This is an optimization exercise on Yosys and OpenROAD, whose aim is small area and few clock cycles, not a production implementation. The RTL was checked by simulation tests, not by an equivalence proof against the original design. Some runs may be left out. An edit can pass the tests and still lose a function that they never use.

==> flow/design.v <==
module cordic_pass (
    input              clk,
    input      [11:0]  i_x,
    input      [11:0]  i_y,
    input              i_vec,
    input      [6:0]   i_dir,
    output reg [11:0]  o_x,
    output reg [11:0]  o_y,
    output reg [6:0]   o_dir
);
    wire        c0 = i_vec ? i_x[11] : i_dir[6];
    wire [11:0] x0 = (i_x ^ {12{c0}}) + {11'd0, c0};
    wire [11:0] y0 = (i_y ^ {12{c0}}) + {11'd0, c0};
    wire        d0 = i_vec ? y0[11] : i_dir[0];
    wire [11:0] x1 = x0 + (y0 ^ {12{d0}}) + {11'd0, d0};
    wire [11:0] y1 = y0 + (x0 ^ {12{~d0}}) + {11'd0, ~d0};
    wire        d1 = i_vec ? y1[11] : i_dir[1];
    wire [11:0] y1s = {y1[11], y1[11:1]};
    wire [11:0] x1s = {x1[11], x1[11:1]};
    wire [11:0] x2 = x1 + (y1s ^ {12{d1}}) + {11'd0, d1};
    wire [11:0] y2 = y1 + (x1s ^ {12{~d1}}) + {11'd0, ~d1};
    wire        d2 = i_vec ? y2[11] : i_dir[2];
    wire [11:0] y2s = {{2{y2[11]}}, y2[11:2]};
    wire [11:0] x2s = {{2{x2[11]}}, x2[11:2]};
    wire [11:0] x3 = x2 + (y2s ^ {12{d2}}) + {11'd0, d2};
    wire [11:0] y3 = y2 + (x2s ^ {12{~d2}}) + {11'd0, ~d2};
    reg  [11:0] m_x, m_y;
    reg         m_vec;
    reg  [2:0]  m_rdir;    
    reg  [3:0]  m_dir;     
    always @(posedge clk) begin
        m_x    <= x3;
        m_y    <= y3;
        m_vec  <= i_vec;
        m_rdir <= i_dir[5:3];
        m_dir  <= {c0, d2, d1, d0};
    end
    wire        d3 = m_vec ? m_y[11] : m_rdir[0];
    wire [11:0] y3s = {{3{m_y[11]}}, m_y[11:3]};
    wire [11:0] x3s = {{3{m_x[11]}}, m_x[11:3]};
    wire [11:0] x4 = m_x + (y3s ^ {12{d3}}) + {11'd0, d3};
    wire [11:0] y4 = m_y + (x3s ^ {12{~d3}}) + {11'd0, ~d3};
    wire        d4 = m_vec ? y4[11] : m_rdir[1];
    wire [11:0] y4s = {{4{y4[11]}}, y4[11:4]};
    wire [11:0] x4s = {{4{x4[11]}}, x4[11:4]};
    wire [11:0] x5 = x4 + (y4s ^ {12{d4}}) + {11'd0, d4};
    wire [11:0] y5 = y4 + (x4s ^ {12{~d4}}) + {11'd0, ~d4};
    wire        d5 = m_vec ? y5[11] : m_rdir[2];
    wire [11:0] y5s = {{5{y5[11]}}, y5[11:5]};
    wire [11:0] x5s = {{5{x5[11]}}, x5[11:5]};
    wire [11:0] x6 = x5 + (y5s ^ {12{d5}}) + {11'd0, d5};
    wire [11:0] y6 = y5 + (x5s ^ {12{~d5}}) + {11'd0, ~d5};
    wire [11:0] kx = {x6[11], x6[11:1]} + {{3{x6[11]}}, x6[11:3]};
    wire [11:0] ky = {y6[11], y6[11:1]} + {{3{y6[11]}}, y6[11:3]};
    always @(posedge clk) begin
        o_x   <= kx;
        o_y   <= ky;
        o_dir <= {m_dir[3], d5, d4, d3, m_dir[2:0]};
    end
endmodule
module pe_core #(
    parameter VPOS = 0
) (
    input             clk,
    input             rst,
    input      [1:0]  slot_n,   
    input             cv,       
    input      [2:0]  ck,
    input             pv,       
    input      [2:0]  pk,
    input      [11:0] xr, xi,   
    input      [11:0] yr, yi,   
    input             ovr,      
    input      [11:0] ovx, ovy,
    input             ovvec,
    input      [6:0]  ovdir,
    output reg [11:0] hxr, hyr, hyi,
    output reg        hvec,
    output     [11:0] uox, uoy,
    output     [6:0]  udir
);
    reg [3:0] sh;
    always @(posedge clk or posedge rst) begin
        if (rst) sh <= 4'b1000;
        else     sh <= 4'b0001 << slot_n;
    end
    wire cvec = cv & (ck == VPOS);
    wire pvec = pv & (pk == VPOS);
    reg [6:0]  t0x, t0y, t1;
    reg [11:0] h1xx, h1xy, h1yy;
    wire [11:0] ix = ({12{sh[0]}} & (ovr ? ovx : xr)) | ({12{sh[1]}} & yr)
                   | ({12{sh[2]}} & h1xy) | ({12{sh[3]}} & h1xx);
    wire [11:0] iy = ({12{sh[0]}} & (ovr ? ovy : xi)) | ({12{sh[1]}} & yi)
                   | ({12{sh[2]}} & h1yy) | ({12{sh[3]}} & uox);
    wire        ivec = (sh[0] & (ovr ? ovvec : cvec)) | ((sh[1] | sh[3]) & cvec);
    wire [6:0]  idir = ({7{sh[0]}} & (ovr ? ovdir : t0x)) | ({7{sh[1]}} & t0y)
                     | ({7{sh[2] | sh[3]}} & t1);
    cordic_pass u (.clk(clk), .i_x(ix), .i_y(iy), .i_vec(ivec), .i_dir(idir),
                   .o_x(uox), .o_y(uoy), .o_dir(udir));
    always @(posedge clk) begin
        h1xx <= uox;    
        hyi  <= uoy;    
    end
    always @(posedge clk) begin
        case (1'b1)
            sh[2]: begin
                h1xy <= uoy;
                if (cvec) t0x <= udir;
            end
            sh[3]: begin
                h1yy <= uoy;
                if (cvec) t0y <= udir;
            end
            sh[1]: begin
                hxr  <= uox;
                hyr  <= uoy;
                hvec <= pvec;
                if (pvec) t1 <= udir;
            end
            default: ;
        endcase
    end
endmodule
module QR_Engine (
    i_clk,
    i_rst,
    i_trig,
    i_data,
    o_rd_vld,
    o_last_data,
    o_y_hat,
    o_r
);
    input          i_clk;
    input          i_rst;
    input          i_trig;
    input  [ 47:0] i_data;
    output         o_rd_vld;
    output         o_last_data;
    output [159:0] o_y_hat;
    output [319:0] o_r;
    localparam [7:0] TAIL = 8'h96;
    localparam NT = 11;
    integer i;
    reg  [1:0] slot;
    reg  [4:0] wcnt;         
    reg        ld;
    reg        vld;
    reg        tv [0:NT-1];  
    reg  [2:0] tk [0:NT-1];
    wire busy  = tv[0] & (tk[0] != 3'd4);
    wire start = i_trig & (wcnt == 5'd4);
    reg  inflight;
    always @(*) begin
        inflight = 1'b0;
        for (i = 0; i < NT; i = i + 1) inflight = inflight | tv[i];
    end
    wire idle = ~inflight & ~i_trig;
    wire [1:0] slot_n = idle ? 2'd3 : slot + 2'd1;
    always @(posedge i_clk or posedge i_rst) begin
        if (i_rst) begin
            slot <= 2'd3;
            wcnt <= 5'd0;
            ld   <= 1'b0;
            vld  <= 1'b0;
            for (i = 0; i < NT; i = i + 1) begin
                tv[i] <= 1'b0;
                tk[i] <= 3'd0;
            end
        end else begin
            slot <= slot_n;
            ld   <= ~i_trig & (idle | (slot == 2'd1));
            if (i_trig) begin
                wcnt <= (wcnt == 5'd19) ? 5'd0 : wcnt + 5'd1;
            end else begin
                wcnt <= 5'd0;
            end
            if (slot == 2'd3) begin
                tv[0] <= busy | start;
                tk[0] <= busy ? tk[0] + 3'd1 : 3'd0;
                for (i = 1; i < NT; i = i + 1) begin
                    tv[i] <= tv[i-1];
                    tk[i] <= tk[i-1];
                end
            end
            vld <= (slot == 2'd1) & tv[10] & (tk[10] == 3'd4);
        end
    end
    assign o_last_data = ld;
    assign o_rd_vld    = vld;
    reg [15:0] dl [1:19];
    always @(posedge i_clk) begin
        dl[1] <= {i_data[47:40], i_data[23:16]};
        for (i = 2; i < 20; i = i + 1) dl[i] <= dl[i-1];
    end
    function [11:0] ext;
        input [7:0] b;
        ext = {{2{b[7]}}, b, 2'b01};
    endfunction
    function [15:0] tap;
        input [2:0]  k;
        input [15:0] a0, a1, a2, a3, a4;
        case (k)
            3'd0: tap = a0;
            3'd1: tap = a1;
            3'd2: tap = a2;
            3'd3: tap = a3;
            default: tap = a4;
        endcase
    endfunction
    wire [15:0] row0 = tap(tk[0], dl[5], dl[8],  dl[11], dl[14], dl[17]);
    wire [15:0] row1 = tap(tk[0], dl[1], dl[4],  dl[7],  dl[10], dl[13]);
    wire [15:0] row2 = tap(tk[2], dl[4], dl[7],  dl[10], dl[13], dl[16]);
    wire [15:0] row3 = tap(tk[4], dl[7], dl[10], dl[13], dl[16], dl[19]);
    wire [11:0] p0_hxr, p0_hyr, p0_hyi, p0_ox, p0_oy;
    wire [11:0] p1_hxr, p1_hyr, p1_hyi, p1_ox, p1_oy;
    wire [11:0] p2_hxr, p2_hyr, p2_hyi, p2_ox, p2_oy;
    wire [11:0] p3_hxr, p3_hyr, p3_hyi, p3_ox, p3_oy;
    wire [11:0] p4_hxr, p4_hyr, p4_hyi, p4_ox, p4_oy;
    wire [11:0] p5_hxr, p5_hyr, p5_hyi, p5_ox, p5_oy;
    wire        p0_hv, p1_hv, p2_hv, p3_hv, p4_hv, p5_hv;
    wire [6:0]  p0_d, p1_d, p2_d, p3_d, p4_d, p5_d;
    wire [11:0] p0_xi = p0_hv ? p0_hyr : p0_ox;
    wire [11:0] p1_xi = p1_hv ? p1_hyr : p1_ox;
    wire [11:0] p2_xi = p2_hv ? p2_hyr : p2_ox;
    wire [11:0] p3_xi = p3_hv ? p3_hyr : p3_ox;
    wire [11:0] p4_xi = p4_hv ? p4_hyr : p4_ox;
    wire [11:0] p5_xi = p5_hv ? p5_hyr : p5_ox;
    wire [11:0] p0_yi = p0_hv ? p0_hyr : p0_hyi;
    wire [11:0] p1_yi = p1_hv ? p1_hyr : p1_hyi;
    wire [11:0] p2_yi = p2_hv ? p2_hyr : p2_hyi;
    wire [11:0] p3_yi = p3_hv ? p3_hyr : p3_hyi;
    wire [11:0] p4_yi = p4_hv ? p4_hyr : p4_hyi;
    reg [23:0] du0a, du0b, du1a, du1b;
    always @(posedge i_clk) begin
        if (slot == 2'd1) begin
            du0a <= {p0_yi, p0_hyr};
            du0b <= du0a;
            du1a <= {p3_yi, p3_hyr};
            du1b <= du1a;
        end
    end
    wire       ru_on  = tv[10] & ((tk[10] == 3'd3) | (tk[10] == 3'd4));
    wire       ru_vec = tv[10] & (tk[10] == 3'd3);
    reg  [6:0] t_ru;
    pe_core #(.VPOS(0)) pe0 (.clk(i_clk), .rst(i_rst), .slot_n(slot_n), .cv(tv[0]), .ck(tk[0]), .pv(tv[1]), .pk(tk[1]),
        .xr(ext(row0[7:0])), .xi(ext(row0[15:8])), .yr(ext(row1[7:0])), .yi(ext(row1[15:8])),
        .ovr(1'b0), .ovx(12'd0), .ovy(12'd0), .ovvec(1'b0), .ovdir(7'd0),
        .hxr(p0_hxr), .hyr(p0_hyr), .hyi(p0_hyi), .hvec(p0_hv), .uox(p0_ox), .uoy(p0_oy), .udir(p0_d));
    pe_core #(.VPOS(0)) pe1 (.clk(i_clk), .rst(i_rst), .slot_n(slot_n), .cv(tv[2]), .ck(tk[2]), .pv(tv[3]), .pk(tk[3]),
        .xr(p0_hxr), .xi(p0_xi), .yr(ext(row2[7:0])), .yi(ext(row2[15:8])),
        .ovr(1'b0), .ovx(12'd0), .ovy(12'd0), .ovvec(1'b0), .ovdir(7'd0),
        .hxr(p1_hxr), .hyr(p1_hyr), .hyi(p1_hyi), .hvec(p1_hv), .uox(p1_ox), .uoy(p1_oy), .udir(p1_d));
    pe_core #(.VPOS(0)) pe2 (.clk(i_clk), .rst(i_rst), .slot_n(slot_n), .cv(tv[4]), .ck(tk[4]), .pv(tv[5]), .pk(tk[5]),
        .xr(p1_hxr), .xi(p1_xi), .yr(ext(row3[7:0])), .yi(ext(row3[15:8])),
        .ovr(1'b0), .ovx(12'd0), .ovy(12'd0), .ovvec(1'b0), .ovdir(7'd0),
        .hxr(p2_hxr), .hyr(p2_hyr), .hyi(p2_hyi), .hvec(p2_hv), .uox(p2_ox), .uoy(p2_oy), .udir(p2_d));
    pe_core #(.VPOS(1)) pe3 (.clk(i_clk), .rst(i_rst), .slot_n(slot_n), .cv(tv[4]), .ck(tk[4]), .pv(tv[5]), .pk(tk[5]),
        .xr(du0b[11:0]), .xi(du0b[23:12]), .yr(p1_hyr), .yi(p1_yi),
        .ovr(1'b0), .ovx(12'd0), .ovy(12'd0), .ovvec(1'b0), .ovdir(7'd0),
        .hxr(p3_hxr), .hyr(p3_hyr), .hyi(p3_hyi), .hvec(p3_hv), .uox(p3_ox), .uoy(p3_oy), .udir(p3_d));
    pe_core #(.VPOS(1)) pe4 (.clk(i_clk), .rst(i_rst), .slot_n(slot_n), .cv(tv[6]), .ck(tk[6]), .pv(tv[7]), .pk(tk[7]),
        .xr(p3_hxr), .xi(p3_xi), .yr(p2_hyr), .yi(p2_yi),
        .ovr(1'b0), .ovx(12'd0), .ovy(12'd0), .ovvec(1'b0), .ovdir(7'd0),
        .hxr(p4_hxr), .hyr(p4_hyr), .hyi(p4_hyi), .hvec(p4_hv), .uox(p4_ox), .uoy(p4_oy), .udir(p4_d));
    pe_core #(.VPOS(2)) pe5 (.clk(i_clk), .rst(i_rst), .slot_n(slot_n), .cv(tv[8]), .ck(tk[8]), .pv(tv[9]), .pk(tk[9]),
        .xr(du1b[11:0]), .xi(du1b[23:12]), .yr(p4_hyr), .yi(p4_yi),
        .ovr(ru_on), .ovx(p5_hyr), .ovy(p5_oy), .ovvec(ru_vec), .ovdir(t_ru),
        .hxr(p5_hxr), .hyr(p5_hyr), .hyi(p5_hyi), .hvec(p5_hv), .uox(p5_ox), .uoy(p5_oy), .udir(p5_d));
    reg [11:0] s_r11, s_r22;
    reg [23:0] s_r12, s_r13, s_r14;
    reg [11:0] f_r11, f_r22, f_r33, f_r44;
    reg [23:0] f_r12, f_r13, f_r14, f_r23, f_r24, f_r34;
    reg [23:0] f_y1, f_y2, f_y3;
    always @(posedge i_clk) begin
        if (slot == 2'd0) begin
            if (tv[6]) begin
                case (tk[6])
                    3'd0: s_r11 <= p2_hxr;
                    3'd1: s_r12 <= {p2_xi, p2_hxr};
                    3'd2: s_r13 <= {p2_xi, p2_hxr};
                    3'd3: s_r14 <= {p2_xi, p2_hxr};
                    3'd4: f_y1  <= {p2_xi, p2_hxr};
                    default: ;
                endcase
            end
            if (tv[8]) begin
                case (tk[8])
                    3'd1: s_r22 <= p4_hxr;
                    3'd2: f_r23 <= {p4_xi, p4_hxr};
                    3'd3: f_r24 <= {p4_xi, p4_hxr};
                    3'd4: f_y2  <= {p4_xi, p4_hxr};
                    default: ;
                endcase
            end
            if (tv[10]) begin
                case (tk[10])
                    3'd0: begin
                        f_r11 <= s_r11;
                        f_r12 <= s_r12;
                        f_r13 <= s_r13;
                        f_r14 <= s_r14;
                        f_r22 <= s_r22;
                    end
                    3'd2: f_r33 <= p5_hxr;
                    3'd3: f_r34 <= {p5_xi, p5_hxr};
                    3'd4: f_y3  <= {p5_xi, p5_hxr};
                    default: ;
                endcase
            end
        end
        if (slot == 2'd2 && ru_vec) begin
            t_ru  <= p5_d;
            f_r44 <= p5_ox;
        end
    end
    function [39:0] cpx;
        input [23:0] v;
        cpx = {v[23:12], TAIL, v[11:0], TAIL};
    endfunction
    assign o_r = {f_r44, TAIL, cpx(f_r34), cpx(f_r24), cpx(f_r14), f_r33, TAIL,
                  cpx(f_r23), cpx(f_r13), f_r22, TAIL, cpx(f_r12), f_r11, TAIL};
    assign o_y_hat = {p5_oy, TAIL, p5_ox, TAIL, cpx(f_y3), cpx(f_y2), cpx(f_y1)};
endmodule
==> flow/run.sh <==
#!/bin/bash
# synth_recipe.tcl (not shown) runs the flow's synth.tcl, then flattens the netlist and writes it again
# the make line also repeats each setting of config.mk as NAME=value (left out here)
make -C /OpenROAD-flow-scripts/flow DESIGN_CONFIG=/design/flow/config.mk WORK_HOME=/design/flow/orfs CLKGATE_MAP_FILE= SYNTH_SCRIPT=/design/flow/synth_recipe.tcl finish
==> flow/config.mk <==
export PLATFORM = sky130hd
export DESIGN_NAME = QR_Engine
export DESIGN_NICKNAME = QR_Engine
export VERILOG_FILES = /design/flow/design.v
export SDC_FILE = /design/flow/constraint.sdc
export NUM_CORES = 4
export LEC_CHECK = 0
export CAP_MARGIN = 20
export CORE_MARGIN = 10
export CORE_UTILIZATION = 30
export PLACE_DENSITY = 0.45
export SLEW_MARGIN = 20
==> flow/constraint.sdc <==
create_clock -name core_clock -period 10.0 [get_ports {i_clk}]
set_input_delay 2.0000 -clock core_clock [delete_from_list [all_inputs] [get_ports {i_clk}]]
set_output_delay 2.0000 -clock core_clock [all_outputs]
set_load 0.01 [all_outputs]
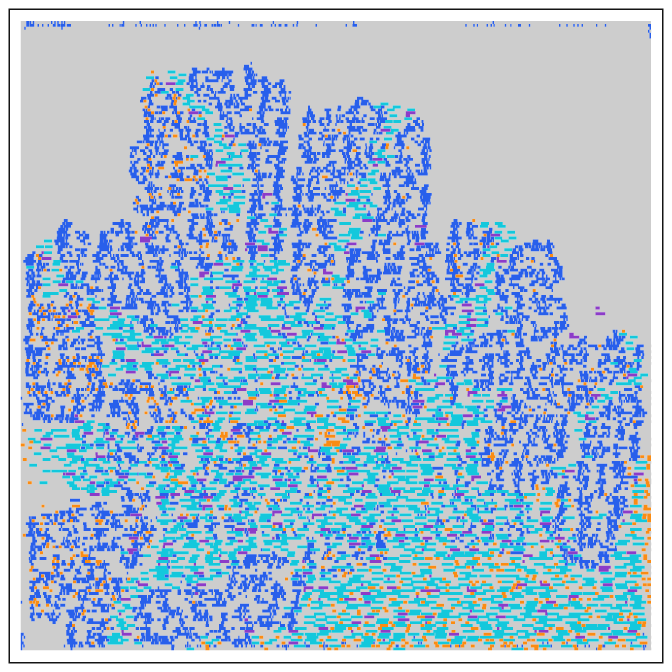
**Above:** run 1 (cell classes on the final placement).
Fill, decap, tap and diode cells in grey.
- orange: remaining buffers and delay cells (cells 977)
- purple: clock drivers and dummy loads (cells 359)
- blue: combinational and other logic (cells 7,767)
- cyan: sequential cells (cells 1,754)

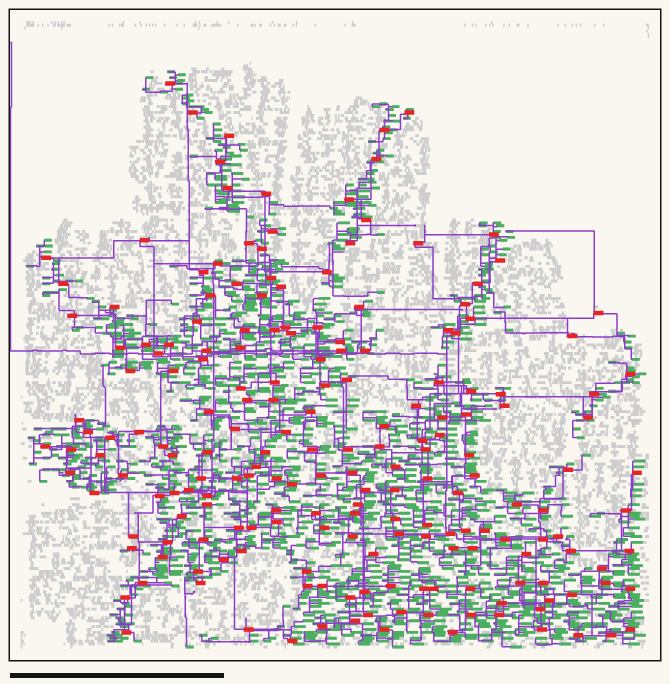
**Above:** run 1 (clock network drawn from the DEF).
The bar under the picture is 200 microns long.
- red: clock drivers (count 195)
- green: flip-flops (count 1,754)
- purple: clock wires (length 24.7 mm)
- routed clock nets: 196

==> flow_summary_export.csv, run 1 <==
group,metric,value,unit
timing,clock_skew,78.0,ps
worst_setup_path,slowest_delay,520,ps
global_route,grt_first_pass_wirelength,491000,microns
clocking,clock_latency,900,ps
synth,synth_compound_area_frac,0.151,
synth,synth.area.mux_share,0.0305,
layout,multi_input_area,56900,sq um
timing,slew_headroom,0.218,
synth,ys_seq_area_frac,0.426,
clocking,cts.sink_count,1754,
route,drc,0,
floorplanning,initial_core_util,0.301,
run_status,status,"timing/DRC/antenna clean",
flow_run,cap_violations,0,
route,viasPerCell,4.91,
worst_setup_path,path_class,"reg -> reg",
worst_setup_path,crit_path_start,"tk[0][0]",
synth,synth_warnings,11,
synth,synth_common_cells,"xnor2_1 (1,175), edfxtp_1 (883), ha_1 (873)",
worst_setup_path,r2r_cells,50,
clocking,cts_tree,"yes",
route,postRouteAntennaNets,0,
worst_setup_path,reg2reg_slack,400,ps
synth,syn_inst,9769,
worst_setup_path,path_common_cell,"a21oi_2",
clocking,cts_buffer_depth,4,
global_route,grt_max_degree,94,
synth,synth_area,104000,sq um
timing,worst-slew-pin-transition,1170,ps
worst_setup_path,r2r_start,"tk[0][0]",
synth,synth.most_common_cell,"xnor2_1",
worst_setup_path,crit_slowest_cell,"or4_4",
route,dr.pass1.iters,7,
timing,finalCritPeriodShare,0.960,
floorplanning,placeableCoreArea,346000,sq um
placement,port_buffers,308,
synth,synth_top_family_by_area,"compound AO/OA/AOI/OAI gates",
worst_setup_path,worstPathRequired,10740,ps
synth,yosysTopAreaCell,"edfxtp_1",
layout,nets,11703,
synth,synth_simple_gate_area_share,0.0848,
clocking,cts_buffers,195,
synth,synthArstFlopShare,0.0325,
placement,routabilityCongestion,0.858,
synth,syn_area_per_cell,10.6,sq um
timing,min_period,9600,ps
synth,synth_cell_types,131,
timing,slew_viol_final,0,
layout,layout.area.seq,44300,sq um
global_route,grt_overflow,0,
layout,fillers,34152,
placement,dp_cells,15003,
layout,instances_no_fill,15440,
clocking,root_buffer,"clkbuf_16",
floorplanning,num_rows,216,
worst_setup_path,cp_max_fo,8,
hold_path,hold_class,"reg -> reg",
route,drt-total-wl,335000,microns
Testbench counts for the RTL of run 1, summed over its fixed seeds: cycles 10,104.
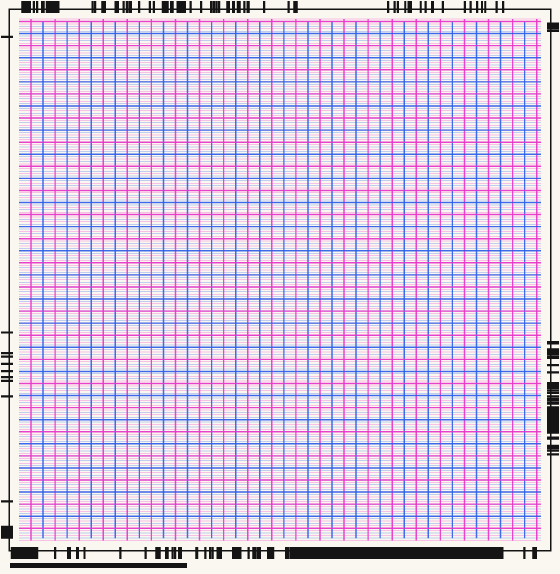
**Above:** run 1 (supply network).
The bar under the picture is 200 microns long. Pins as bars on the die edge.
- blue: VDD
- magenta: VSS
- met1 rails: 217
- met5 straps: 43
- met4 straps: 43
- rows: 216
- signal pins: 533

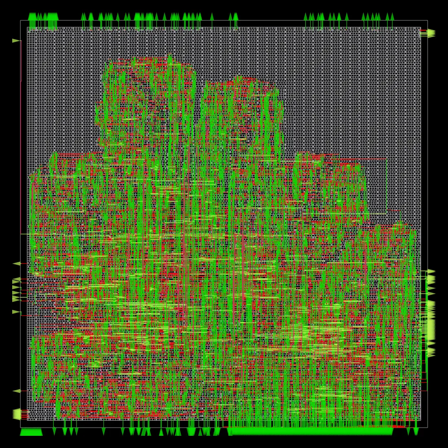
**Above:** run 1 (signal routing as the flow saved it).
WL/cell: 21.7 microns
All-Layer GR Usage: 0.171
metal2 WL: 166,000 microns
Via Count: 75,736
wl on met1: 147,000 microns

==> run 1: layout make-up <==
| class | count | area share |
|---|---|---|
| Timing Repair Buffer | 977 | 0.0699 |
| Antenna cell | 5 | 0.000101 |
| Sequential cell | 1754 | 0.356 |
| Inverter | 610 | 0.0186 |
| Clock inverter | 106 | 0.00894 |
| Clock buffer | 253 | 0.0434 |
| Multi-Input combinational cell | 7157 | 0.457 |
| Tap cell | 4578 | 0.0460 |
==> run 1: routing by layer <==
metal	vias to the layer above	GRT usage	wire (microns)
met5	-	0	0
met4	0	0.0468	9580
met3	415	0.0183	13200
met2	1619	0.305	166000
met1	37069	0.219	147000
li1	36633	-	-
==> run 1: sequential cells by signal, summed over array words and instances (netlist names), 24 cells and up <==
register  cells
f_r12        24
f_y2         24
du1a         24
dl          304
s_r14        24
du1b         24
tk           33
f_r24        24
f_y1         24
du0b         24
f_r14        24
s_r13        24
f_r34        24
f_r23        24
f_y3         24
du0a         24
f_r13        24
s_r12        24
==> run 1: cell families after synthesis <==
| family | count (synthesis) |
|---|---|
| AO/OA/AOI/OAI | 2308 |
| flip-flops | 1754 |
| AND/OR/NAND/NOR | 1778 |
| other | 2 |
| XOR/XNOR | 1650 |
| multiplexers | 268 |
| buffers and inverters | 1048 |
| adder cells (fa/ha/maj) | 961 |
==> run 1: per-stage QoR <==
stage / utilization / setup TNS, ps / worst slack, ps / cell area [sq um]
floorplan: - / -38.2 / -26.7 / 105000
global placement: 0.336 / -690 / -224 / 116000
detailed placement: 0.336 / -1030 / -365 / 116000
CTS: 0.355 / 0 / 0.908 / 123000
global route: 0.360 / -553 / -173 / 124000
finish: 0.360 / 0 / 404 / 124000
==> run 1: how the worst min path moves through the flow <==
stage / to / slack (ps) / cells past startpoint / from
floorplan: dl[10][0] / 310 / 0 / dl[9][0]
global placement: dl[13][15] / 310 / 0 / dl[12][15]
detailed placement: dl[10][1] / 310 / 0 / dl[9][1]
CTS: dl[4][9] / 300 / 0 / dl[3][9]
global route: pe3.u.o_dir[0] / 310 / 0 / pe3.u.m_dir[0]
finish: dl[4][9] / 300 / 0 / dl[3][9]
==> run 1: timing repair <==
action                     in CTS  in global routing
setup endpoints to repair      13                109
pin swaps                       3                 92
cloned                          0                  3
setup buffers                   6                 65
resized for setup              13                249
==> run 1: cell usage in the layout, fill, tap and decap left out, types with 57 or more instances in the layout <==
cell,count
o21bai_1,206
mux2i_1,111
fa_1,82
nor2_1,480
xnor2_1,1154
nor2b_1,96
a21o_1,263
clkdlybuf4s50_1,308
nand2_1,401
mux2_2,118
a21oi_1,601
nand3_1,134
a222oi_1,125
o21a_1,64
or3_1,57
conb_1,192
a22oi_1,97
nor3_1,137
inv_1,586
dfxtp_1,811
xor2_1,461
clkbuf_16,205
buf_4,608
and3_1,74
nand2b_1,129
ha_1,854
o21ai_0,361
edfxtp_1,883
==> run 1: worst register-to-register path, delay by kind of cell (launching register included) <==
family                   cells  cell delay (ps)
AO/OA/AOI/OAI               22             3680
adder cells (fa/ha/maj)      5             1210
XOR/XNOR                     4              500
buffers and inverters        9             1200
flip-flops                   1              440
AND/OR/NAND/NOR             10             2440
**Run 1: wiring by layer**

The bar under the picture is 200 microns long. Only two layers are drawn.
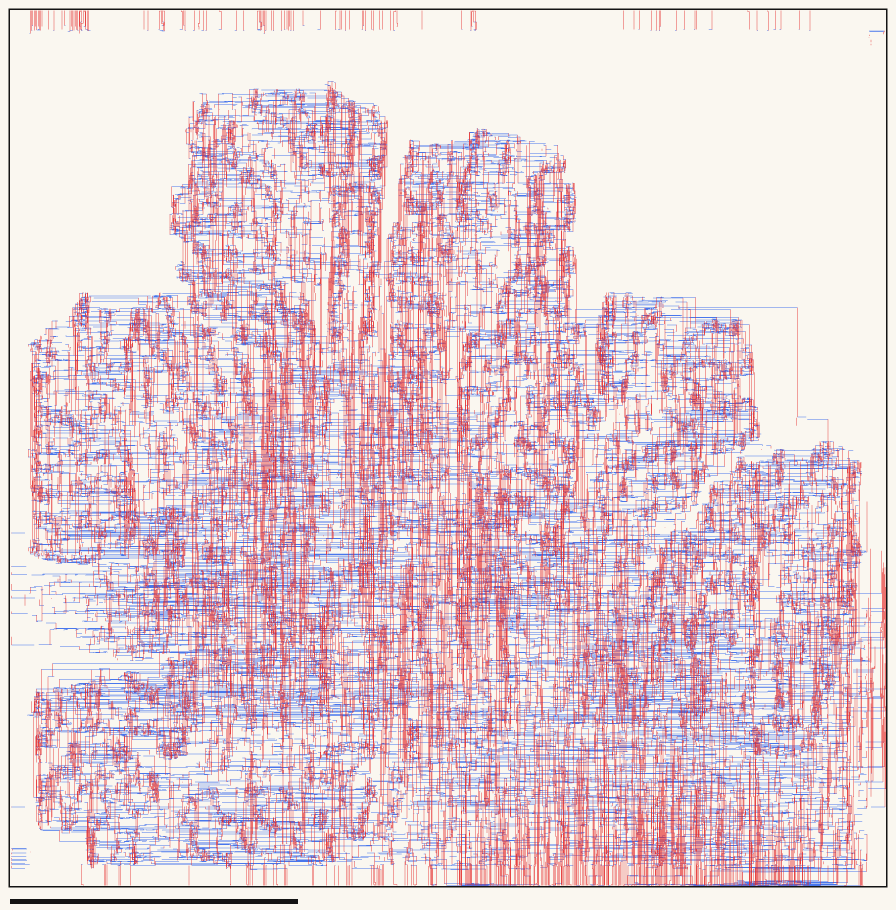

==> run 2, diff against run 1 <==
--- a/flow/config.mk
+++ b/flow/config.mk
@@ -6,7 +6,7 @@
 export NUM_CORES = 4
 export LEC_CHECK = 0
 export CAP_MARGIN = 20
-export CORE_MARGIN = 10
-export CORE_UTILIZATION = 30
-export PLACE_DENSITY = 0.45
+export CORE_MARGIN = 4
+export CORE_UTILIZATION = 50
+export PLACE_DENSITY = 0.62
 export SLEW_MARGIN = 20
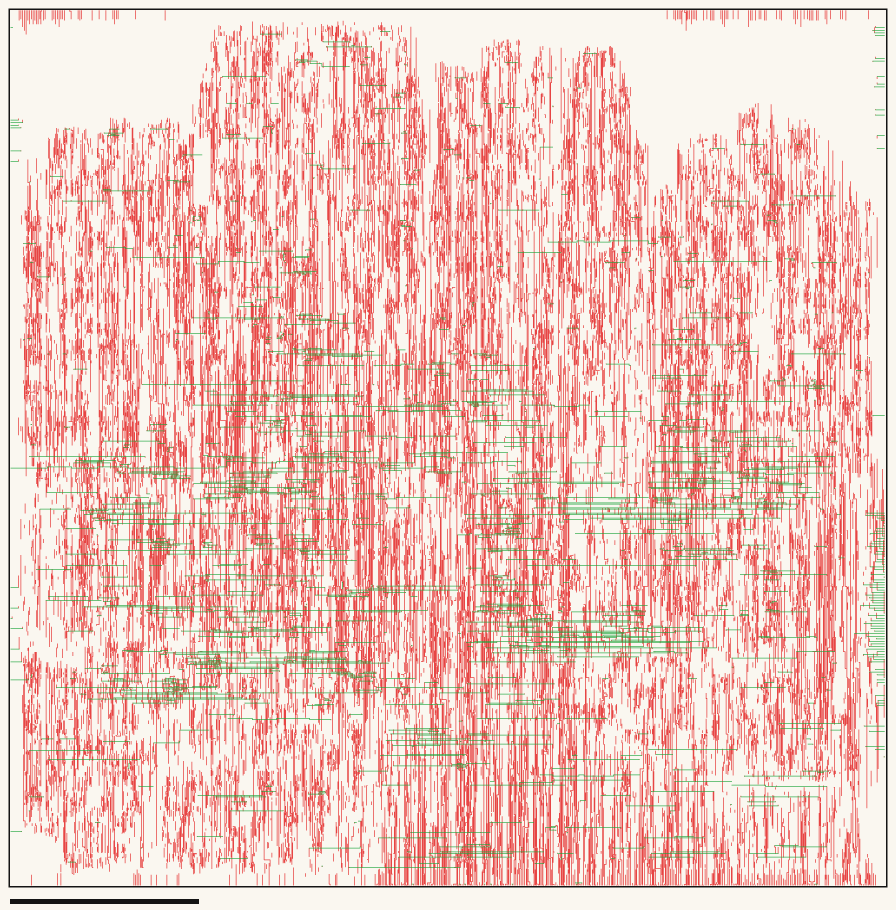
**Above:** run 2 (wiring by layer).
The bar under the picture is 100 microns long. Only two layers are drawn.
- green: metal 3 (wire length 16,300 microns)
- red: metal 2 (wire length 146 mm)

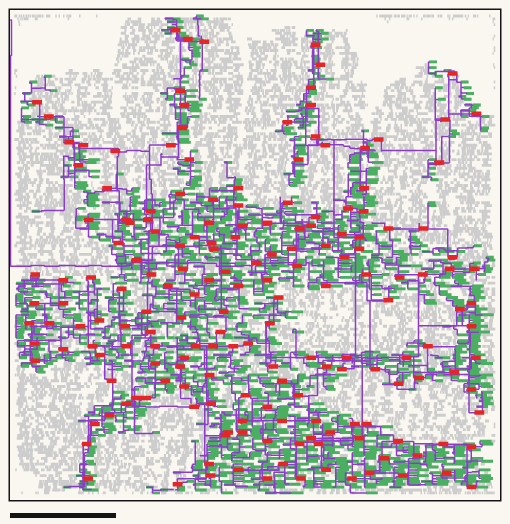
**Above:** run 2 (clock network drawn from the DEF).
The bar under the picture is 100 microns long.
- green: flip-flops (count 1,754)
- purple: clock wires (length 20.3 mm)
- red: clock drivers (count 181)
- routed clock nets: 182
- flops lie: widely spread

==> run 2 against run 1 <==
  * Critical path type unchanged
  * Utilization is 22 points higher
  * Die area is 42% lower
  * Flip-flop and latch count stayed put
  * Fmax is 0.13% lower
  * Largest cell class unchanged
  * Register-to-register slack hardly changed
  * Still clean
==> flow_summary_export.csv, run 2 <==
group,metric,value,unit
run_status,status,"timing/DRC/antenna clean",
layout,instances_no_fill,13348,
timing,final-hold-violation-count,0,
floorplanning,die_h,464,microns
layout,fillers,17434,
timing,max_clock_freq,104,MHz
worst_setup_path,crit_arrival,10330,ps
route,wl_per_cell,22.0,microns
clocking,cts_tree,"yes",
synth,synth_warnings,11,
floorplanning,die_w,464,microns
worst_setup_path,path_class,"reg -> reg",
timing,clock_skew,74.6,ps
global_route,grt_overflow,0,
worst_setup_path,crit_slowest_cell,"or4_4",
global_route,antenna_found_initial,17,
worst_setup_path,end_kind,"flip-flop",
timing,finalCritPeriodShare,0.961,
clocking,cts.sink_count,1754,
worst_setup_path,slowest_delay,550,ps
floorplanning,die-area,215000,sq um
clocking,clock_latency,850,ps
synth,yosysTopAreaCell,"edfxtp_1",
timing,fin_ws,391,ps
worst_setup_path,critPathLaunchType,"flip-flop",
layout,final_util,0.580,
synth,synthArstFlopShare,0.0325,
layout,reg.largest.list,"dl (304), tk (33)",
flow_run,cap_violations,0,
global_route,globalRouteTotalUtil,0.261,
clocking,path_clk_slew,70,ps
floorplanning,initial_core_util,0.503,
layout,nets,11488,
clocking,ctsHtreeMaxLevel,4,
placement,place_area,112000,sq um
floorplanning,num_rows,167,
route,viasPerCell,5.64,
timing,slew_viol_final,0,
layout,drive_gt1_frac,0.117,
placement,dp_cells,12907,
synth,synth_common_cells,"xnor2_1 (1,175), edfxtp_1 (883), ha_1 (873)",
layout,regMostFlops,"dl",
timing,min_period,9610,ps
clocking,cts_buffers,181,
clocking,cts_buffer_depth,3,
floorplanning,pin_count,533,
synth,synth-edff-count,883,
hold_path,hold_class,"reg -> reg",
placement,hpwl,229000,microns
route,vias,75217,
timing,fin_tns_setup,0,ps
timing,setup-violations-final,0,
synth,synth_flop_cell,"edfxtp_1",
floorplanning,placeableCoreArea,207000,sq um
synth,syn_area_per_cell,10.6,sq um
layout,final_cell_mix,"xnor2_1 (1,155), edfxtp_1 (883), ha_1 (855)",
global_route,grt_pass1_vias,73659,
worst_setup_path,worstPathRequired,10720,ps
synth,synth_area,104000,sq um
placement,port_buffers,308,
timing,worst-slew-pin-transition,1110,ps
global_route,grt_max_degree,98,
timing,slew_headroom,0.249,
placement,place_ws,-310,ps
layout,syn_to_final_growth,15.5,%
layout,largest_register_ffs,304,
global_route,grt_first_pass_wirelength,437000,microns
route,drc,0,
layout,fin_area,120000,sq um
route,dr.pass1.iters,9,
synth,synth.most_common_cell,"xnor2_1",
route,drt-total-wl,294000,microns
synth,synth_cell_types,131,
layout,mostFrequentLayoutCell,"xnor2_1",
synth,synth_top_cell_area_share,0.255,
route,postRouteAntennaNets,0,
synth,synthTopCellsByArea,"edfxtp_1 (26%), dfxtp_1 (16%), ha_1 (11%)",
worst_setup_path,cp_max_fo,8,
synth,syn_inst,9769,
clocking,root_buffer,"clkbuf_16",
placement,routabilityCongestion,0.918,
route,drt-initial-drc-count,6124,
synth,synth-seq-cells,1754,
synth,ys_seq_area_frac,0.426,
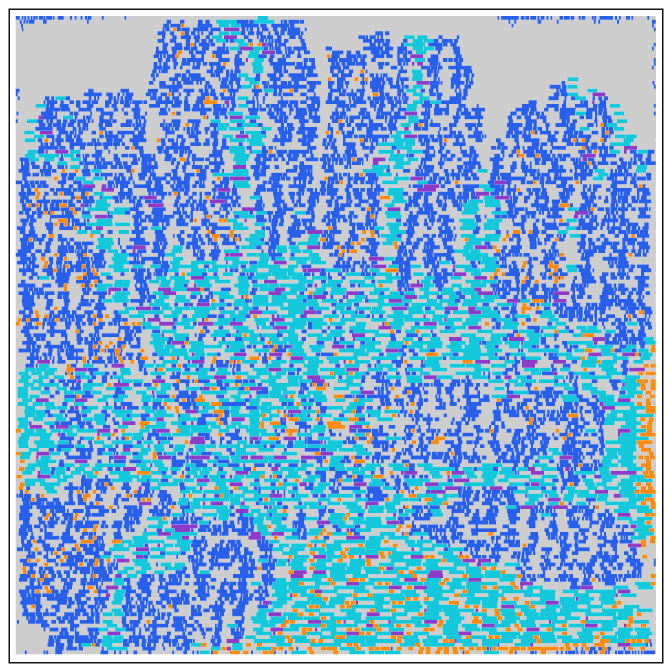
**Above:** run 2 (cell classes on the final placement).
Fill, decap, tap and diode cells in grey.
- orange: remaining buffers and delay cells (cells 776)
- purple: clock drivers and dummy loads (cells 340)
- cyan: sequential cells (cells 1,754)
- blue: combinational and other logic (cells 7,767)

-- run 2: per-layer routing --
metal	vias to the layer above	GRT usage	routed length, microns
met4	2	0.0815	8650
met1	36498	0.337	123000
met3	435	0.0321	16300
li1	36201	-	-
met5	-	0	15
met2	2081	0.457	146000
-- run 2: worst max-delay path: cells and delay by family (launching register included) --
family                   cells  cell delay [ps]
XOR/XNOR                     4              500
AND/OR/NAND/NOR             10             2610
AO/OA/AOI/OAI               22             3430
buffers and inverters        9             1190
flip-flops                   1              430
adder cells (fa/ha/maj)      5             1300
-- run 2: kinds of logic (layout without fill, tap and decap cells) --
kind of cell,after synthesis,after routing,synth area share
muxes,268,268,0.0305
adders and majority gates,961,961,0.122
AOI/OAI and AO/OA,2308,2308,0.151
xor gates and xnor gates,1650,1650,0.140
DFF,1754,1754,0.426
other,2,199,0.0000722
and+or+nand+nor,1778,1778,0.0848
buffers and inverters,1048,1726,0.0467
-- run 2: final timing paths --
path                                start              to  slack (ps)  depth (start not counted)
max reg2reg                      tk[0][1]   pe0.u.m_x[10]         390                         50
min in group asynchronous           i_rst         wcnt[2]        1680                          3
min                        pe2.u.m_dir[1]  pe2.u.o_dir[1]         280                          0
min reg2reg                pe2.u.m_dir[1]  pe2.u.o_dir[1]         280                          0
max                              tk[0][1]   pe0.u.m_x[10]         390                         50
max in group asynchronous           i_rst       pe4.sh[1]        7690                          3
-- run 2: per-stage QoR --
stage	hold slack [ps]
after floorplan	310
after global placement	309
after detailed placement	312
after CTS	270
after global routing	277
final	277
-- run 2: layout make-up --
type	instances	area (sq um)	area share
inverter	610	2310	0.0193
multi-input combinational	7157	56700	0.473
sequential	1754	44300	0.369
clock inverter	103	1240	0.0103
clock buffer	237	5020	0.0419
antenna	7	17.5	0.000146
tap	2704	3380	0.0282
timing repair buffer	776	7050	0.0587
-- run 2: what timing repair did --
| action | 4_1_cts | 5_1_grt |
|---|---|---|
| setup endpoints to repair | 17 | 108 |
| gates resized for setup | 9 | 203 |
| cloned | 0 | 4 |
| hold buffers | 0 | 0 |
| buffers inserted | 6 | 84 |
| pin swaps | 3 | 71 |
**Run 2: signal routing as the flow saved it**

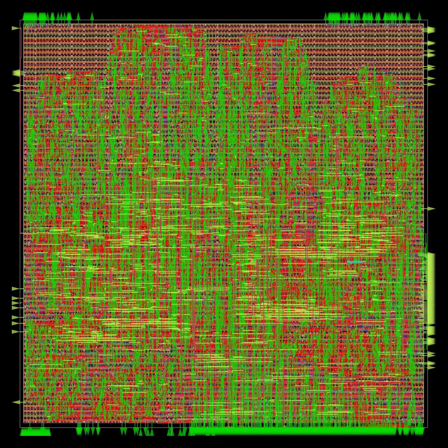

==> run 3, diff against run 2 <==
--- a/flow/config.mk
+++ b/flow/config.mk
@@ -8,5 +8,7 @@
 export CAP_MARGIN = 20
 export CORE_MARGIN = 4
 export CORE_UTILIZATION = 50
+export CTS_CLUSTER_DIAMETER = 100
+export CTS_CLUSTER_SIZE = 30
 export PLACE_DENSITY = 0.62
 export SLEW_MARGIN = 20
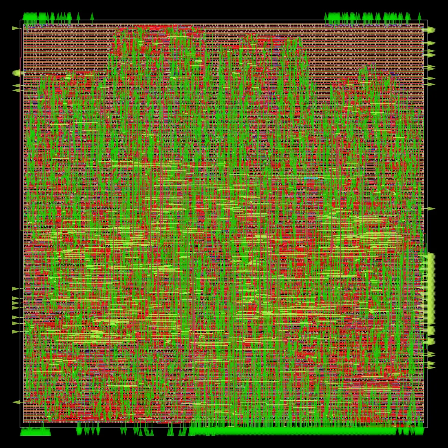
**Above:** run 3 (signal routing as the flow saved it).
Max Used Layer: met5
met3 WL post-DR: 15,100 microns
Via Count: 74,300
Total Routed Length: 291,000 microns
wl on met1: 123,000 microns

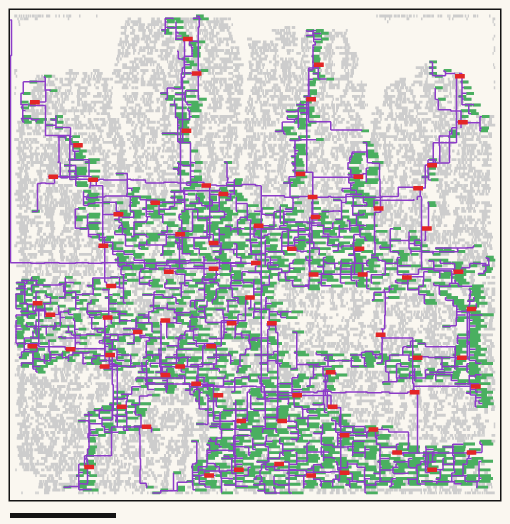
**Above:** run 3 (clock network drawn from the DEF).
The bar under the picture is 100 microns long.
- red: clock drivers (count 78)
- purple: clock wires (length 18,200 microns)
- green: flip-flops (count 1,754)
- flops lie: widely spread

==> run 3 against run 2 <==
  * Utilization is 1.8 points lower
  * Clock skew is 24 ps lower
  * Hold slack better by 46 ps
  * Fmax is 1.0% lower
  * Via count is 1.2% lower
  * Clock-buffer cell count is 125 lower
  * Final area is 3.1% lower
==> flow_summary_export.csv, run 3 <==
group,metric,value,unit
timing,setup-violations-final,0,
worst_setup_path,path_class,"reg -> reg",
layout,fillers,17772,
hold_path,whs_path_depth,0,
layout,nets,11379,
worst_setup_path,path_common_cell,"ha_1",
global_route,grt_max_degree,98,
worst_setup_path,worstPathRequired,10630,ps
synth,synth-seq-cells,1754,
layout,instances_no_fill,13138,
global_route,globalRouteTotalUtil,0.258,
worst_setup_path,slowest_delay,630,ps
worst_setup_path,crit_arrival,10340,ps
route,drt-initial-drc-count,6445,
synth,ys_seq_area_frac,0.426,
synth,synth_common_cells,"xnor2_1 (1,175), edfxtp_1 (883), ha_1 (873)",
layout,final_cell_mix,"xnor2_1 (1,154), edfxtp_1 (883), ha_1 (857)",
floorplanning,placeableCoreArea,207000,sq um
route,dr.pass1.iters,9,
timing,max_clock_freq,103,MHz
synth,synthArstFlopShare,0.0325,
layout,largest_register_ffs,304,
worst_setup_path,r2r_cells,44,
worst_setup_path,r2r_start,"tk[0][0]",
global_route,grt_pass1_vias,72271,
clocking,root_buffer,"clkbuf_16",
clocking,clock_latency,760,ps
clocking,cts.sink_count,1754,
synth,synth_warnings,11,
floorplanning,num_rows,167,
timing,finalCritPeriodShare,0.971,
synth,syn_inst,9769,
placement,port_buffers,308,
route,viasPerCell,5.66,
hold_path,holdPathEnd,"dl[7][13]",
timing,rsz0062_at_grt,"yes",
global_route,grt_first_pass_wirelength,432000,microns
clocking,ctsHtreeMaxLevel,3,
synth,synth.most_common_cell,"xnor2_1",
global_route,grt_overflow,0,
timing,min_period,9710,ps
layout,fin_area,116000,sq um
timing,fin_tns_setup,0,ps
route,wl_per_cell,22.1,microns
timing,slew_viol_final,0,
worst_setup_path,crit_slowest_cell,"a222oi_1",
hold_path,hold_class,"reg -> reg",
synth,synth_area,104000,sq um
synth,syn_area_per_cell,10.6,sq um
worst_setup_path,crit_path_start,"tk[0][0]",
timing,final-hold-violation-count,0,
layout,multi_input_area,56700,sq um
timing,worst-slew-pin-transition,1160,ps
synth,synth_cell_types,131,
placement,place_area,112000,sq um
run_status,status,"timing/DRC/antenna clean",
hold_path,hp-start,"dl[6][13]",
synth,synth-edff-count,883,
clocking,cts_buffer_depth,3,
layout,reg.largest.list,"dl (304), tk (33)",
worst_setup_path,reg2reg_slack,290,ps
synth,yosysTopAreaCell,"edfxtp_1",
worst_setup_path,cp_max_fo,25,
floorplanning,initial_core_util,0.503,
floorplanning,die_w,464,microns
floorplanning,pin_count,533,
synth,synthTopCellsByArea,"edfxtp_1 (26%), dfxtp_1 (16%), ha_1 (11%)",
clocking,cts_buffers,78,
layout,mostFrequentLayoutCell,"xnor2_1",
clocking,cts_tree,"yes",
layout,syn_to_final_growth,11.9,%
flow_run,cap_violations,0,
route,postRouteAntennaNets,0,
route,drc,0,
placement,hpwl,229000,microns
timing,clock_skew,51.1,ps
floorplanning,die-area,215000,sq um
floorplanning,die_h,464,microns
timing,slew_headroom,0.218,
synth,synth_flop_cell,"edfxtp_1",
placement,dp_cells,12907,
worst_setup_path,critPathLaunchType,"flip-flop",
layout,regMostFlops,"dl",
worst_setup_path,end_kind,"flip-flop",
global_route,antenna_found_initial,13,
synth,synth_top_cell_area_share,0.255,
layout,layout.area.seq,44300,sq um
placement,routabilityCongestion,0.918,
clocking,path_clk_slew,110,ps
worst_setup_path,worst_r2r_endpoint,"pe0.u.m_y[9]",
layout,drive_gt1_frac,0.100,
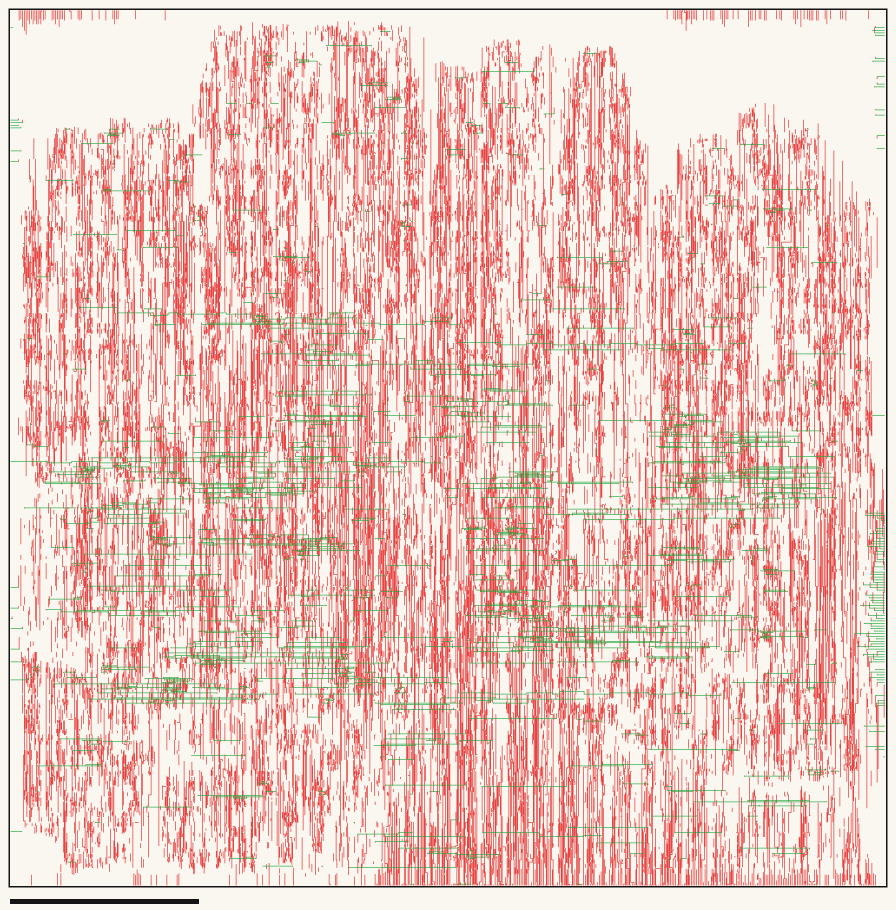
**Above:** run 3 (wiring by layer).
The bar under the picture is 100 microns long. Only two layers are drawn.
- red: metal 2 (wire length 144 mm)
- green: metal 3 (wire length 15,100 microns)

## run 3: worst max-delay path: cells and delay by family, from the launching register on
kind,cells,cell delay [ps]
XOR/XNOR,5,720
AND/OR/NAND/NOR,13,2770
AO/OA/AOI/OAI,15,3250
buffers and inverters,6,960
adder cells (fa/ha/maj),5,1390
flip-flops,1,470
## run 3: layout make-up
cell class / instances / area share
sequential: 1754 / 0.381
clock buffer: 112 / 0.0184
multi-input combinational: 7157 / 0.487
tap: 2704 / 0.0291
timing repair buffer: 770 / 0.0603
antenna: 4 / 0.0000861
clock inverter: 27 / 0.00408
inverter: 610 / 0.0199
## run 3: how the worst max path moves through the flow
| stage | slack [ps] | cells past startpoint | to |
|---|---|---|---|
| final | 290 | 44 | pe0.u.m_y[9] |
| after detailed placement | -310 | 49 | pe2.u.m_x[11] |
| after global routing | -120 | 50 | pe2.u.m_x[11] |
| after floorplan | -30 | 56 | pe2.u.m_y[10] |
| after global placement | -240 | 49 | pe2.u.m_x[11] |
| after CTS | 2 | 49 | pe0.u.m_y[10] |
## run 3: kinds of logic (layout without fill, tap and decap cells)
logic type | Yosys count | after routing | synth area share
adder cells (fa/ha/maj) | 961 | 961 | 0.122
multiplexers | 268 | 268 | 0.0305
AND/OR/NAND/NOR | 1778 | 1778 | 0.0848
other | 2 | 196 | 0.0000722
AO/OA/AOI/OAI | 2308 | 2308 | 0.151
flip-flops | 1754 | 1754 | 0.426
buffers and inverters | 1048 | 1519 | 0.0467
XOR/XNOR | 1650 | 1650 | 0.140
## run 3: timing repair
action,4_1_cts,5_1_grt
pin swaps,2,60
gates cloned,0,3
endpoints found under the setup margin,15,109
setup buffers,2,83
gates resized for setup,8,186
hold buffers,0,0
## run 3: through the flow
step                       util  worst slack [ps]  hold WS (ps)
after CTS                 0.555              1.65           327
after global placement    0.542              -237           309
after global routing      0.562              -118           339
final                     0.562               294           323
after detailed placement  0.542              -310           312
after floorplan               -             -26.7           310
## run 3: per-layer routing
layer | up-vias | track usage | wire length, microns
li1 | 35863 | - | -
met1 | 36154 | 0.339 | 123000
met2 | 1925 | 0.455 | 144000
met3 | 356 | 0.0265 | 15100
met4 | 2 | 0.0683 | 8520
met5 | - | 0 | 13
**Run 3: cell classes on the final placement**

Fill, decap, tap and diode cells in grey.
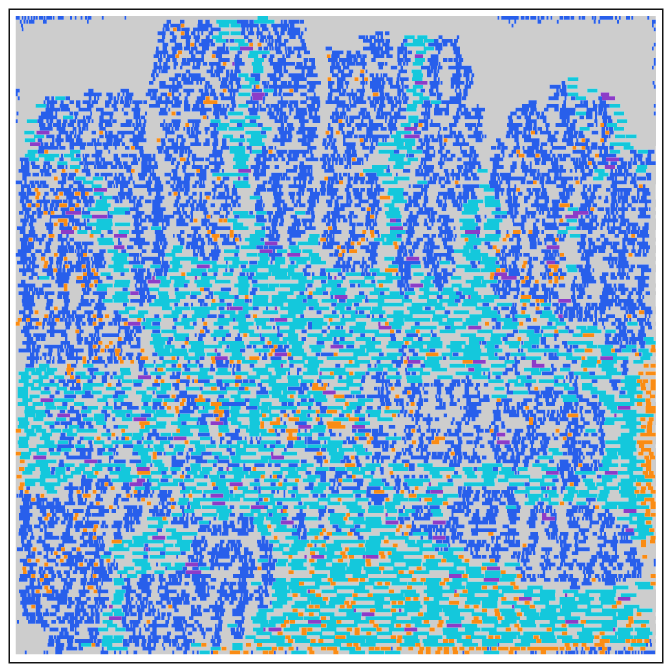

==> run 4, diff against run 3 <==
--- a/flow/config.mk
+++ b/flow/config.mk
@@ -9,6 +9,6 @@
 export CORE_MARGIN = 4
 export CORE_UTILIZATION = 50
 export CTS_CLUSTER_DIAMETER = 100
-export CTS_CLUSTER_SIZE = 30
+export CTS_CLUSTER_SIZE = 22
 export PLACE_DENSITY = 0.62
 export SLEW_MARGIN = 20
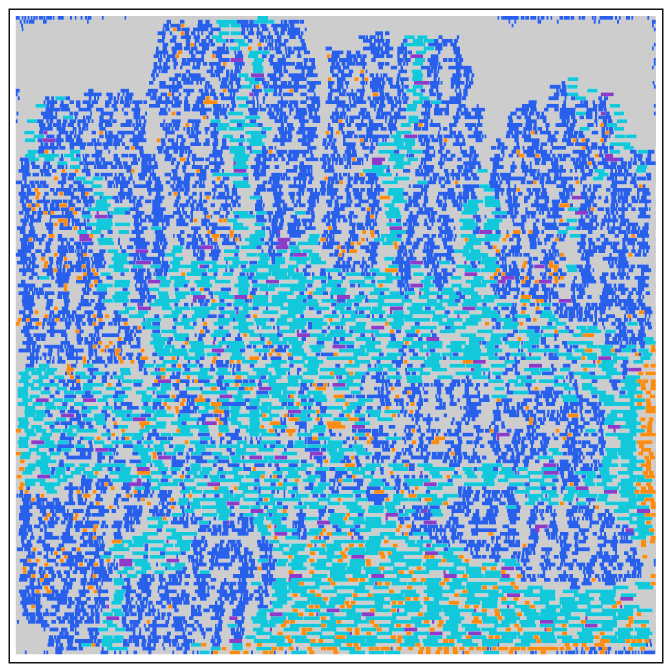
**Above:** run 4 (cell classes on the final placement).
Fill, decap, tap and diode cells in grey.
- purple: clock drivers and dummy loads (cells 174)
- orange: remaining buffers and delay cells (cells 763)
- cyan: sequential cells (cells 1,754)
- blue: combinational and other logic (cells 7,767)

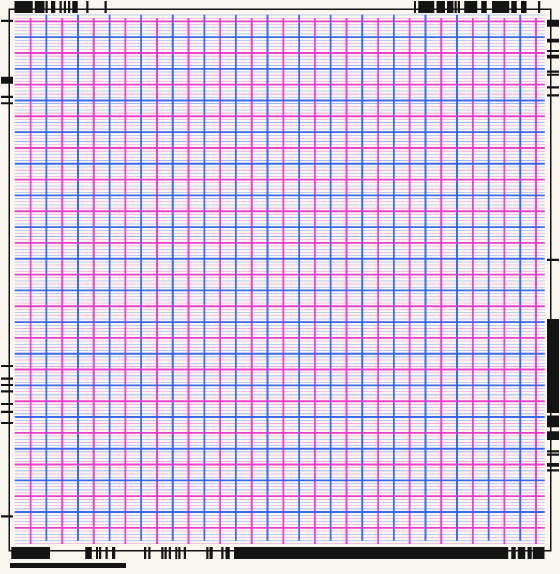
**Above:** run 4 (supply network).
The bar under the picture is 100 microns long. Pins as bars on the die edge.
- blue: VDD
- magenta: VSS
- met5 straps: 33
- rows: 167
- met1 rails: 168

==> run 4 against run 3 <==
  * Final cell count up 0.21%
  * Routed wire length up 0.19%
  * Hold slack better by 1.5 ps
  * Critical endpoint unchanged
  * Sequential share of layout area down 0.073 points
  * Clock skew down 22 ps
  * Global-route usage up 0.055 points
  * Fmax up 0.20%
  * Still clean on timing, DRC and antenna
  * Utilization up 0.11 points
  * Final area up 0.19%
  * Non-clock buffer count down 7
  * Synthesized cell count unchanged
==> flow_summary_export.csv, run 4 <==
group,metric,value,unit
run_status,status,"timing/DRC/antenna clean",
clocking,clock_latency,770,ps
synth,synth_flop_cell,"edfxtp_1",
layout,nets,11391,
route,dr.pass1.iters,9,
layout,fin_area,117000,sq um
placement,routabilityCongestion,0.918,
worst_setup_path,crit_family,"compound AO/OA/AOI/OAI gates",
worst_setup_path,critPathBufInv,6,
layout,fillers,17787,
layout,drive_gt1_frac,0.0998,
flow_run,cap_violations,0,
timing,finalCritPeriodShare,0.969,
timing,max_clock_freq,103,MHz
floorplanning,placeableCoreArea,207000,sq um
layout,syn_to_final_growth,12.1,%
layout,mostFrequentLayoutCell,"xnor2_1",
worst_setup_path,slowest_delay,640,ps
synth,synth_warnings,11,
route,drc,0,
timing,clock_skew,29.4,ps
worst_setup_path,crit_arrival,10330,ps
placement,place_ws,-310,ps
worst_setup_path,path_class,"reg -> reg",
global_route,grt_max_degree,98,
floorplanning,initial_core_util,0.503,
placement,place_area,112000,sq um
timing,fin_ws,313,ps
worst_setup_path,critPathLaunchType,"flip-flop",
placement,hpwl,229000,microns
timing,setup-violations-final,0,
layout,largest_register_ffs,304,
route,viasPerCell,5.66,
layout,multi_input_area,56600,sq um
synth,syn_area_per_cell,10.6,sq um
worst_setup_path,worstPathRequired,10640,ps
clocking,path_clk_slew,90,ps
layout,reg.largest.list,"dl (304), tk (33)",
floorplanning,pin_count,533,
timing,hold-worst-slack,325,ps
floorplanning,num_rows,167,
global_route,grt_pass1_vias,72577,
worst_setup_path,end_kind,"flip-flop",
synth,synth-edff-count,883,
floorplanning,die-area,215000,sq um
synth,synth_top_cell_area_share,0.255,
clocking,cts.sink_count,1754,
clocking,ctsHtreeMaxLevel,3,
synth,synth.most_common_cell,"xnor2_1",
synth,synth_cell_types,131,
timing,slew_headroom,0.231,
worst_setup_path,crit_slowest_cell,"a222oi_1",
floorplanning,die_h,464,microns
synth,ys_seq_area_frac,0.426,
layout,layout.area.seq,44300,sq um
route,wl_per_cell,22.1,microns
hold_path,hold_class,"reg -> reg",
synth,synth_common_cells,"xnor2_1 (1,175), edfxtp_1 (883), ha_1 (873)",
layout,instances_no_fill,13166,
timing,min_period,9690,ps
global_route,grt_overflow,0,
placement,dp_cells,12907,
timing,rsz0062_at_grt,"yes",
global_route,antenna_found_initial,13,
clocking,cts_tree,"yes",
route,vias,74468,
synth,synth-seq-cells,1754,
global_route,grt_first_pass_wirelength,433000,microns
layout,final_cell_mix,"xnor2_1 (1,157), edfxtp_1 (883), ha_1 (856)",
global_route,globalRouteTotalUtil,0.259,
clocking,root_buffer,"clkbuf_16",
worst_setup_path,path_common_cell,"ha_1",
worst_setup_path,cp_max_fo,25,
placement,port_buffers,308,
timing,worst-slew-pin-transition,1140,ps
route,postRouteAntennaNets,0,
synth,synthTopCellsByArea,"edfxtp_1 (26%), dfxtp_1 (16%), ha_1 (11%)",
synth,yosysTopAreaCell,"edfxtp_1",
timing,final-hold-violation-count,0,
route,drt-initial-drc-count,6129,
synth,syn_inst,9769,
layout,regMostFlops,"dl",
synth,synthArstFlopShare,0.0325,
synth,synth_area,104000,sq um
clocking,cts_buffer_depth,3,
floorplanning,die_w,464,microns
clocking,cts_buffers,97,
route,drt-total-wl,291000,microns
timing,slew_viol_final,0,
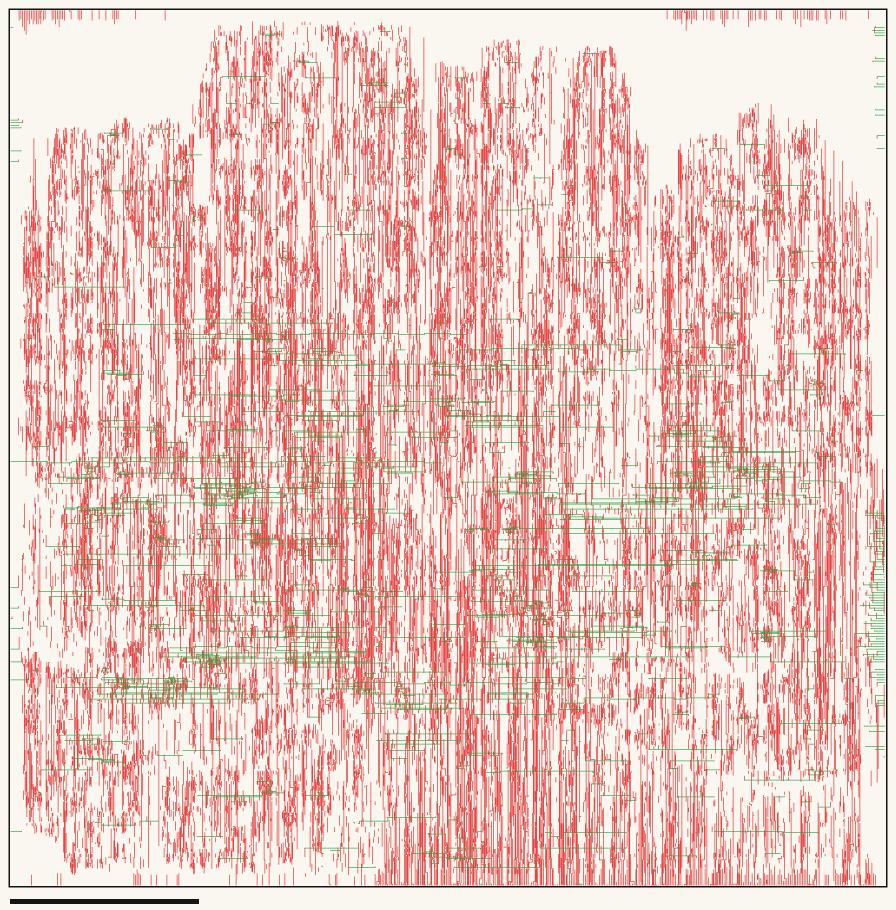
**Above:** run 4 (wiring by layer).
The bar under the picture is 100 microns long. Only two layers are drawn.
- green: metal 3 (wire length 14,200 microns)
- red: metal 2 (wire length 144 mm)

run 4: path summary, 6_finish.rpt:
path | to | startpoint | depth (start not counted) | slack (ps)
setup reg to reg | pe0.u.m_y[9] | tk[0][0] | 44 | 310
min in group asynchronous | wcnt[2] | i_rst | 3 | 1760
hold / removal | dl[16][1] | dl[15][1] | 0 | 320
hold reg to reg | dl[16][1] | dl[15][1] | 0 | 320
setup / recovery | pe0.u.m_y[9] | tk[0][0] | 44 | 310
max in group asynchronous | pe4.sh[1] | i_rst | 3 | 7630
run 4: area by class of cell:
class / instances / share of cell area
timing repair buffer: 763 / 0.0592
sequential: 1754 / 0.380
antenna: 4 / 0.0000859
tap: 2704 / 0.0290
inverter: 610 / 0.0198
multi-input combinational: 7157 / 0.486
clock inverter: 24 / 0.00303
clock buffer: 150 / 0.0227
run 4: cells by family (layout without fill, tap and decap cells):
family / after synthesis / in the layout / share of synthesized area
AOI/OAI and AO/OA: 2308 / 2308 / 0.151
and+or+nand+nor: 1778 / 1778 / 0.0848
DFF: 1754 / 1754 / 0.426
xor gates and xnor gates: 1650 / 1650 / 0.140
buffers and inverters: 1048 / 1547 / 0.0467
adders and majority gates: 961 / 961 / 0.122
muxes: 268 / 268 / 0.0305
other: 2 / 196 / 0.0000722
run 4: metal layers:
layer | GRT usage | share of wire | wire length [microns] | up-vias
met5 | 0 | 0.000045 | 13 | -
met4 | 0.0657 | 0.029 | 8340 | 2
met3 | 0.0281 | 0.049 | 14200 | 386
met2 | 0.458 | 0.50 | 144000 | 1897
met1 | 0.338 | 0.43 | 124000 | 36299
li1 | - | - | - | 35884
run 4: what timing repair did:
action,in CTS,in global routing
pin swaps,2,56
gates resized for setup,7,172
cloned,0,2
setup endpoints to repair,14,107
hold buffers,0,0
buffers inserted,2,78
run 4: metrics by stage:
step | util | setup TNS [ps]
after floorplan | - | -38.2
after detailed placement | 0.542 | -787
final | 0.563 | 0
after CTS | 0.556 | 0
after global placement | 0.542 | -592
after global routing | 0.563 | -798
**Run 4: clock network drawn from the DEF**

The bar under the picture is 100 microns long.
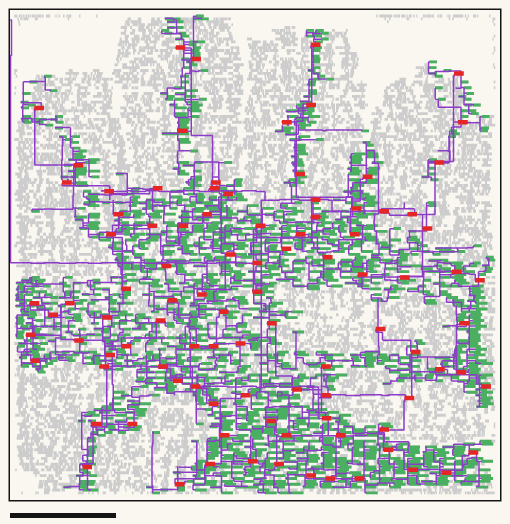

--- run 5 (changed files replaced; the others as in run 4) ---
==> flow/design.v <==
module cordic_pass (
    input              clk,
    input      [11:0]  i_x,
    input      [11:0]  i_y,
    input              i_vec,
    input      [6:0]   i_dir,
    output reg [11:0]  o_x,
    output reg [11:0]  o_y,
    output reg [6:0]   o_dir
);
    wire        c0 = i_vec ? i_x[11] : i_dir[6];
    wire [11:0] x0 = (i_x ^ {12{c0}}) + {11'd0, c0};
    wire [11:0] y0 = (i_y ^ {12{c0}}) + {11'd0, c0};
    wire        d0 = i_vec ? y0[11] : i_dir[0];
    wire [11:0] x1 = x0 + (y0 ^ {12{d0}}) + {11'd0, d0};
    wire [11:0] y1 = y0 + (x0 ^ {12{~d0}}) + {11'd0, ~d0};
    wire        d1 = i_vec ? y1[11] : i_dir[1];
    wire [11:0] y1s = {y1[11], y1[11:1]};
    wire [11:0] x1s = {x1[11], x1[11:1]};
    wire [11:0] x2 = x1 + (y1s ^ {12{d1}}) + {11'd0, d1};
    wire [11:0] y2 = y1 + (x1s ^ {12{~d1}}) + {11'd0, ~d1};
    wire        d2 = i_vec ? y2[11] : i_dir[2];
    wire [11:0] y2s = {{2{y2[11]}}, y2[11:2]};
    wire [11:0] x2s = {{2{x2[11]}}, x2[11:2]};
    wire [11:0] x3 = x2 + (y2s ^ {12{d2}}) + {11'd0, d2};
    wire [11:0] y3 = y2 + (x2s ^ {12{~d2}}) + {11'd0, ~d2};
    reg  [11:0] m_x, m_y;
    reg         m_vec;
    reg  [2:0]  m_rdir;    
    reg  [3:0]  m_dir;     
    always @(posedge clk) begin
        m_x    <= x3;
        m_y    <= y3;
        m_vec  <= i_vec;
        m_rdir <= i_dir[5:3];
        m_dir  <= {c0, d2, d1, d0};
    end
    wire        d3 = m_vec ? m_y[11] : m_rdir[0];
    wire [11:0] y3s = {{3{m_y[11]}}, m_y[11:3]};
    wire [11:0] x3s = {{3{m_x[11]}}, m_x[11:3]};
    wire [11:0] x4 = m_x + (y3s ^ {12{d3}}) + {11'd0, d3};
    wire [11:0] y4 = m_y + (x3s ^ {12{~d3}}) + {11'd0, ~d3};
    wire        d4 = m_vec ? y4[11] : m_rdir[1];
    wire [11:0] y4s = {{4{y4[11]}}, y4[11:4]};
    wire [11:0] x4s = {{4{x4[11]}}, x4[11:4]};
    wire [11:0] x5 = x4 + (y4s ^ {12{d4}}) + {11'd0, d4};
    wire [11:0] y5 = y4 + (x4s ^ {12{~d4}}) + {11'd0, ~d4};
    wire        d5 = m_vec ? y5[11] : m_rdir[2];
    wire [11:0] y5s = {{5{y5[11]}}, y5[11:5]};
    wire [11:0] x5s = {{5{x5[11]}}, x5[11:5]};
    wire [11:0] x6 = x5 + (y5s ^ {12{d5}}) + {11'd0, d5};
    wire [11:0] y6 = y5 + (x5s ^ {12{~d5}}) + {11'd0, ~d5};
    wire [11:0] kx = {x6[11], x6[11:1]} + {{3{x6[11]}}, x6[11:3]};
    wire [11:0] ky = {y6[11], y6[11:1]} + {{3{y6[11]}}, y6[11:3]};
    always @(posedge clk) begin
        o_x   <= kx;
        o_y   <= ky;
        o_dir <= {m_dir[3], d5, d4, d3, m_dir[2:0]};
    end
endmodule
module pe_core #(
    parameter VPOS = 0
) (
    input             clk,
    input             rst,
    input      [1:0]  slot_n,   
    input      [4:0]  cur,      
    input      [4:0]  prv,      
    input      [11:0] xr, xi,   
    input      [11:0] yr, yi,   
    input             ovr,      
    input      [11:0] ovx, ovy,
    input             ovvec,
    input      [6:0]  ovdir,
    output reg [11:0] hxr, hyr, hyi,
    output reg        hvec,
    output     [11:0] uox, uoy,
    output     [6:0]  udir
);
    reg [3:0] sh;
    always @(posedge clk or posedge rst) begin
        if (rst) sh <= 4'b1000;
        else     sh <= 4'b0001 << slot_n;
    end
    wire cvec = cur[VPOS];
    wire pvec = prv[VPOS];
    reg [6:0]  t0x, t0y, t1;
    reg [11:0] h1xx, h1xy, h1yy;
    wire [11:0] ix = ({12{sh[0]}} & (ovr ? ovx : xr)) | ({12{sh[1]}} & yr)
                   | ({12{sh[2]}} & h1xy) | ({12{sh[3]}} & h1xx);
    wire [11:0] iy = ({12{sh[0]}} & (ovr ? ovy : xi)) | ({12{sh[1]}} & yi)
                   | ({12{sh[2]}} & h1yy) | ({12{sh[3]}} & uox);
    wire        ivec = (sh[0] & (ovr ? ovvec : cvec)) | ((sh[1] | sh[3]) & cvec);
    wire [6:0]  idir = ({7{sh[0]}} & (ovr ? ovdir : t0x)) | ({7{sh[1]}} & t0y)
                     | ({7{sh[2] | sh[3]}} & t1);
    cordic_pass u (.clk(clk), .i_x(ix), .i_y(iy), .i_vec(ivec), .i_dir(idir),
                   .o_x(uox), .o_y(uoy), .o_dir(udir));
    always @(posedge clk) begin
        h1xx <= uox;    
        hyi  <= uoy;    
    end
    always @(posedge clk) begin
        case (1'b1)
            sh[2]: begin
                h1xy <= uoy;
                if (cvec) t0x <= udir;
            end
            sh[3]: begin
                h1yy <= uoy;
                if (cvec) t0y <= udir;
            end
            sh[1]: begin
                hxr  <= uox;
                hyr  <= uoy;
                hvec <= pvec;
                if (pvec) t1 <= udir;
            end
            default: ;
        endcase
    end
endmodule
module QR_Engine (
    i_clk,
    i_rst,
    i_trig,
    i_data,
    o_rd_vld,
    o_last_data,
    o_y_hat,
    o_r
);
    input          i_clk;
    input          i_rst;
    input          i_trig;
    input  [ 47:0] i_data;
    output         o_rd_vld;
    output         o_last_data;
    output [159:0] o_y_hat;
    output [319:0] o_r;
    localparam [7:0] TAIL = 8'h96;
    localparam NT = 11;
    integer i;
    reg  [1:0] slot;
    reg  [4:0] wcnt;         
    reg        ld;
    reg        vld;
    reg  [4:0] to [0:NT-1];  
    wire busy  = |to[0][3:0];
    wire start = i_trig & (wcnt == 5'd4);
    reg  inflight;
    always @(*) begin
        inflight = 1'b0;
        for (i = 0; i < NT; i = i + 1) inflight = inflight | (|to[i]);
    end
    wire idle = ~inflight & ~i_trig;
    wire [1:0] slot_n = idle ? 2'd3 : slot + 2'd1;
    always @(posedge i_clk or posedge i_rst) begin
        if (i_rst) begin
            slot <= 2'd3;
            wcnt <= 5'd0;
            ld   <= 1'b0;
            vld  <= 1'b0;
            for (i = 0; i < NT; i = i + 1) begin
                to[i] <= 5'd0;
            end
        end else begin
            slot <= slot_n;
            ld   <= ~i_trig & (idle | (slot == 2'd1));
            if (i_trig) begin
                wcnt <= (wcnt == 5'd19) ? 5'd0 : wcnt + 5'd1;
            end else begin
                wcnt <= 5'd0;
            end
            if (slot == 2'd3) begin
                to[0] <= busy ? {to[0][3:0], 1'b0} : {4'd0, start};
                for (i = 1; i < NT; i = i + 1) begin
                    to[i] <= to[i-1];
                end
            end
            vld <= (slot == 2'd1) & to[10][4];
        end
    end
    assign o_last_data = ld;
    assign o_rd_vld    = vld;
    reg [15:0] dl [1:19];
    always @(posedge i_clk) begin
        dl[1] <= {i_data[47:40], i_data[23:16]};
        for (i = 2; i < 20; i = i + 1) dl[i] <= dl[i-1];
    end
    function [11:0] ext;
        input [7:0] b;
        ext = {{2{b[7]}}, b, 2'b01};
    endfunction
    function [15:0] tap;
        input [4:0]  k;
        input [15:0] a0, a1, a2, a3, a4;
        tap = ({16{k[0]}} & a0) | ({16{k[1]}} & a1) | ({16{k[2]}} & a2)
            | ({16{k[3]}} & a3) | ({16{k[4]}} & a4);
    endfunction
    wire [15:0] row0 = tap(to[0], dl[5], dl[8],  dl[11], dl[14], dl[17]);
    wire [15:0] row1 = tap(to[0], dl[1], dl[4],  dl[7],  dl[10], dl[13]);
    wire [15:0] row2 = tap(to[2], dl[4], dl[7],  dl[10], dl[13], dl[16]);
    wire [15:0] row3 = tap(to[4], dl[7], dl[10], dl[13], dl[16], dl[19]);
    wire [11:0] p0_hxr, p0_hyr, p0_hyi, p0_ox, p0_oy;
    wire [11:0] p1_hxr, p1_hyr, p1_hyi, p1_ox, p1_oy;
    wire [11:0] p2_hxr, p2_hyr, p2_hyi, p2_ox, p2_oy;
    wire [11:0] p3_hxr, p3_hyr, p3_hyi, p3_ox, p3_oy;
    wire [11:0] p4_hxr, p4_hyr, p4_hyi, p4_ox, p4_oy;
    wire [11:0] p5_hxr, p5_hyr, p5_hyi, p5_ox, p5_oy;
    wire        p0_hv, p1_hv, p2_hv, p3_hv, p4_hv, p5_hv;
    wire [6:0]  p0_d, p1_d, p2_d, p3_d, p4_d, p5_d;
    wire [11:0] p0_xi = p0_hv ? p0_hyr : p0_ox;
    wire [11:0] p1_xi = p1_hv ? p1_hyr : p1_ox;
    wire [11:0] p2_xi = p2_hv ? p2_hyr : p2_ox;
    wire [11:0] p3_xi = p3_hv ? p3_hyr : p3_ox;
    wire [11:0] p4_xi = p4_hv ? p4_hyr : p4_ox;
    wire [11:0] p5_xi = p5_hv ? p5_hyr : p5_ox;
    wire [11:0] p0_yi = p0_hv ? p0_hyr : p0_hyi;
    wire [11:0] p1_yi = p1_hv ? p1_hyr : p1_hyi;
    wire [11:0] p2_yi = p2_hv ? p2_hyr : p2_hyi;
    wire [11:0] p3_yi = p3_hv ? p3_hyr : p3_hyi;
    wire [11:0] p4_yi = p4_hv ? p4_hyr : p4_hyi;
    reg [23:0] du0a, du0b, du1a, du1b;
    always @(posedge i_clk) begin
        if (slot == 2'd1) begin
            du0a <= {p0_yi, p0_hyr};
            du0b <= du0a;
            du1a <= {p3_yi, p3_hyr};
            du1b <= du1a;
        end
    end
    wire       ru_on  = to[10][3] | to[10][4];
    wire       ru_vec = to[10][3];
    reg  [6:0] t_ru;
    pe_core #(.VPOS(0)) pe0 (.clk(i_clk), .rst(i_rst), .slot_n(slot_n), .cur(to[0]), .prv(to[1]),
        .xr(ext(row0[7:0])), .xi(ext(row0[15:8])), .yr(ext(row1[7:0])), .yi(ext(row1[15:8])),
        .ovr(1'b0), .ovx(12'd0), .ovy(12'd0), .ovvec(1'b0), .ovdir(7'd0),
        .hxr(p0_hxr), .hyr(p0_hyr), .hyi(p0_hyi), .hvec(p0_hv), .uox(p0_ox), .uoy(p0_oy), .udir(p0_d));
    pe_core #(.VPOS(0)) pe1 (.clk(i_clk), .rst(i_rst), .slot_n(slot_n), .cur(to[2]), .prv(to[3]),
        .xr(p0_hxr), .xi(p0_xi), .yr(ext(row2[7:0])), .yi(ext(row2[15:8])),
        .ovr(1'b0), .ovx(12'd0), .ovy(12'd0), .ovvec(1'b0), .ovdir(7'd0),
        .hxr(p1_hxr), .hyr(p1_hyr), .hyi(p1_hyi), .hvec(p1_hv), .uox(p1_ox), .uoy(p1_oy), .udir(p1_d));
    pe_core #(.VPOS(0)) pe2 (.clk(i_clk), .rst(i_rst), .slot_n(slot_n), .cur(to[4]), .prv(to[5]),
        .xr(p1_hxr), .xi(p1_xi), .yr(ext(row3[7:0])), .yi(ext(row3[15:8])),
        .ovr(1'b0), .ovx(12'd0), .ovy(12'd0), .ovvec(1'b0), .ovdir(7'd0),
        .hxr(p2_hxr), .hyr(p2_hyr), .hyi(p2_hyi), .hvec(p2_hv), .uox(p2_ox), .uoy(p2_oy), .udir(p2_d));
    pe_core #(.VPOS(1)) pe3 (.clk(i_clk), .rst(i_rst), .slot_n(slot_n), .cur(to[4]), .prv(to[5]),
        .xr(du0b[11:0]), .xi(du0b[23:12]), .yr(p1_hyr), .yi(p1_yi),
        .ovr(1'b0), .ovx(12'd0), .ovy(12'd0), .ovvec(1'b0), .ovdir(7'd0),
        .hxr(p3_hxr), .hyr(p3_hyr), .hyi(p3_hyi), .hvec(p3_hv), .uox(p3_ox), .uoy(p3_oy), .udir(p3_d));
    pe_core #(.VPOS(1)) pe4 (.clk(i_clk), .rst(i_rst), .slot_n(slot_n), .cur(to[6]), .prv(to[7]),
        .xr(p3_hxr), .xi(p3_xi), .yr(p2_hyr), .yi(p2_yi),
        .ovr(1'b0), .ovx(12'd0), .ovy(12'd0), .ovvec(1'b0), .ovdir(7'd0),
        .hxr(p4_hxr), .hyr(p4_hyr), .hyi(p4_hyi), .hvec(p4_hv), .uox(p4_ox), .uoy(p4_oy), .udir(p4_d));
    pe_core #(.VPOS(2)) pe5 (.clk(i_clk), .rst(i_rst), .slot_n(slot_n), .cur(to[8]), .prv(to[9]),
        .xr(du1b[11:0]), .xi(du1b[23:12]), .yr(p4_hyr), .yi(p4_yi),
        .ovr(ru_on), .ovx(p5_hyr), .ovy(p5_oy), .ovvec(ru_vec), .ovdir(t_ru),
        .hxr(p5_hxr), .hyr(p5_hyr), .hyi(p5_hyi), .hvec(p5_hv), .uox(p5_ox), .uoy(p5_oy), .udir(p5_d));
    reg [11:0] s_r11, s_r22;
    reg [23:0] s_r12, s_r13, s_r14;
    reg [11:0] f_r11, f_r22, f_r33, f_r44;
    reg [23:0] f_r12, f_r13, f_r14, f_r23, f_r24, f_r34;
    reg [23:0] f_y1, f_y2, f_y3;
    always @(posedge i_clk) begin
        if (slot == 2'd0) begin
            if (to[6][0]) s_r11 <= p2_hxr;
            if (to[6][1]) s_r12 <= {p2_xi, p2_hxr};
            if (to[6][2]) s_r13 <= {p2_xi, p2_hxr};
            if (to[6][3]) s_r14 <= {p2_xi, p2_hxr};
            if (to[6][4]) f_y1  <= {p2_xi, p2_hxr};
            if (to[8][1]) s_r22 <= p4_hxr;
            if (to[8][2]) f_r23 <= {p4_xi, p4_hxr};
            if (to[8][3]) f_r24 <= {p4_xi, p4_hxr};
            if (to[8][4]) f_y2  <= {p4_xi, p4_hxr};
            if (to[10][0]) begin
                f_r11 <= s_r11;
                f_r12 <= s_r12;
                f_r13 <= s_r13;
                f_r14 <= s_r14;
                f_r22 <= s_r22;
            end
            if (to[10][2]) f_r33 <= p5_hxr;
            if (to[10][3]) f_r34 <= {p5_xi, p5_hxr};
            if (to[10][4]) f_y3  <= {p5_xi, p5_hxr};
        end
        if (slot == 2'd2 && ru_vec) begin
            t_ru  <= p5_d;
            f_r44 <= p5_ox;
        end
    end
    function [39:0] cpx;
        input [23:0] v;
        cpx = {v[23:12], TAIL, v[11:0], TAIL};
    endfunction
    assign o_r = {f_r44, TAIL, cpx(f_r34), cpx(f_r24), cpx(f_r14), f_r33, TAIL,
                  cpx(f_r23), cpx(f_r13), f_r22, TAIL, cpx(f_r12), f_r11, TAIL};
    assign o_y_hat = {p5_oy, TAIL, p5_ox, TAIL, cpx(f_y3), cpx(f_y2), cpx(f_y1)};
endmodule
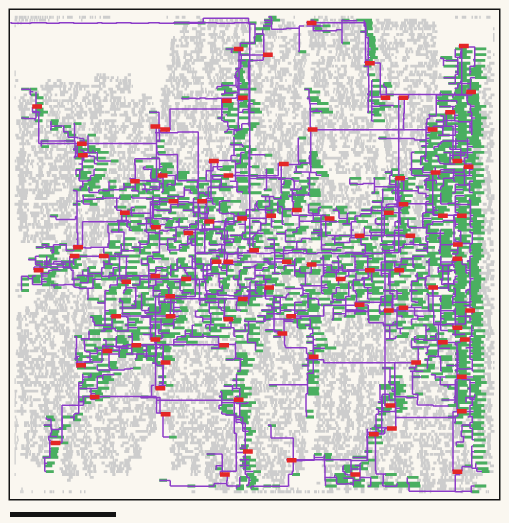
**Above:** run 5 (clock network drawn from the DEF).
The bar under the picture is 100 microns long.
- purple: clock wires (length 19,200 microns)
- red: clock drivers (count 99)
- green: flip-flops (count 1,765)
- routed clock nets: 100

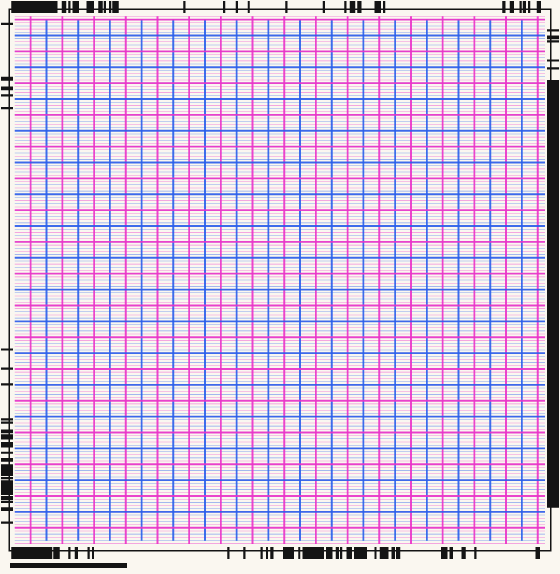
**Above:** run 5 (supply network).
The bar under the picture is 100 microns long. Pins as bars on the die edge.
- blue: VDD
- magenta: VSS
- met4 straps: 33
- rows: 166
- met5 straps: 33

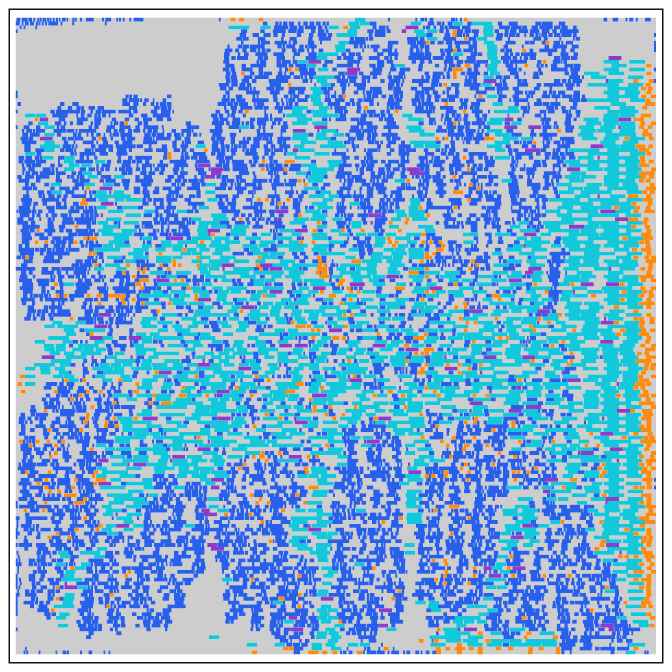
**Above:** run 5 (cell classes on the final placement).
Fill, decap, tap and diode cells in grey.
- blue: combinational and other logic (cells 7,675)
- cyan: sequential cells (cells 1,765)
- orange: remaining buffers and delay cells (cells 757)
- purple: clock drivers and dummy loads (cells 187)

==> run 5 against run 4 <==
  * Critical path depth is 2 higher
  * Fmax is 0.14% lower
  * Via count is 0.44% lower
  * Routed wire length is 2.4% lower
  * Utilization is 0.26 points higher
  * Synthesized cell count is 0.83% lower
  * Register-to-register slack hardly changed
  * Highest routed layer unchanged
==> flow_summary_export.csv, run 5 <==
group,metric,value,unit
clocking,cts_buffers,99,
clocking,ctsHtreeMaxLevel,3,
global_route,grt_max_degree,85,
worst_setup_path,crit_arrival,10330,ps
layout,nets,11301,
timing,finalCritPeriodShare,0.970,
placement,hpwl,223000,microns
placement,routabilityCongestion,0.912,
route,drc,0,
route,wl_per_cell,21.7,microns
placement,place_ws,-79.8,ps
synth,synthTopCellsByArea,"edfxtp_1 (26%), dfxtp_1 (16%), ha_1 (11%)",
worst_setup_path,cp_max_fo,24,
clocking,path_clk_slew,100,ps
floorplanning,pin_count,533,
route,drt-initial-drc-count,6267,
timing,slew_headroom,0.276,
floorplanning,placeableCoreArea,205000,sq um
synth,ys_seq_area_frac,0.431,
worst_setup_path,crit_slowest_cell,"dfrtp_4",
synth,syn_inst,9688,
worst_setup_path,end_kind,"flip-flop",
floorplanning,num_rows,166,
floorplanning,initial_core_util,0.504,
layout,final_cell_mix,"xnor2_1 (1,171), edfxtp_1 (883), ha_1 (853)",
layout,instances_no_fill,13077,
clocking,clock_latency,780,ps
run_status,status,"timing/DRC/antenna clean",
route,postRouteAntennaNets,0,
timing,slew_viol_final,0,
global_route,globalRouteTotalUtil,0.252,
synth,synth-seq-cells,1765,
global_route,grt_overflow,0,
timing,final-hold-violation-count,0,
placement,port_buffers,308,
layout,regMostFlops,"dl",
route,dr.pass1.iters,9,
route,viasPerCell,5.67,
layout,largest_register_ffs,304,
timing,min_period,9700,ps
timing,fin_ws,300,ps
synth,synthArstFlopShare,0.0385,
layout,mostFrequentLayoutCell,"xnor2_1",
worst_setup_path,critPathLaunchType,"flip-flop",
floorplanning,die-area,214000,sq um
worst_setup_path,path_class,"reg -> reg",
global_route,grt_pass1_vias,71835,
flow_run,cap_violations,0,
route,drt-total-wl,284000,microns
synth,synth_top_cell_area_share,0.257,
synth,synth-edff-count,883,
layout,syn_to_final_growth,12.3,%
Testbench counts for the RTL of run 5, summed over its fixed seeds: cycles 10,104.
==> run 5: changes by cell type in the layout (fill, tap and decap cells not counted), moves of 29 or more <==
| cell | delta |
|---|---|
| and2_1 | +36 |
| inv_1 | -44 |
| o21a_1 | +29 |
| xor2_1 | -34 |
| a222oi_1 | +45 |
| nand2_1 | -52 |
| mux2_2 | +31 |
| o21ai_0 | -29 |
==> run 5: layer usage <==
layer,up-vias,global-route usage,part of all wire
met5,-,0,0.000046
met4,2,0.0781,0.032
met3,365,0.0314,0.058
met2,2158,0.434,0.48
met1,35893,0.332,0.43
li1,35722,-,-
==> run 5: per-stage QoR <==
stage          setup TNS (ps)  instance area (sq um)
2_1_floorplan            -795                 105000
3_3_place_gp            -39.2                 111000
3_5_place_dp             -248                 111000
4_1_cts                     0                 114000
5_1_grt                  -933                 116000
6_report                    0                 116000
==> run 5: logic make-up after synthesis <==
family                   after synthesis  share of synthesized area
AO/OA/AOI/OAI                       2353                      0.154
adder cells (fa/ha/maj)              952                      0.121
other                                  2                  0.0000727
buffers and inverters               1004                     0.0447
flip-flops                          1765                      0.431
AND/OR/NAND/NOR                     1726                     0.0826
multiplexers                         258                     0.0270
XOR/XNOR                            1628                      0.139
==> run 5: worst max-delay path, delay by kind of cell (launching register included) <==
kind,cells,cell delay (ps)
DFF,1,560
xor gates and xnor gates,7,940
buffers and inverters,8,1250
AOI/OAI and AO/OA,17,4030
and+or+nand+nor,11,1960
adders and majority gates,3,790
==> run 5: layout make-up <==
type / instances / area [sq um] / share of cell area
flip-flops and latches: 1765 / 44500 / 0.384
inverters: 565 / 2160 / 0.0187
clock buffers: 162 / 2770 / 0.0238
diodes: 5 / 12.5 / 0.000108
well taps: 2688 / 3360 / 0.0290
multi-input cells: 7110 / 56000 / 0.483
clock inverters: 25 / 384 / 0.00331
repair buffers: 757 / 6780 / 0.0584
==> run 5: repair_timing <==
item | CTS | global route
setup buffers | 10 | 106
setup endpoints to repair | 6 | 104
gates resized for setup | 6 | 172
hold buffers | 0 | 0
pin swaps | 0 | 73
cloned | 0 | 3
==> run 5: final timing paths <==
kind,startpoint,to,slack [ps],cells past startpoint
min reg2reg,dl[15][2],dl[16][2],310,0
max in group asynchronous,i_rst,pe4.sh[1],7430,3
min in group asynchronous,i_rst,vld,1850,3
min,dl[15][2],dl[16][2],310,0
max,pe4.sh[2],pe1.u.m_x[11],300,46
max reg2reg,pe4.sh[2],pe1.u.m_x[11],300,46
**Run 5: wiring by layer**

The bar under the picture is 100 microns long. Only two layers are drawn.
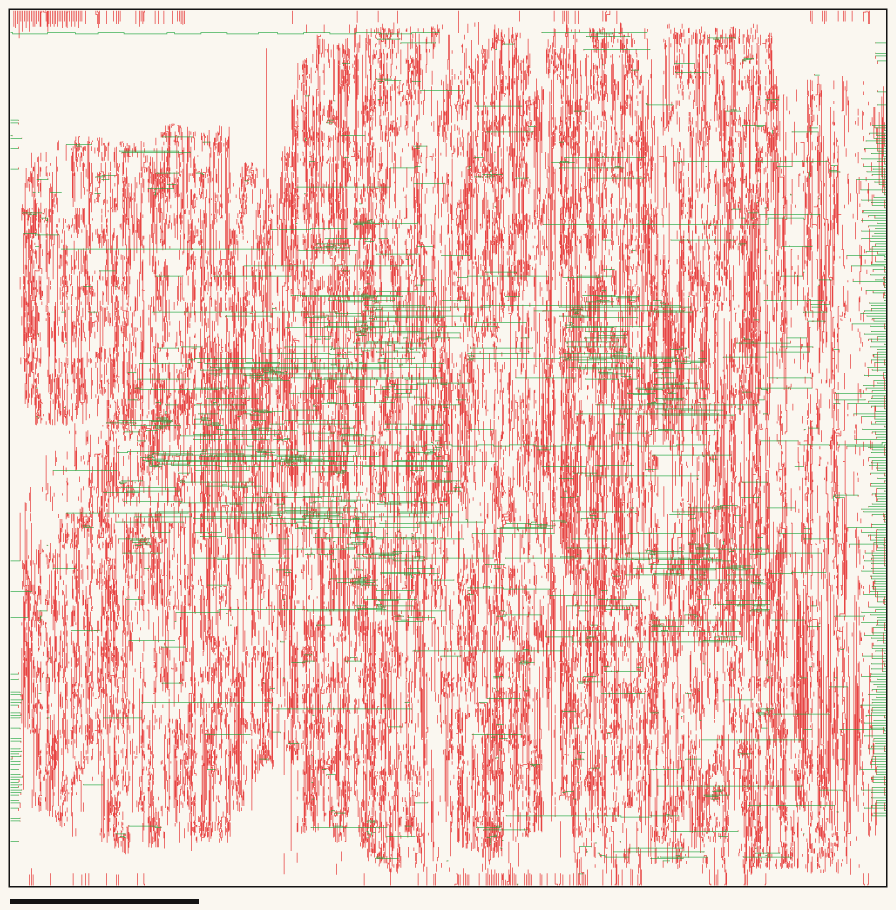

==> run 6, diff against run 5 <==
--- a/flow/config.mk
+++ b/flow/config.mk
@@ -5,6 +5,7 @@
 export SDC_FILE = /design/flow/constraint.sdc
 export NUM_CORES = 4
 export LEC_CHECK = 0
+export ABC_AREA = 1
 export CAP_MARGIN = 20
 export CORE_MARGIN = 4
 export CORE_UTILIZATION = 50
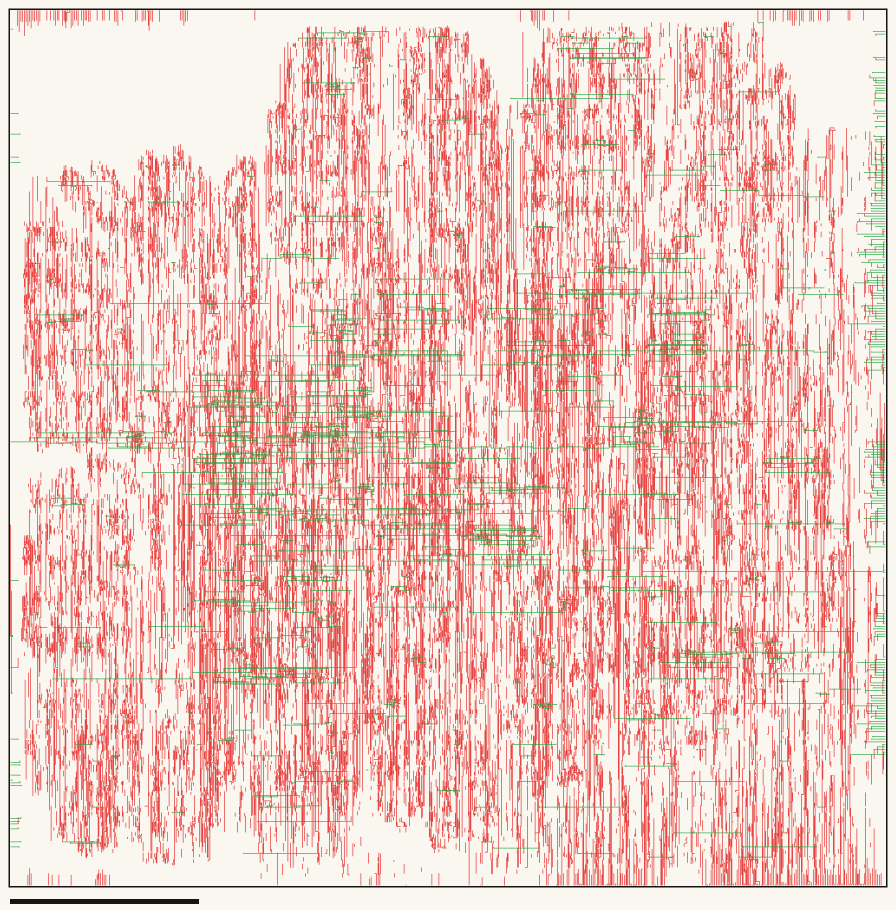
**Above:** run 6 (wiring by layer).
The bar under the picture is 100 microns long. Only two layers are drawn.
- red: metal 2 (wire length 137 mm)
- green: metal 3 (wire length 13,800 microns)

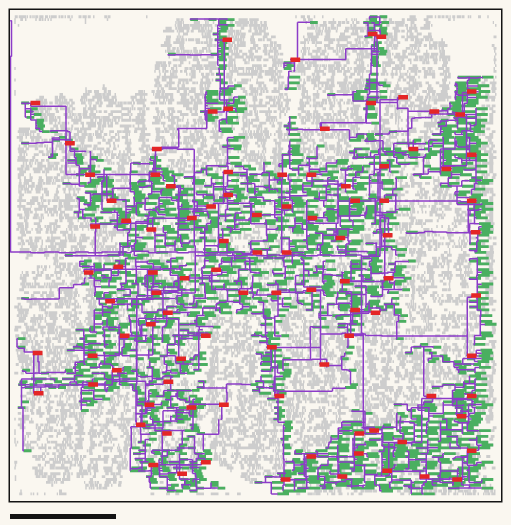
**Above:** run 6 (clock network drawn from the DEF).
The bar under the picture is 100 microns long.
- green: flip-flops (count 1,765)
- purple: clock wires (length 19,200 microns)
- red: clock drivers (count 98)
- flops lie: widely spread

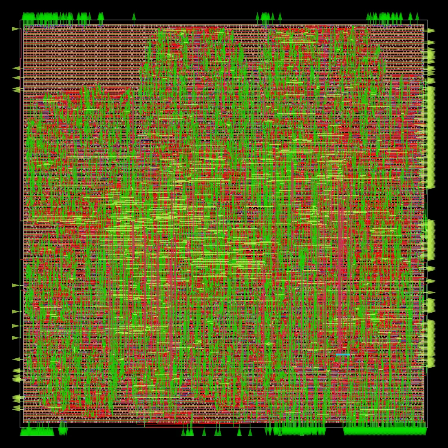
**Above:** run 6 (signal routing as the flow saved it).
Via Count: 76,466
metal2 WL: 137,000 microns
All-Layer GR Usage: 0.254
met3 WL post-DR: 13,800 microns
WL/cell: 19.4 microns

==> run 6 against run 5 <==
  * Still clean
  * Hold slack got worse by 0.74 ps
  * Highest routed layer unchanged
  * Sequential share of layout area grew 0.96 points
  * Largest cell class unchanged
  * Final cell count increased by 11%
  * Global-route usage grew 0.16 points
  * Clock skew shrank 6.1 ps
  * Die area grew 0.96%
  * Routed wire length shrank 0.73%
  * Final area decreased by 2.4%
  * Clock-buffer cell count decreased by 3
==> flow_summary_export.csv, run 6 <==
group,metric,value,unit
synth,synth_flop_cell,"edfxtp_1",
floorplanning,initial_core_util,0.503,
global_route,grt_max_degree,151,
placement,routabilityCongestion,0.914,
layout,fin_area,113000,sq um
layout,fillers,18821,
synth,synth-seq-cells,1765,
worst_setup_path,slowest_delay,790,ps
global_route,grt_first_pass_wirelength,430000,microns
worst_setup_path,crit_arrival,9930,ps
layout,mostFrequentLayoutCell,"nand2_1",
synth,syn_inst,11308,
timing,slew_viol_final,0,
clocking,ctsHtreeMaxLevel,3,
synth,synth_fa_ha_area_frac,0.120,
clocking,cts-hold-fix-buffers,0,
worst_setup_path,critPathLaunchType,"flip-flop",
clocking,cts.sink_count,1765,
clocking,root_buffer,"clkbuf_16",
synth,synth.area.mux_share,0.00127,
worst_setup_path,worstPathRequired,10650,ps
worst_setup_path,path_common_cell,"nand2_1",
placement,hpwl,223000,microns
worst_setup_path,path_class,"reg -> reg",
floorplanning,pin_count,533,
layout,nets,12647,
synth,synth_warnings,9,
floorplanning,num_rows,167,
timing,final-hold-violation-count,0,
synth,synth-edff-count,883,
timing,clock_skew,47.4,ps
synth,synth-xor-area-share,0.137,
timing,fin_ws,727,ps
clocking,cts_buffers,98,
route,drt-total-wl,282000,microns
clocking,clock_latency,780,ps
worst_setup_path,end_kind,"flip-flop",
clocking,cts_tree,"yes",
synth,synthArstFlopShare,0.0385,
floorplanning,die_w,465,microns
route,dr.pass1.iters,6,
global_route,antenna_found_initial,13,
route,drc,0,
timing,worst-slew-pin-transition,1150,ps
timing,finalCritPeriodShare,0.927,
synth,synth_compound_area_frac,0.0994,
synth,ys_seq_area_frac,0.427,
synth,syn_area_per_cell,9.22,sq um
placement,place_area,110000,sq um
clocking,path_clk_slew,90,ps
timing,min_period,9270,ps
flow_run,cap_violations,0,
worst_setup_path,cp_max_fo,21,
synth,synth_simple_gate_area_share,0.145,
synth,synthTopCellsByArea,"edfxtp_1 (25%), dfxtp_1 (16%), ha_1 (10%)",
synth,synth_area,104000,sq um
synth,synth_common_cells,"nand2_1 (2,309), inv_1 (1,172), xor2_1 (1,065)",
route,viasPerCell,5.27,
layout,syn_to_final_growth,8.53,%
route,drt-initial-drc-count,5476,
synth,synth.most_common_cell,"nand2_1",
clocking,cts_buffer_depth,3,
worst_setup_path,crit_slowest_cell,"dfstp_4",
timing,max_clock_freq,108,MHz
placement,place_ws,472,ps
layout,regMostFlops,"dl",
timing,slew_headroom,0.224,
synth,synth_cell_types,84,
run_status,status,"timing/DRC/antenna clean",
timing,setup-violations-final,0,
synth,synth_top_family_by_area,"simple AND/OR/NAND/NOR gates",
layout,final_cell_mix,"nand2_1 (2,306), inv_1 (1,167), xor2_1 (1,064)",
hold_path,hold_class,"reg -> reg",
global_route,grt_overflow,0,
synth,yosysTopAreaCell,"edfxtp_1",
floorplanning,die-area,216000,sq um
==> run 6: cell types whose count changed in the layout (fill, tap and decap cells not counted), sizes merged, moves of 311 or more <==
cell | previous run | this run
xor2 | 431 | 1109
inv | 570 | 1213
xnor2 | 1195 | 486
nand3 | 117 | 481
buf | 446 | 135
nand2 | 352 | 2381
==> run 6: final cells by class <==
type                            instances  area [sq um]  area share
Multi-Input combinational cell       8128         53300       0.471
Inverter                             1208          4560      0.0403
Clock buffer                          159          2720      0.0241
Tap cell                             2788          3490      0.0308
Sequential cell                      1765         44500       0.394
Clock inverter                         20           303     0.00268
Timing Repair Buffer                  443          4200      0.0371
Antenna cell                            8          20.0    0.000177
==> run 6: layer usage <==
| metal | track usage | wire length, microns | vias to the layer above |
|---|---|---|---|
| li1 | - | - | 37821 |
| met1 | 0.325 | 120000 | 36305 |
| met2 | 0.446 | 137000 | 1928 |
| met3 | 0.0253 | 13800 | 410 |
| met4 | 0.0928 | 11300 | 2 |
| met5 | 0 | 13 | - |
==> run 6: final timing paths <==
kind                       depth (start not counted)      start            end  slack (ps)
hold reg to reg                                    0  dl[12][3]      dl[13][3]         310
max in group asynchronous                          3      i_rst      pe4.sh[1]        7460
min in group asynchronous                          3      i_rst            vld        1820
hold / removal                                     0  dl[12][3]      dl[13][3]         310
setup reg to reg                                  49  pe4.sh[3]  pe2.u.m_x[11]         730
setup / recovery                                  49  pe4.sh[3]  pe2.u.m_x[11]         730
==> run 6: stage by stage <==
step,hold slack [ps],cells,setup TNS [ps]
after floorplan,310,11498,0
after global placement,310,14326,0
after detailed placement,312,14326,0
after CTS,319,14505,0
after global routing,334,14517,-0.226
final,307,14519,0
==> run 6: what timing repair did <==
action	CTS	global route
buffers inserted	0	3
gates resized for setup	0	13
setup endpoints to repair	0	17
==> run 6: cells by family (layout without fill, tap and decap cells) <==
group / count (synthesis) / in the layout
and+or+nand+nor: 3597 / 3597
AOI/OAI and AO/OA: 1780 / 1780
DFF: 1765 / 1765
buffers and inverters: 1605 / 1830
xor gates and xnor gates: 1595 / 1595
adders and majority gates: 952 / 952
muxes: 12 / 12
other: 2 / 200
==> run 6: worst max-delay path: cells and delay by family, from the launching register on <==
family                   cells  cell delay (ps)
adder cells (fa/ha/maj)      4             1310
AND/OR/NAND/NOR             24             2560
XOR/XNOR                     3              650
buffers and inverters        7             1330
AO/OA/AOI/OAI               11             2490
flip-flops                   1              790
**Run 6: cell classes on the final placement**

Fill, decap, tap and diode cells in grey.
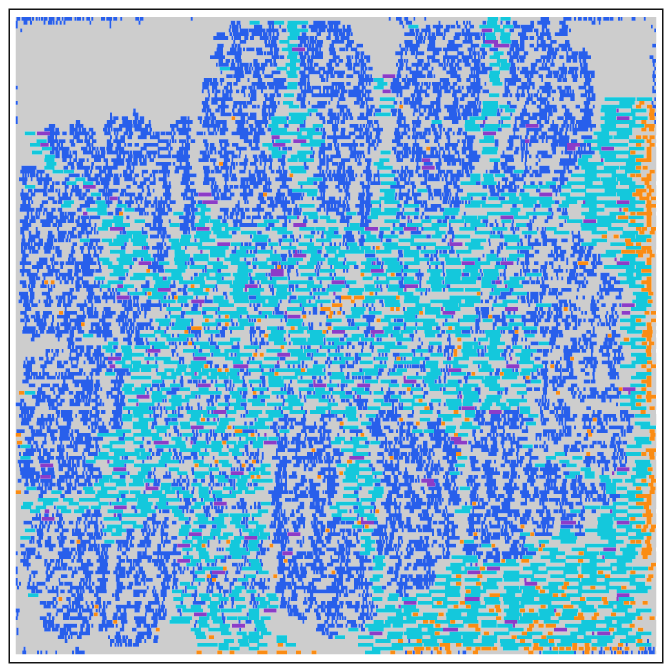

==> run 7, diff against run 6 <==
--- a/flow/design.v
+++ b/flow/design.v
@@ -9,21 +9,21 @@
     output reg [6:0]   o_dir
 );
     wire        c0 = i_vec ? i_x[11] : i_dir[6];
-    wire [11:0] x0 = (i_x ^ {12{c0}}) + {11'd0, c0};
-    wire [11:0] y0 = (i_y ^ {12{c0}}) + {11'd0, c0};
+    wire [11:0] x0 = padd(12'd0, i_x ^ {12{c0}}, c0);
+    wire [11:0] y0 = padd(12'd0, i_y ^ {12{c0}}, c0);
     wire        d0 = i_vec ? y0[11] : i_dir[0];
-    wire [11:0] x1 = x0 + (y0 ^ {12{d0}}) + {11'd0, d0};
-    wire [11:0] y1 = y0 + (x0 ^ {12{~d0}}) + {11'd0, ~d0};
+    wire [11:0] x1 = padd(x0, y0 ^ {12{d0}}, d0);
+    wire [11:0] y1 = padd(y0, x0 ^ {12{~d0}}, ~d0);
     wire        d1 = i_vec ? y1[11] : i_dir[1];
     wire [11:0] y1s = {y1[11], y1[11:1]};
     wire [11:0] x1s = {x1[11], x1[11:1]};
-    wire [11:0] x2 = x1 + (y1s ^ {12{d1}}) + {11'd0, d1};
-    wire [11:0] y2 = y1 + (x1s ^ {12{~d1}}) + {11'd0, ~d1};
+    wire [11:0] x2 = padd(x1, y1s ^ {12{d1}}, d1);
+    wire [11:0] y2 = padd(y1, x1s ^ {12{~d1}}, ~d1);
     wire        d2 = i_vec ? y2[11] : i_dir[2];
     wire [11:0] y2s = {{2{y2[11]}}, y2[11:2]};
     wire [11:0] x2s = {{2{x2[11]}}, x2[11:2]};
-    wire [11:0] x3 = x2 + (y2s ^ {12{d2}}) + {11'd0, d2};
-    wire [11:0] y3 = y2 + (x2s ^ {12{~d2}}) + {11'd0, ~d2};
+    wire [11:0] x3 = padd(x2, y2s ^ {12{d2}}, d2);
+    wire [11:0] y3 = padd(y2, x2s ^ {12{~d2}}, ~d2);
     reg  [11:0] m_x, m_y;
     reg         m_vec;
     reg  [2:0]  m_rdir;    
@@ -38,25 +38,66 @@
     wire        d3 = m_vec ? m_y[11] : m_rdir[0];
     wire [11:0] y3s = {{3{m_y[11]}}, m_y[11:3]};
     wire [11:0] x3s = {{3{m_x[11]}}, m_x[11:3]};
-    wire [11:0] x4 = m_x + (y3s ^ {12{d3}}) + {11'd0, d3};
-    wire [11:0] y4 = m_y + (x3s ^ {12{~d3}}) + {11'd0, ~d3};
+    wire [11:0] x4 = padd(m_x, y3s ^ {12{d3}}, d3);
+    wire [11:0] y4 = padd(m_y, x3s ^ {12{~d3}}, ~d3);
     wire        d4 = m_vec ? y4[11] : m_rdir[1];
     wire [11:0] y4s = {{4{y4[11]}}, y4[11:4]};
     wire [11:0] x4s = {{4{x4[11]}}, x4[11:4]};
-    wire [11:0] x5 = x4 + (y4s ^ {12{d4}}) + {11'd0, d4};
-    wire [11:0] y5 = y4 + (x4s ^ {12{~d4}}) + {11'd0, ~d4};
+    wire [11:0] x5 = padd(x4, y4s ^ {12{d4}}, d4);
+    wire [11:0] y5 = padd(y4, x4s ^ {12{~d4}}, ~d4);
     wire        d5 = m_vec ? y5[11] : m_rdir[2];
     wire [11:0] y5s = {{5{y5[11]}}, y5[11:5]};
     wire [11:0] x5s = {{5{x5[11]}}, x5[11:5]};
-    wire [11:0] x6 = x5 + (y5s ^ {12{d5}}) + {11'd0, d5};
-    wire [11:0] y6 = y5 + (x5s ^ {12{~d5}}) + {11'd0, ~d5};
-    wire [11:0] kx = {x6[11], x6[11:1]} + {{3{x6[11]}}, x6[11:3]};
-    wire [11:0] ky = {y6[11], y6[11:1]} + {{3{y6[11]}}, y6[11:3]};
+    wire [11:0] x6 = padd(x5, y5s ^ {12{d5}}, d5);
+    wire [11:0] y6 = padd(y5, x5s ^ {12{~d5}}, ~d5);
+    wire [11:0] kx = padd({x6[11], x6[11:1]}, {{3{x6[11]}}, x6[11:3]}, 1'b0);
+    wire [11:0] ky = padd({y6[11], y6[11:1]}, {{3{y6[11]}}, y6[11:3]}, 1'b0);
     always @(posedge clk) begin
         o_x   <= kx;
         o_y   <= ky;
         o_dir <= {m_dir[3], d5, d4, d3, m_dir[2:0]};
     end
+    function [11:0] padd;
+        input [11:0] a, b;
+        input        c;
+        reg [12:0] g, p, g2, p2;
+        begin
+            g = {a & b, c};
+            p = {a ^ b, 1'b0};
+            g2 = g; p2 = p;
+            g2[1] = g[1] | (p[1] & g[0]); p2[1] = p[1] & p[0];
+            g2[3] = g[3] | (p[3] & g[2]); p2[3] = p[3] & p[2];
+            g2[5] = g[5] | (p[5] & g[4]); p2[5] = p[5] & p[4];
+            g2[7] = g[7] | (p[7] & g[6]); p2[7] = p[7] & p[6];
+            g2[9] = g[9] | (p[9] & g[8]); p2[9] = p[9] & p[8];
+            g2[11] = g[11] | (p[11] & g[10]); p2[11] = p[11] & p[10];
+            g = g2; p = p2;
+            g2 = g; p2 = p;
+            g2[3] = g[3] | (p[3] & g[1]); p2[3] = p[3] & p[1];
+            g2[7] = g[7] | (p[7] & g[5]); p2[7] = p[7] & p[5];
+            g2[11] = g[11] | (p[11] & g[9]); p2[11] = p[11] & p[9];
+            g = g2; p = p2;
+            g2 = g; p2 = p;
+            g2[7] = g[7] | (p[7] & g[3]); p2[7] = p[7] & p[3];
+            g = g2; p = p2;
+            g2 = g; p2 = p;
+            g2[11] = g[11] | (p[11] & g[7]); p2[11] = p[11] & p[7];
+            g = g2; p = p2;
+            g2 = g; p2 = p;
+            g2[5] = g[5] | (p[5] & g[3]); p2[5] = p[5] & p[3];
+            g2[9] = g[9] | (p[9] & g[7]); p2[9] = p[9] & p[7];
+            g = g2; p = p2;
+            g2 = g; p2 = p;
+            g2[2] = g[2] | (p[2] & g[1]); p2[2] = p[2] & p[1];
+            g2[4] = g[4] | (p[4] & g[3]); p2[4] = p[4] & p[3];
+            g2[6] = g[6] | (p[6] & g[5]); p2[6] = p[6] & p[5];
+            g2[8] = g[8] | (p[8] & g[7]); p2[8] = p[8] & p[7];
+            g2[10] = g[10] | (p[10] & g[9]); p2[10] = p[10] & p[9];
+            g2[12] = g[12] | (p[12] & g[11]); p2[12] = p[12] & p[11];
+            g = g2; p = p2;
+            padd = (a ^ b) ^ g[11:0];
+        end
+    endfunction
 endmodule
 module pe_core #(
     parameter VPOS = 0
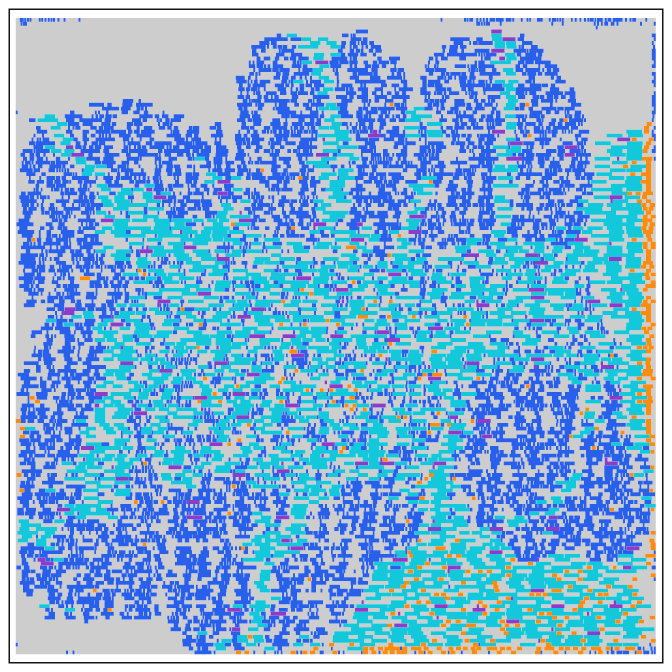
**Above:** run 7 (cell classes on the final placement).
Fill, decap, tap and diode cells in grey.
- blue: combinational and other logic (cells 8,220)
- purple: clock drivers and dummy loads (cells 185)
- orange: remaining buffers and delay cells (cells 418)
- cyan: sequential cells (cells 1,765)

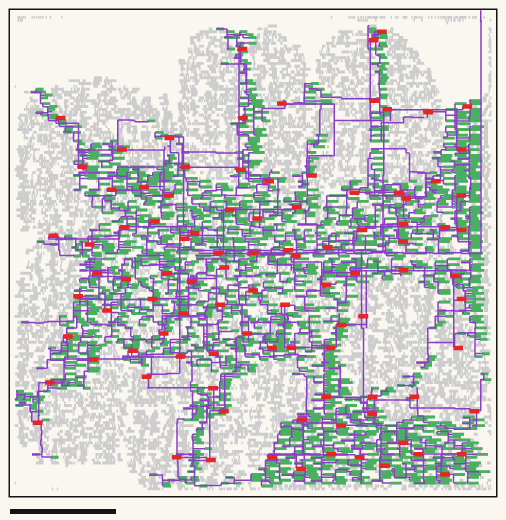
**Above:** run 7 (clock network drawn from the DEF).
The bar under the picture is 100 microns long.
- red: clock drivers (count 98)
- green: flip-flops (count 1,765)
- purple: clock wires (length 18,900 microns)
- routed clock nets: 99

==> run 7 against run 6 <==
  * Routed wire length is 6.3% lower
  * Die area down 2.1%
  * Non-clock buffer count is 25 lower
  * Flip-flop and latch count did not move
  * Hold slack got worse by 6.1 ps
  * Final cell count is 8.6% lower
  * Via count shrank 9.5%
  * Largest cell class unchanged
  * Final area down 1.9%
==> flow_summary_export.csv, run 7 <==
group,metric,value,unit
floorplanning,placeableCoreArea,203000,sq um
timing,hold-worst-slack,300,ps
worst_setup_path,slowest_delay,540,ps
timing,setup-violations-final,0,
synth,syn_inst,10192,
timing,clock_skew,53.2,ps
route,dr.pass1.iters,6,
synth,synth_area,102000,sq um
worst_setup_path,r2r_start,"pe4.sh[0]",
hold_path,whs_path_depth,0,
synth,yosysTopAreaCell,"edfxtp_1",
clocking,cts_buffers,98,
timing,finalCritPeriodShare,0.931,
global_route,grt_first_pass_wirelength,402000,microns
floorplanning,die_h,460,microns
timing,final-hold-violation-count,0,
route,drt-initial-drc-count,5187,
timing,fin_ws,693,ps
placement,dp_cells,13073,
synth,synth_top_cell_area_share,0.260,
worst_setup_path,crit_family,"simple AND/OR/NAND/NOR gates",
route,met3_length,14400,microns
layout,instances_no_fill,13266,
timing,fin_tns_setup,0,ps
layout,regMostFlops,"dl",
synth,synth-seq-cells,1765,
route,vias,69227,
layout,multi_input_area,50700,sq um
hold_path,holdPathEnd,"dl[19][15]",
clocking,path_clk_slew,90,ps
worst_setup_path,path_class,"reg -> reg",
floorplanning,pin_count,533,
route,drc,0,
synth,synthTopCellsByArea,"edfxtp_1 (26%), dfxtp_1 (16%), ha_1 (11%)",
clocking,ctsHtreeMaxLevel,3,
worst_setup_path,crit_slowest_cell,"dfrtp_4",
synth,syn_area_per_cell,10.0,sq um
route,wl_per_cell,19.9,microns
worst_setup_path,r2r_cells,47,
worst_setup_path,worstPathRequired,10670,ps
synth,synth_flop_cell,"edfxtp_1",
layout,fillers,17815,
worst_setup_path,cp_max_fo,24,
placement,port_buffers,308,
worst_setup_path,crit_arrival,9980,ps
layout,final_cell_mix,"nand2_1 (2,001), inv_1 (1,398), ha_1 (904)",
worst_setup_path,critPathBufInv,5,
floorplanning,initial_core_util,0.504,
placement,place_area,108000,sq um
synth,synth_common_cells,"nand2_1 (2,010), inv_1 (1,400), ha_1 (906)",
hold_path,hold_class,"reg -> reg",
global_route,antenna_found_initial,10,
timing,min_period,9310,ps
layout,layout.area.seq,44500,sq um
clocking,cts_tree,"yes",
route,postRouteAntennaNets,0,
layout,mostFrequentLayoutCell,"nand2_1",
run_status,status,"timing/DRC/antenna clean",
global_route,grt_max_degree,110,
synth,synth_warnings,9,
route,drt-total-wl,264000,microns
layout,final_util,0.548,
route,wl_met1,110000,microns
clocking,clock_latency,770,ps
Testbench counts for the RTL of run 7, summed over its fixed seeds: cycles 10,104.
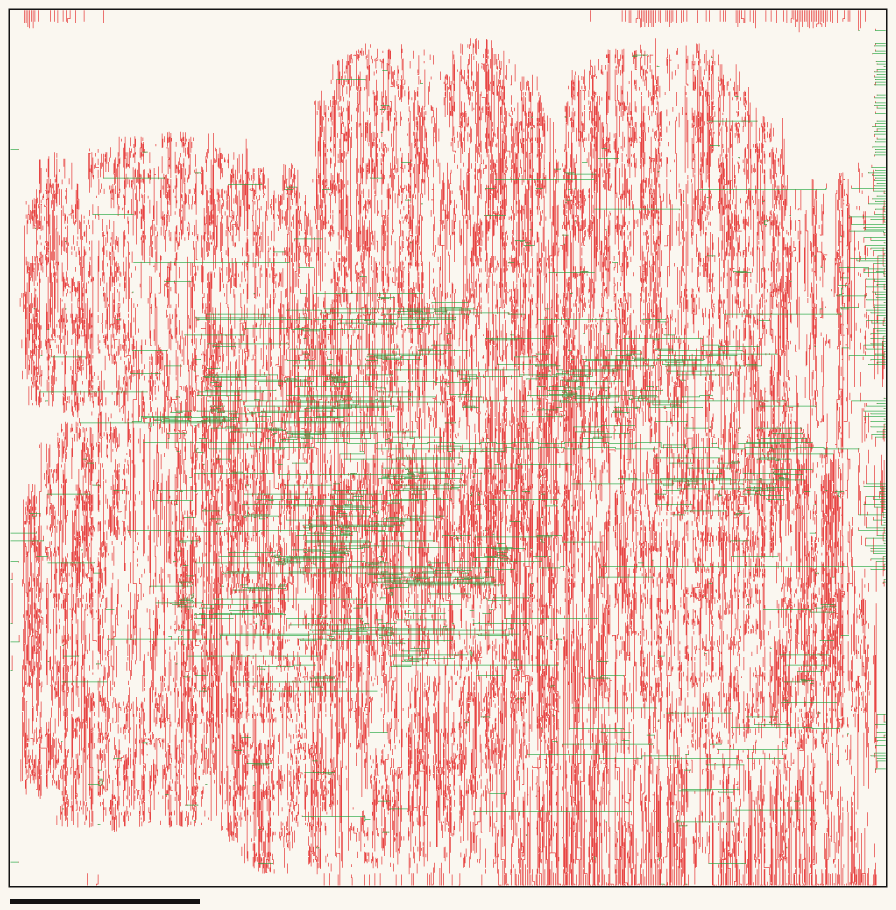
**Above:** run 7 (wiring by layer).
The bar under the picture is 100 microns long. Only two layers are drawn.
- red: metal 2 (wire length 132 mm)
- green: metal 3 (wire length 14,400 microns)

==> run 7: cell types whose count changed after synthesis, moves of 103 or more <==
| cell | delta |
|---|---|
| a21oi_1 | -463 |
| fa_1 | +336 |
| nand2_1 | -299 |
| xor2_1 | -290 |
| inv_1 | +228 |
| o21ai_0 | -197 |
| nor2_1 | -133 |
| o21bai_1 | -106 |
| nand3_1 | -103 |
==> run 7: cell families (layout without fill, tap and decap cells) <==
kind of cell / after synthesis / in the layout / share of synthesized area
adders and majority gates: 1326 / 1326 / 0.193
DFF: 1765 / 1765 / 0.436
and+or+nand+nor: 2932 / 2932 / 0.119
muxes: 10 / 10 / 0.00110
other: 2 / 198 / 0.0000736
buffers and inverters: 1814 / 2020 / 0.0758
AOI/OAI and AO/OA: 1106 / 1106 / 0.0681
xor gates and xnor gates: 1237 / 1237 / 0.107
==> run 7: what timing repair did <==
item                       in CTS  in global routing
setup buffers                   0                  2
gates resized for setup         0                 28
setup endpoints to repair       0                 73
==> run 7: final cells by class <==
cell class,instances,area share
clock inverter,24,0.00374
tap,2672,0.0301
sequential,1765,0.401
inverter,1417,0.0480
timing repair buffer,418,0.0358
antenna,6,0.000135
multi-input combinational,6803,0.457
clock buffer,161,0.0245
==> run 7: how the worst max path moves through the flow <==
stage | cells past startpoint | startpoint | to | slack [ps]
4_1_cts | 46 | pe3.u.m_vec | pe3.u.o_x[9] | 410
6_report | 47 | pe4.sh[0] | pe1.u.m_y[10] | 690
3_3_place_gp | 48 | pe4.sh[3] | pe0.u.m_y[10] | 670
3_5_place_dp | 46 | pe3.u.m_vec | pe3.u.o_x[9] | 480
5_1_grt | 49 | pe4.sh[0] | pe1.u.m_y[10] | -3
2_1_floorplan | 52 | pe4.sh[2] | pe3.u.m_y[10] | 470
==> run 7: worst register-to-register path: cells and delay by family (launching register included) <==
kind | cells | cell delay (ps)
AOI/OAI and AO/OA | 7 | 1300
adders and majority gates | 4 | 1230
DFF | 1 | 540
xor gates and xnor gates | 5 | 1090
buffers and inverters | 5 | 1240
and+or+nand+nor | 26 | 3810
==> run 7: layer usage <==
layer | vias up | GRT usage
li1 | 33501 | -
met1 | 33517 | 0.315
met2 | 1833 | 0.438
met3 | 372 | 0.0266
met4 | 4 | 0.0777
met5 | - | 0

[port drivers added, routing unchanged]
In the flow no input, the clock included, has a driving cell. The finished layouts below were timed again as built, in two steps. Step 1: set_driving_cell puts a clkbuf_16 on i_clk and a buf_2 on each other input, an assumption about the parent block. Step 2 also shifts input and output timing later by t, the mid clock arrival at the registers, as if the neighbouring blocks saw the same clock. Slacks: no drivers / after step 1 / after step 2; pairs: no drivers / after step 1.
run	t (ns)	setup WS [ns]	worst setup path after step 2	clock arrival spread, ns
run 1	0.968	0.404 / 0.404 / 0.404	register to register	0.094 / 0.094
run 2	0.902	0.391 / 0.391 / 0.391	register to register	0.080 / 0.080
run 3	0.820	0.294 / 0.294 / 0.294	register to register	0.053 / 0.054
run 4	0.841	0.313 / 0.313 / 0.313	register to register	0.034 / 0.035
run 5	0.846	0.300 / 0.300 / 0.300	register to register	0.056 / 0.056
run 6	0.851	0.727 / 0.727 / 0.727	register to register	0.048 / 0.048
run 7	0.848	0.693 / 0.693 / 0.693	register to register	0.074 / 0.073
After both steps setup and hold are still met in every run listed.
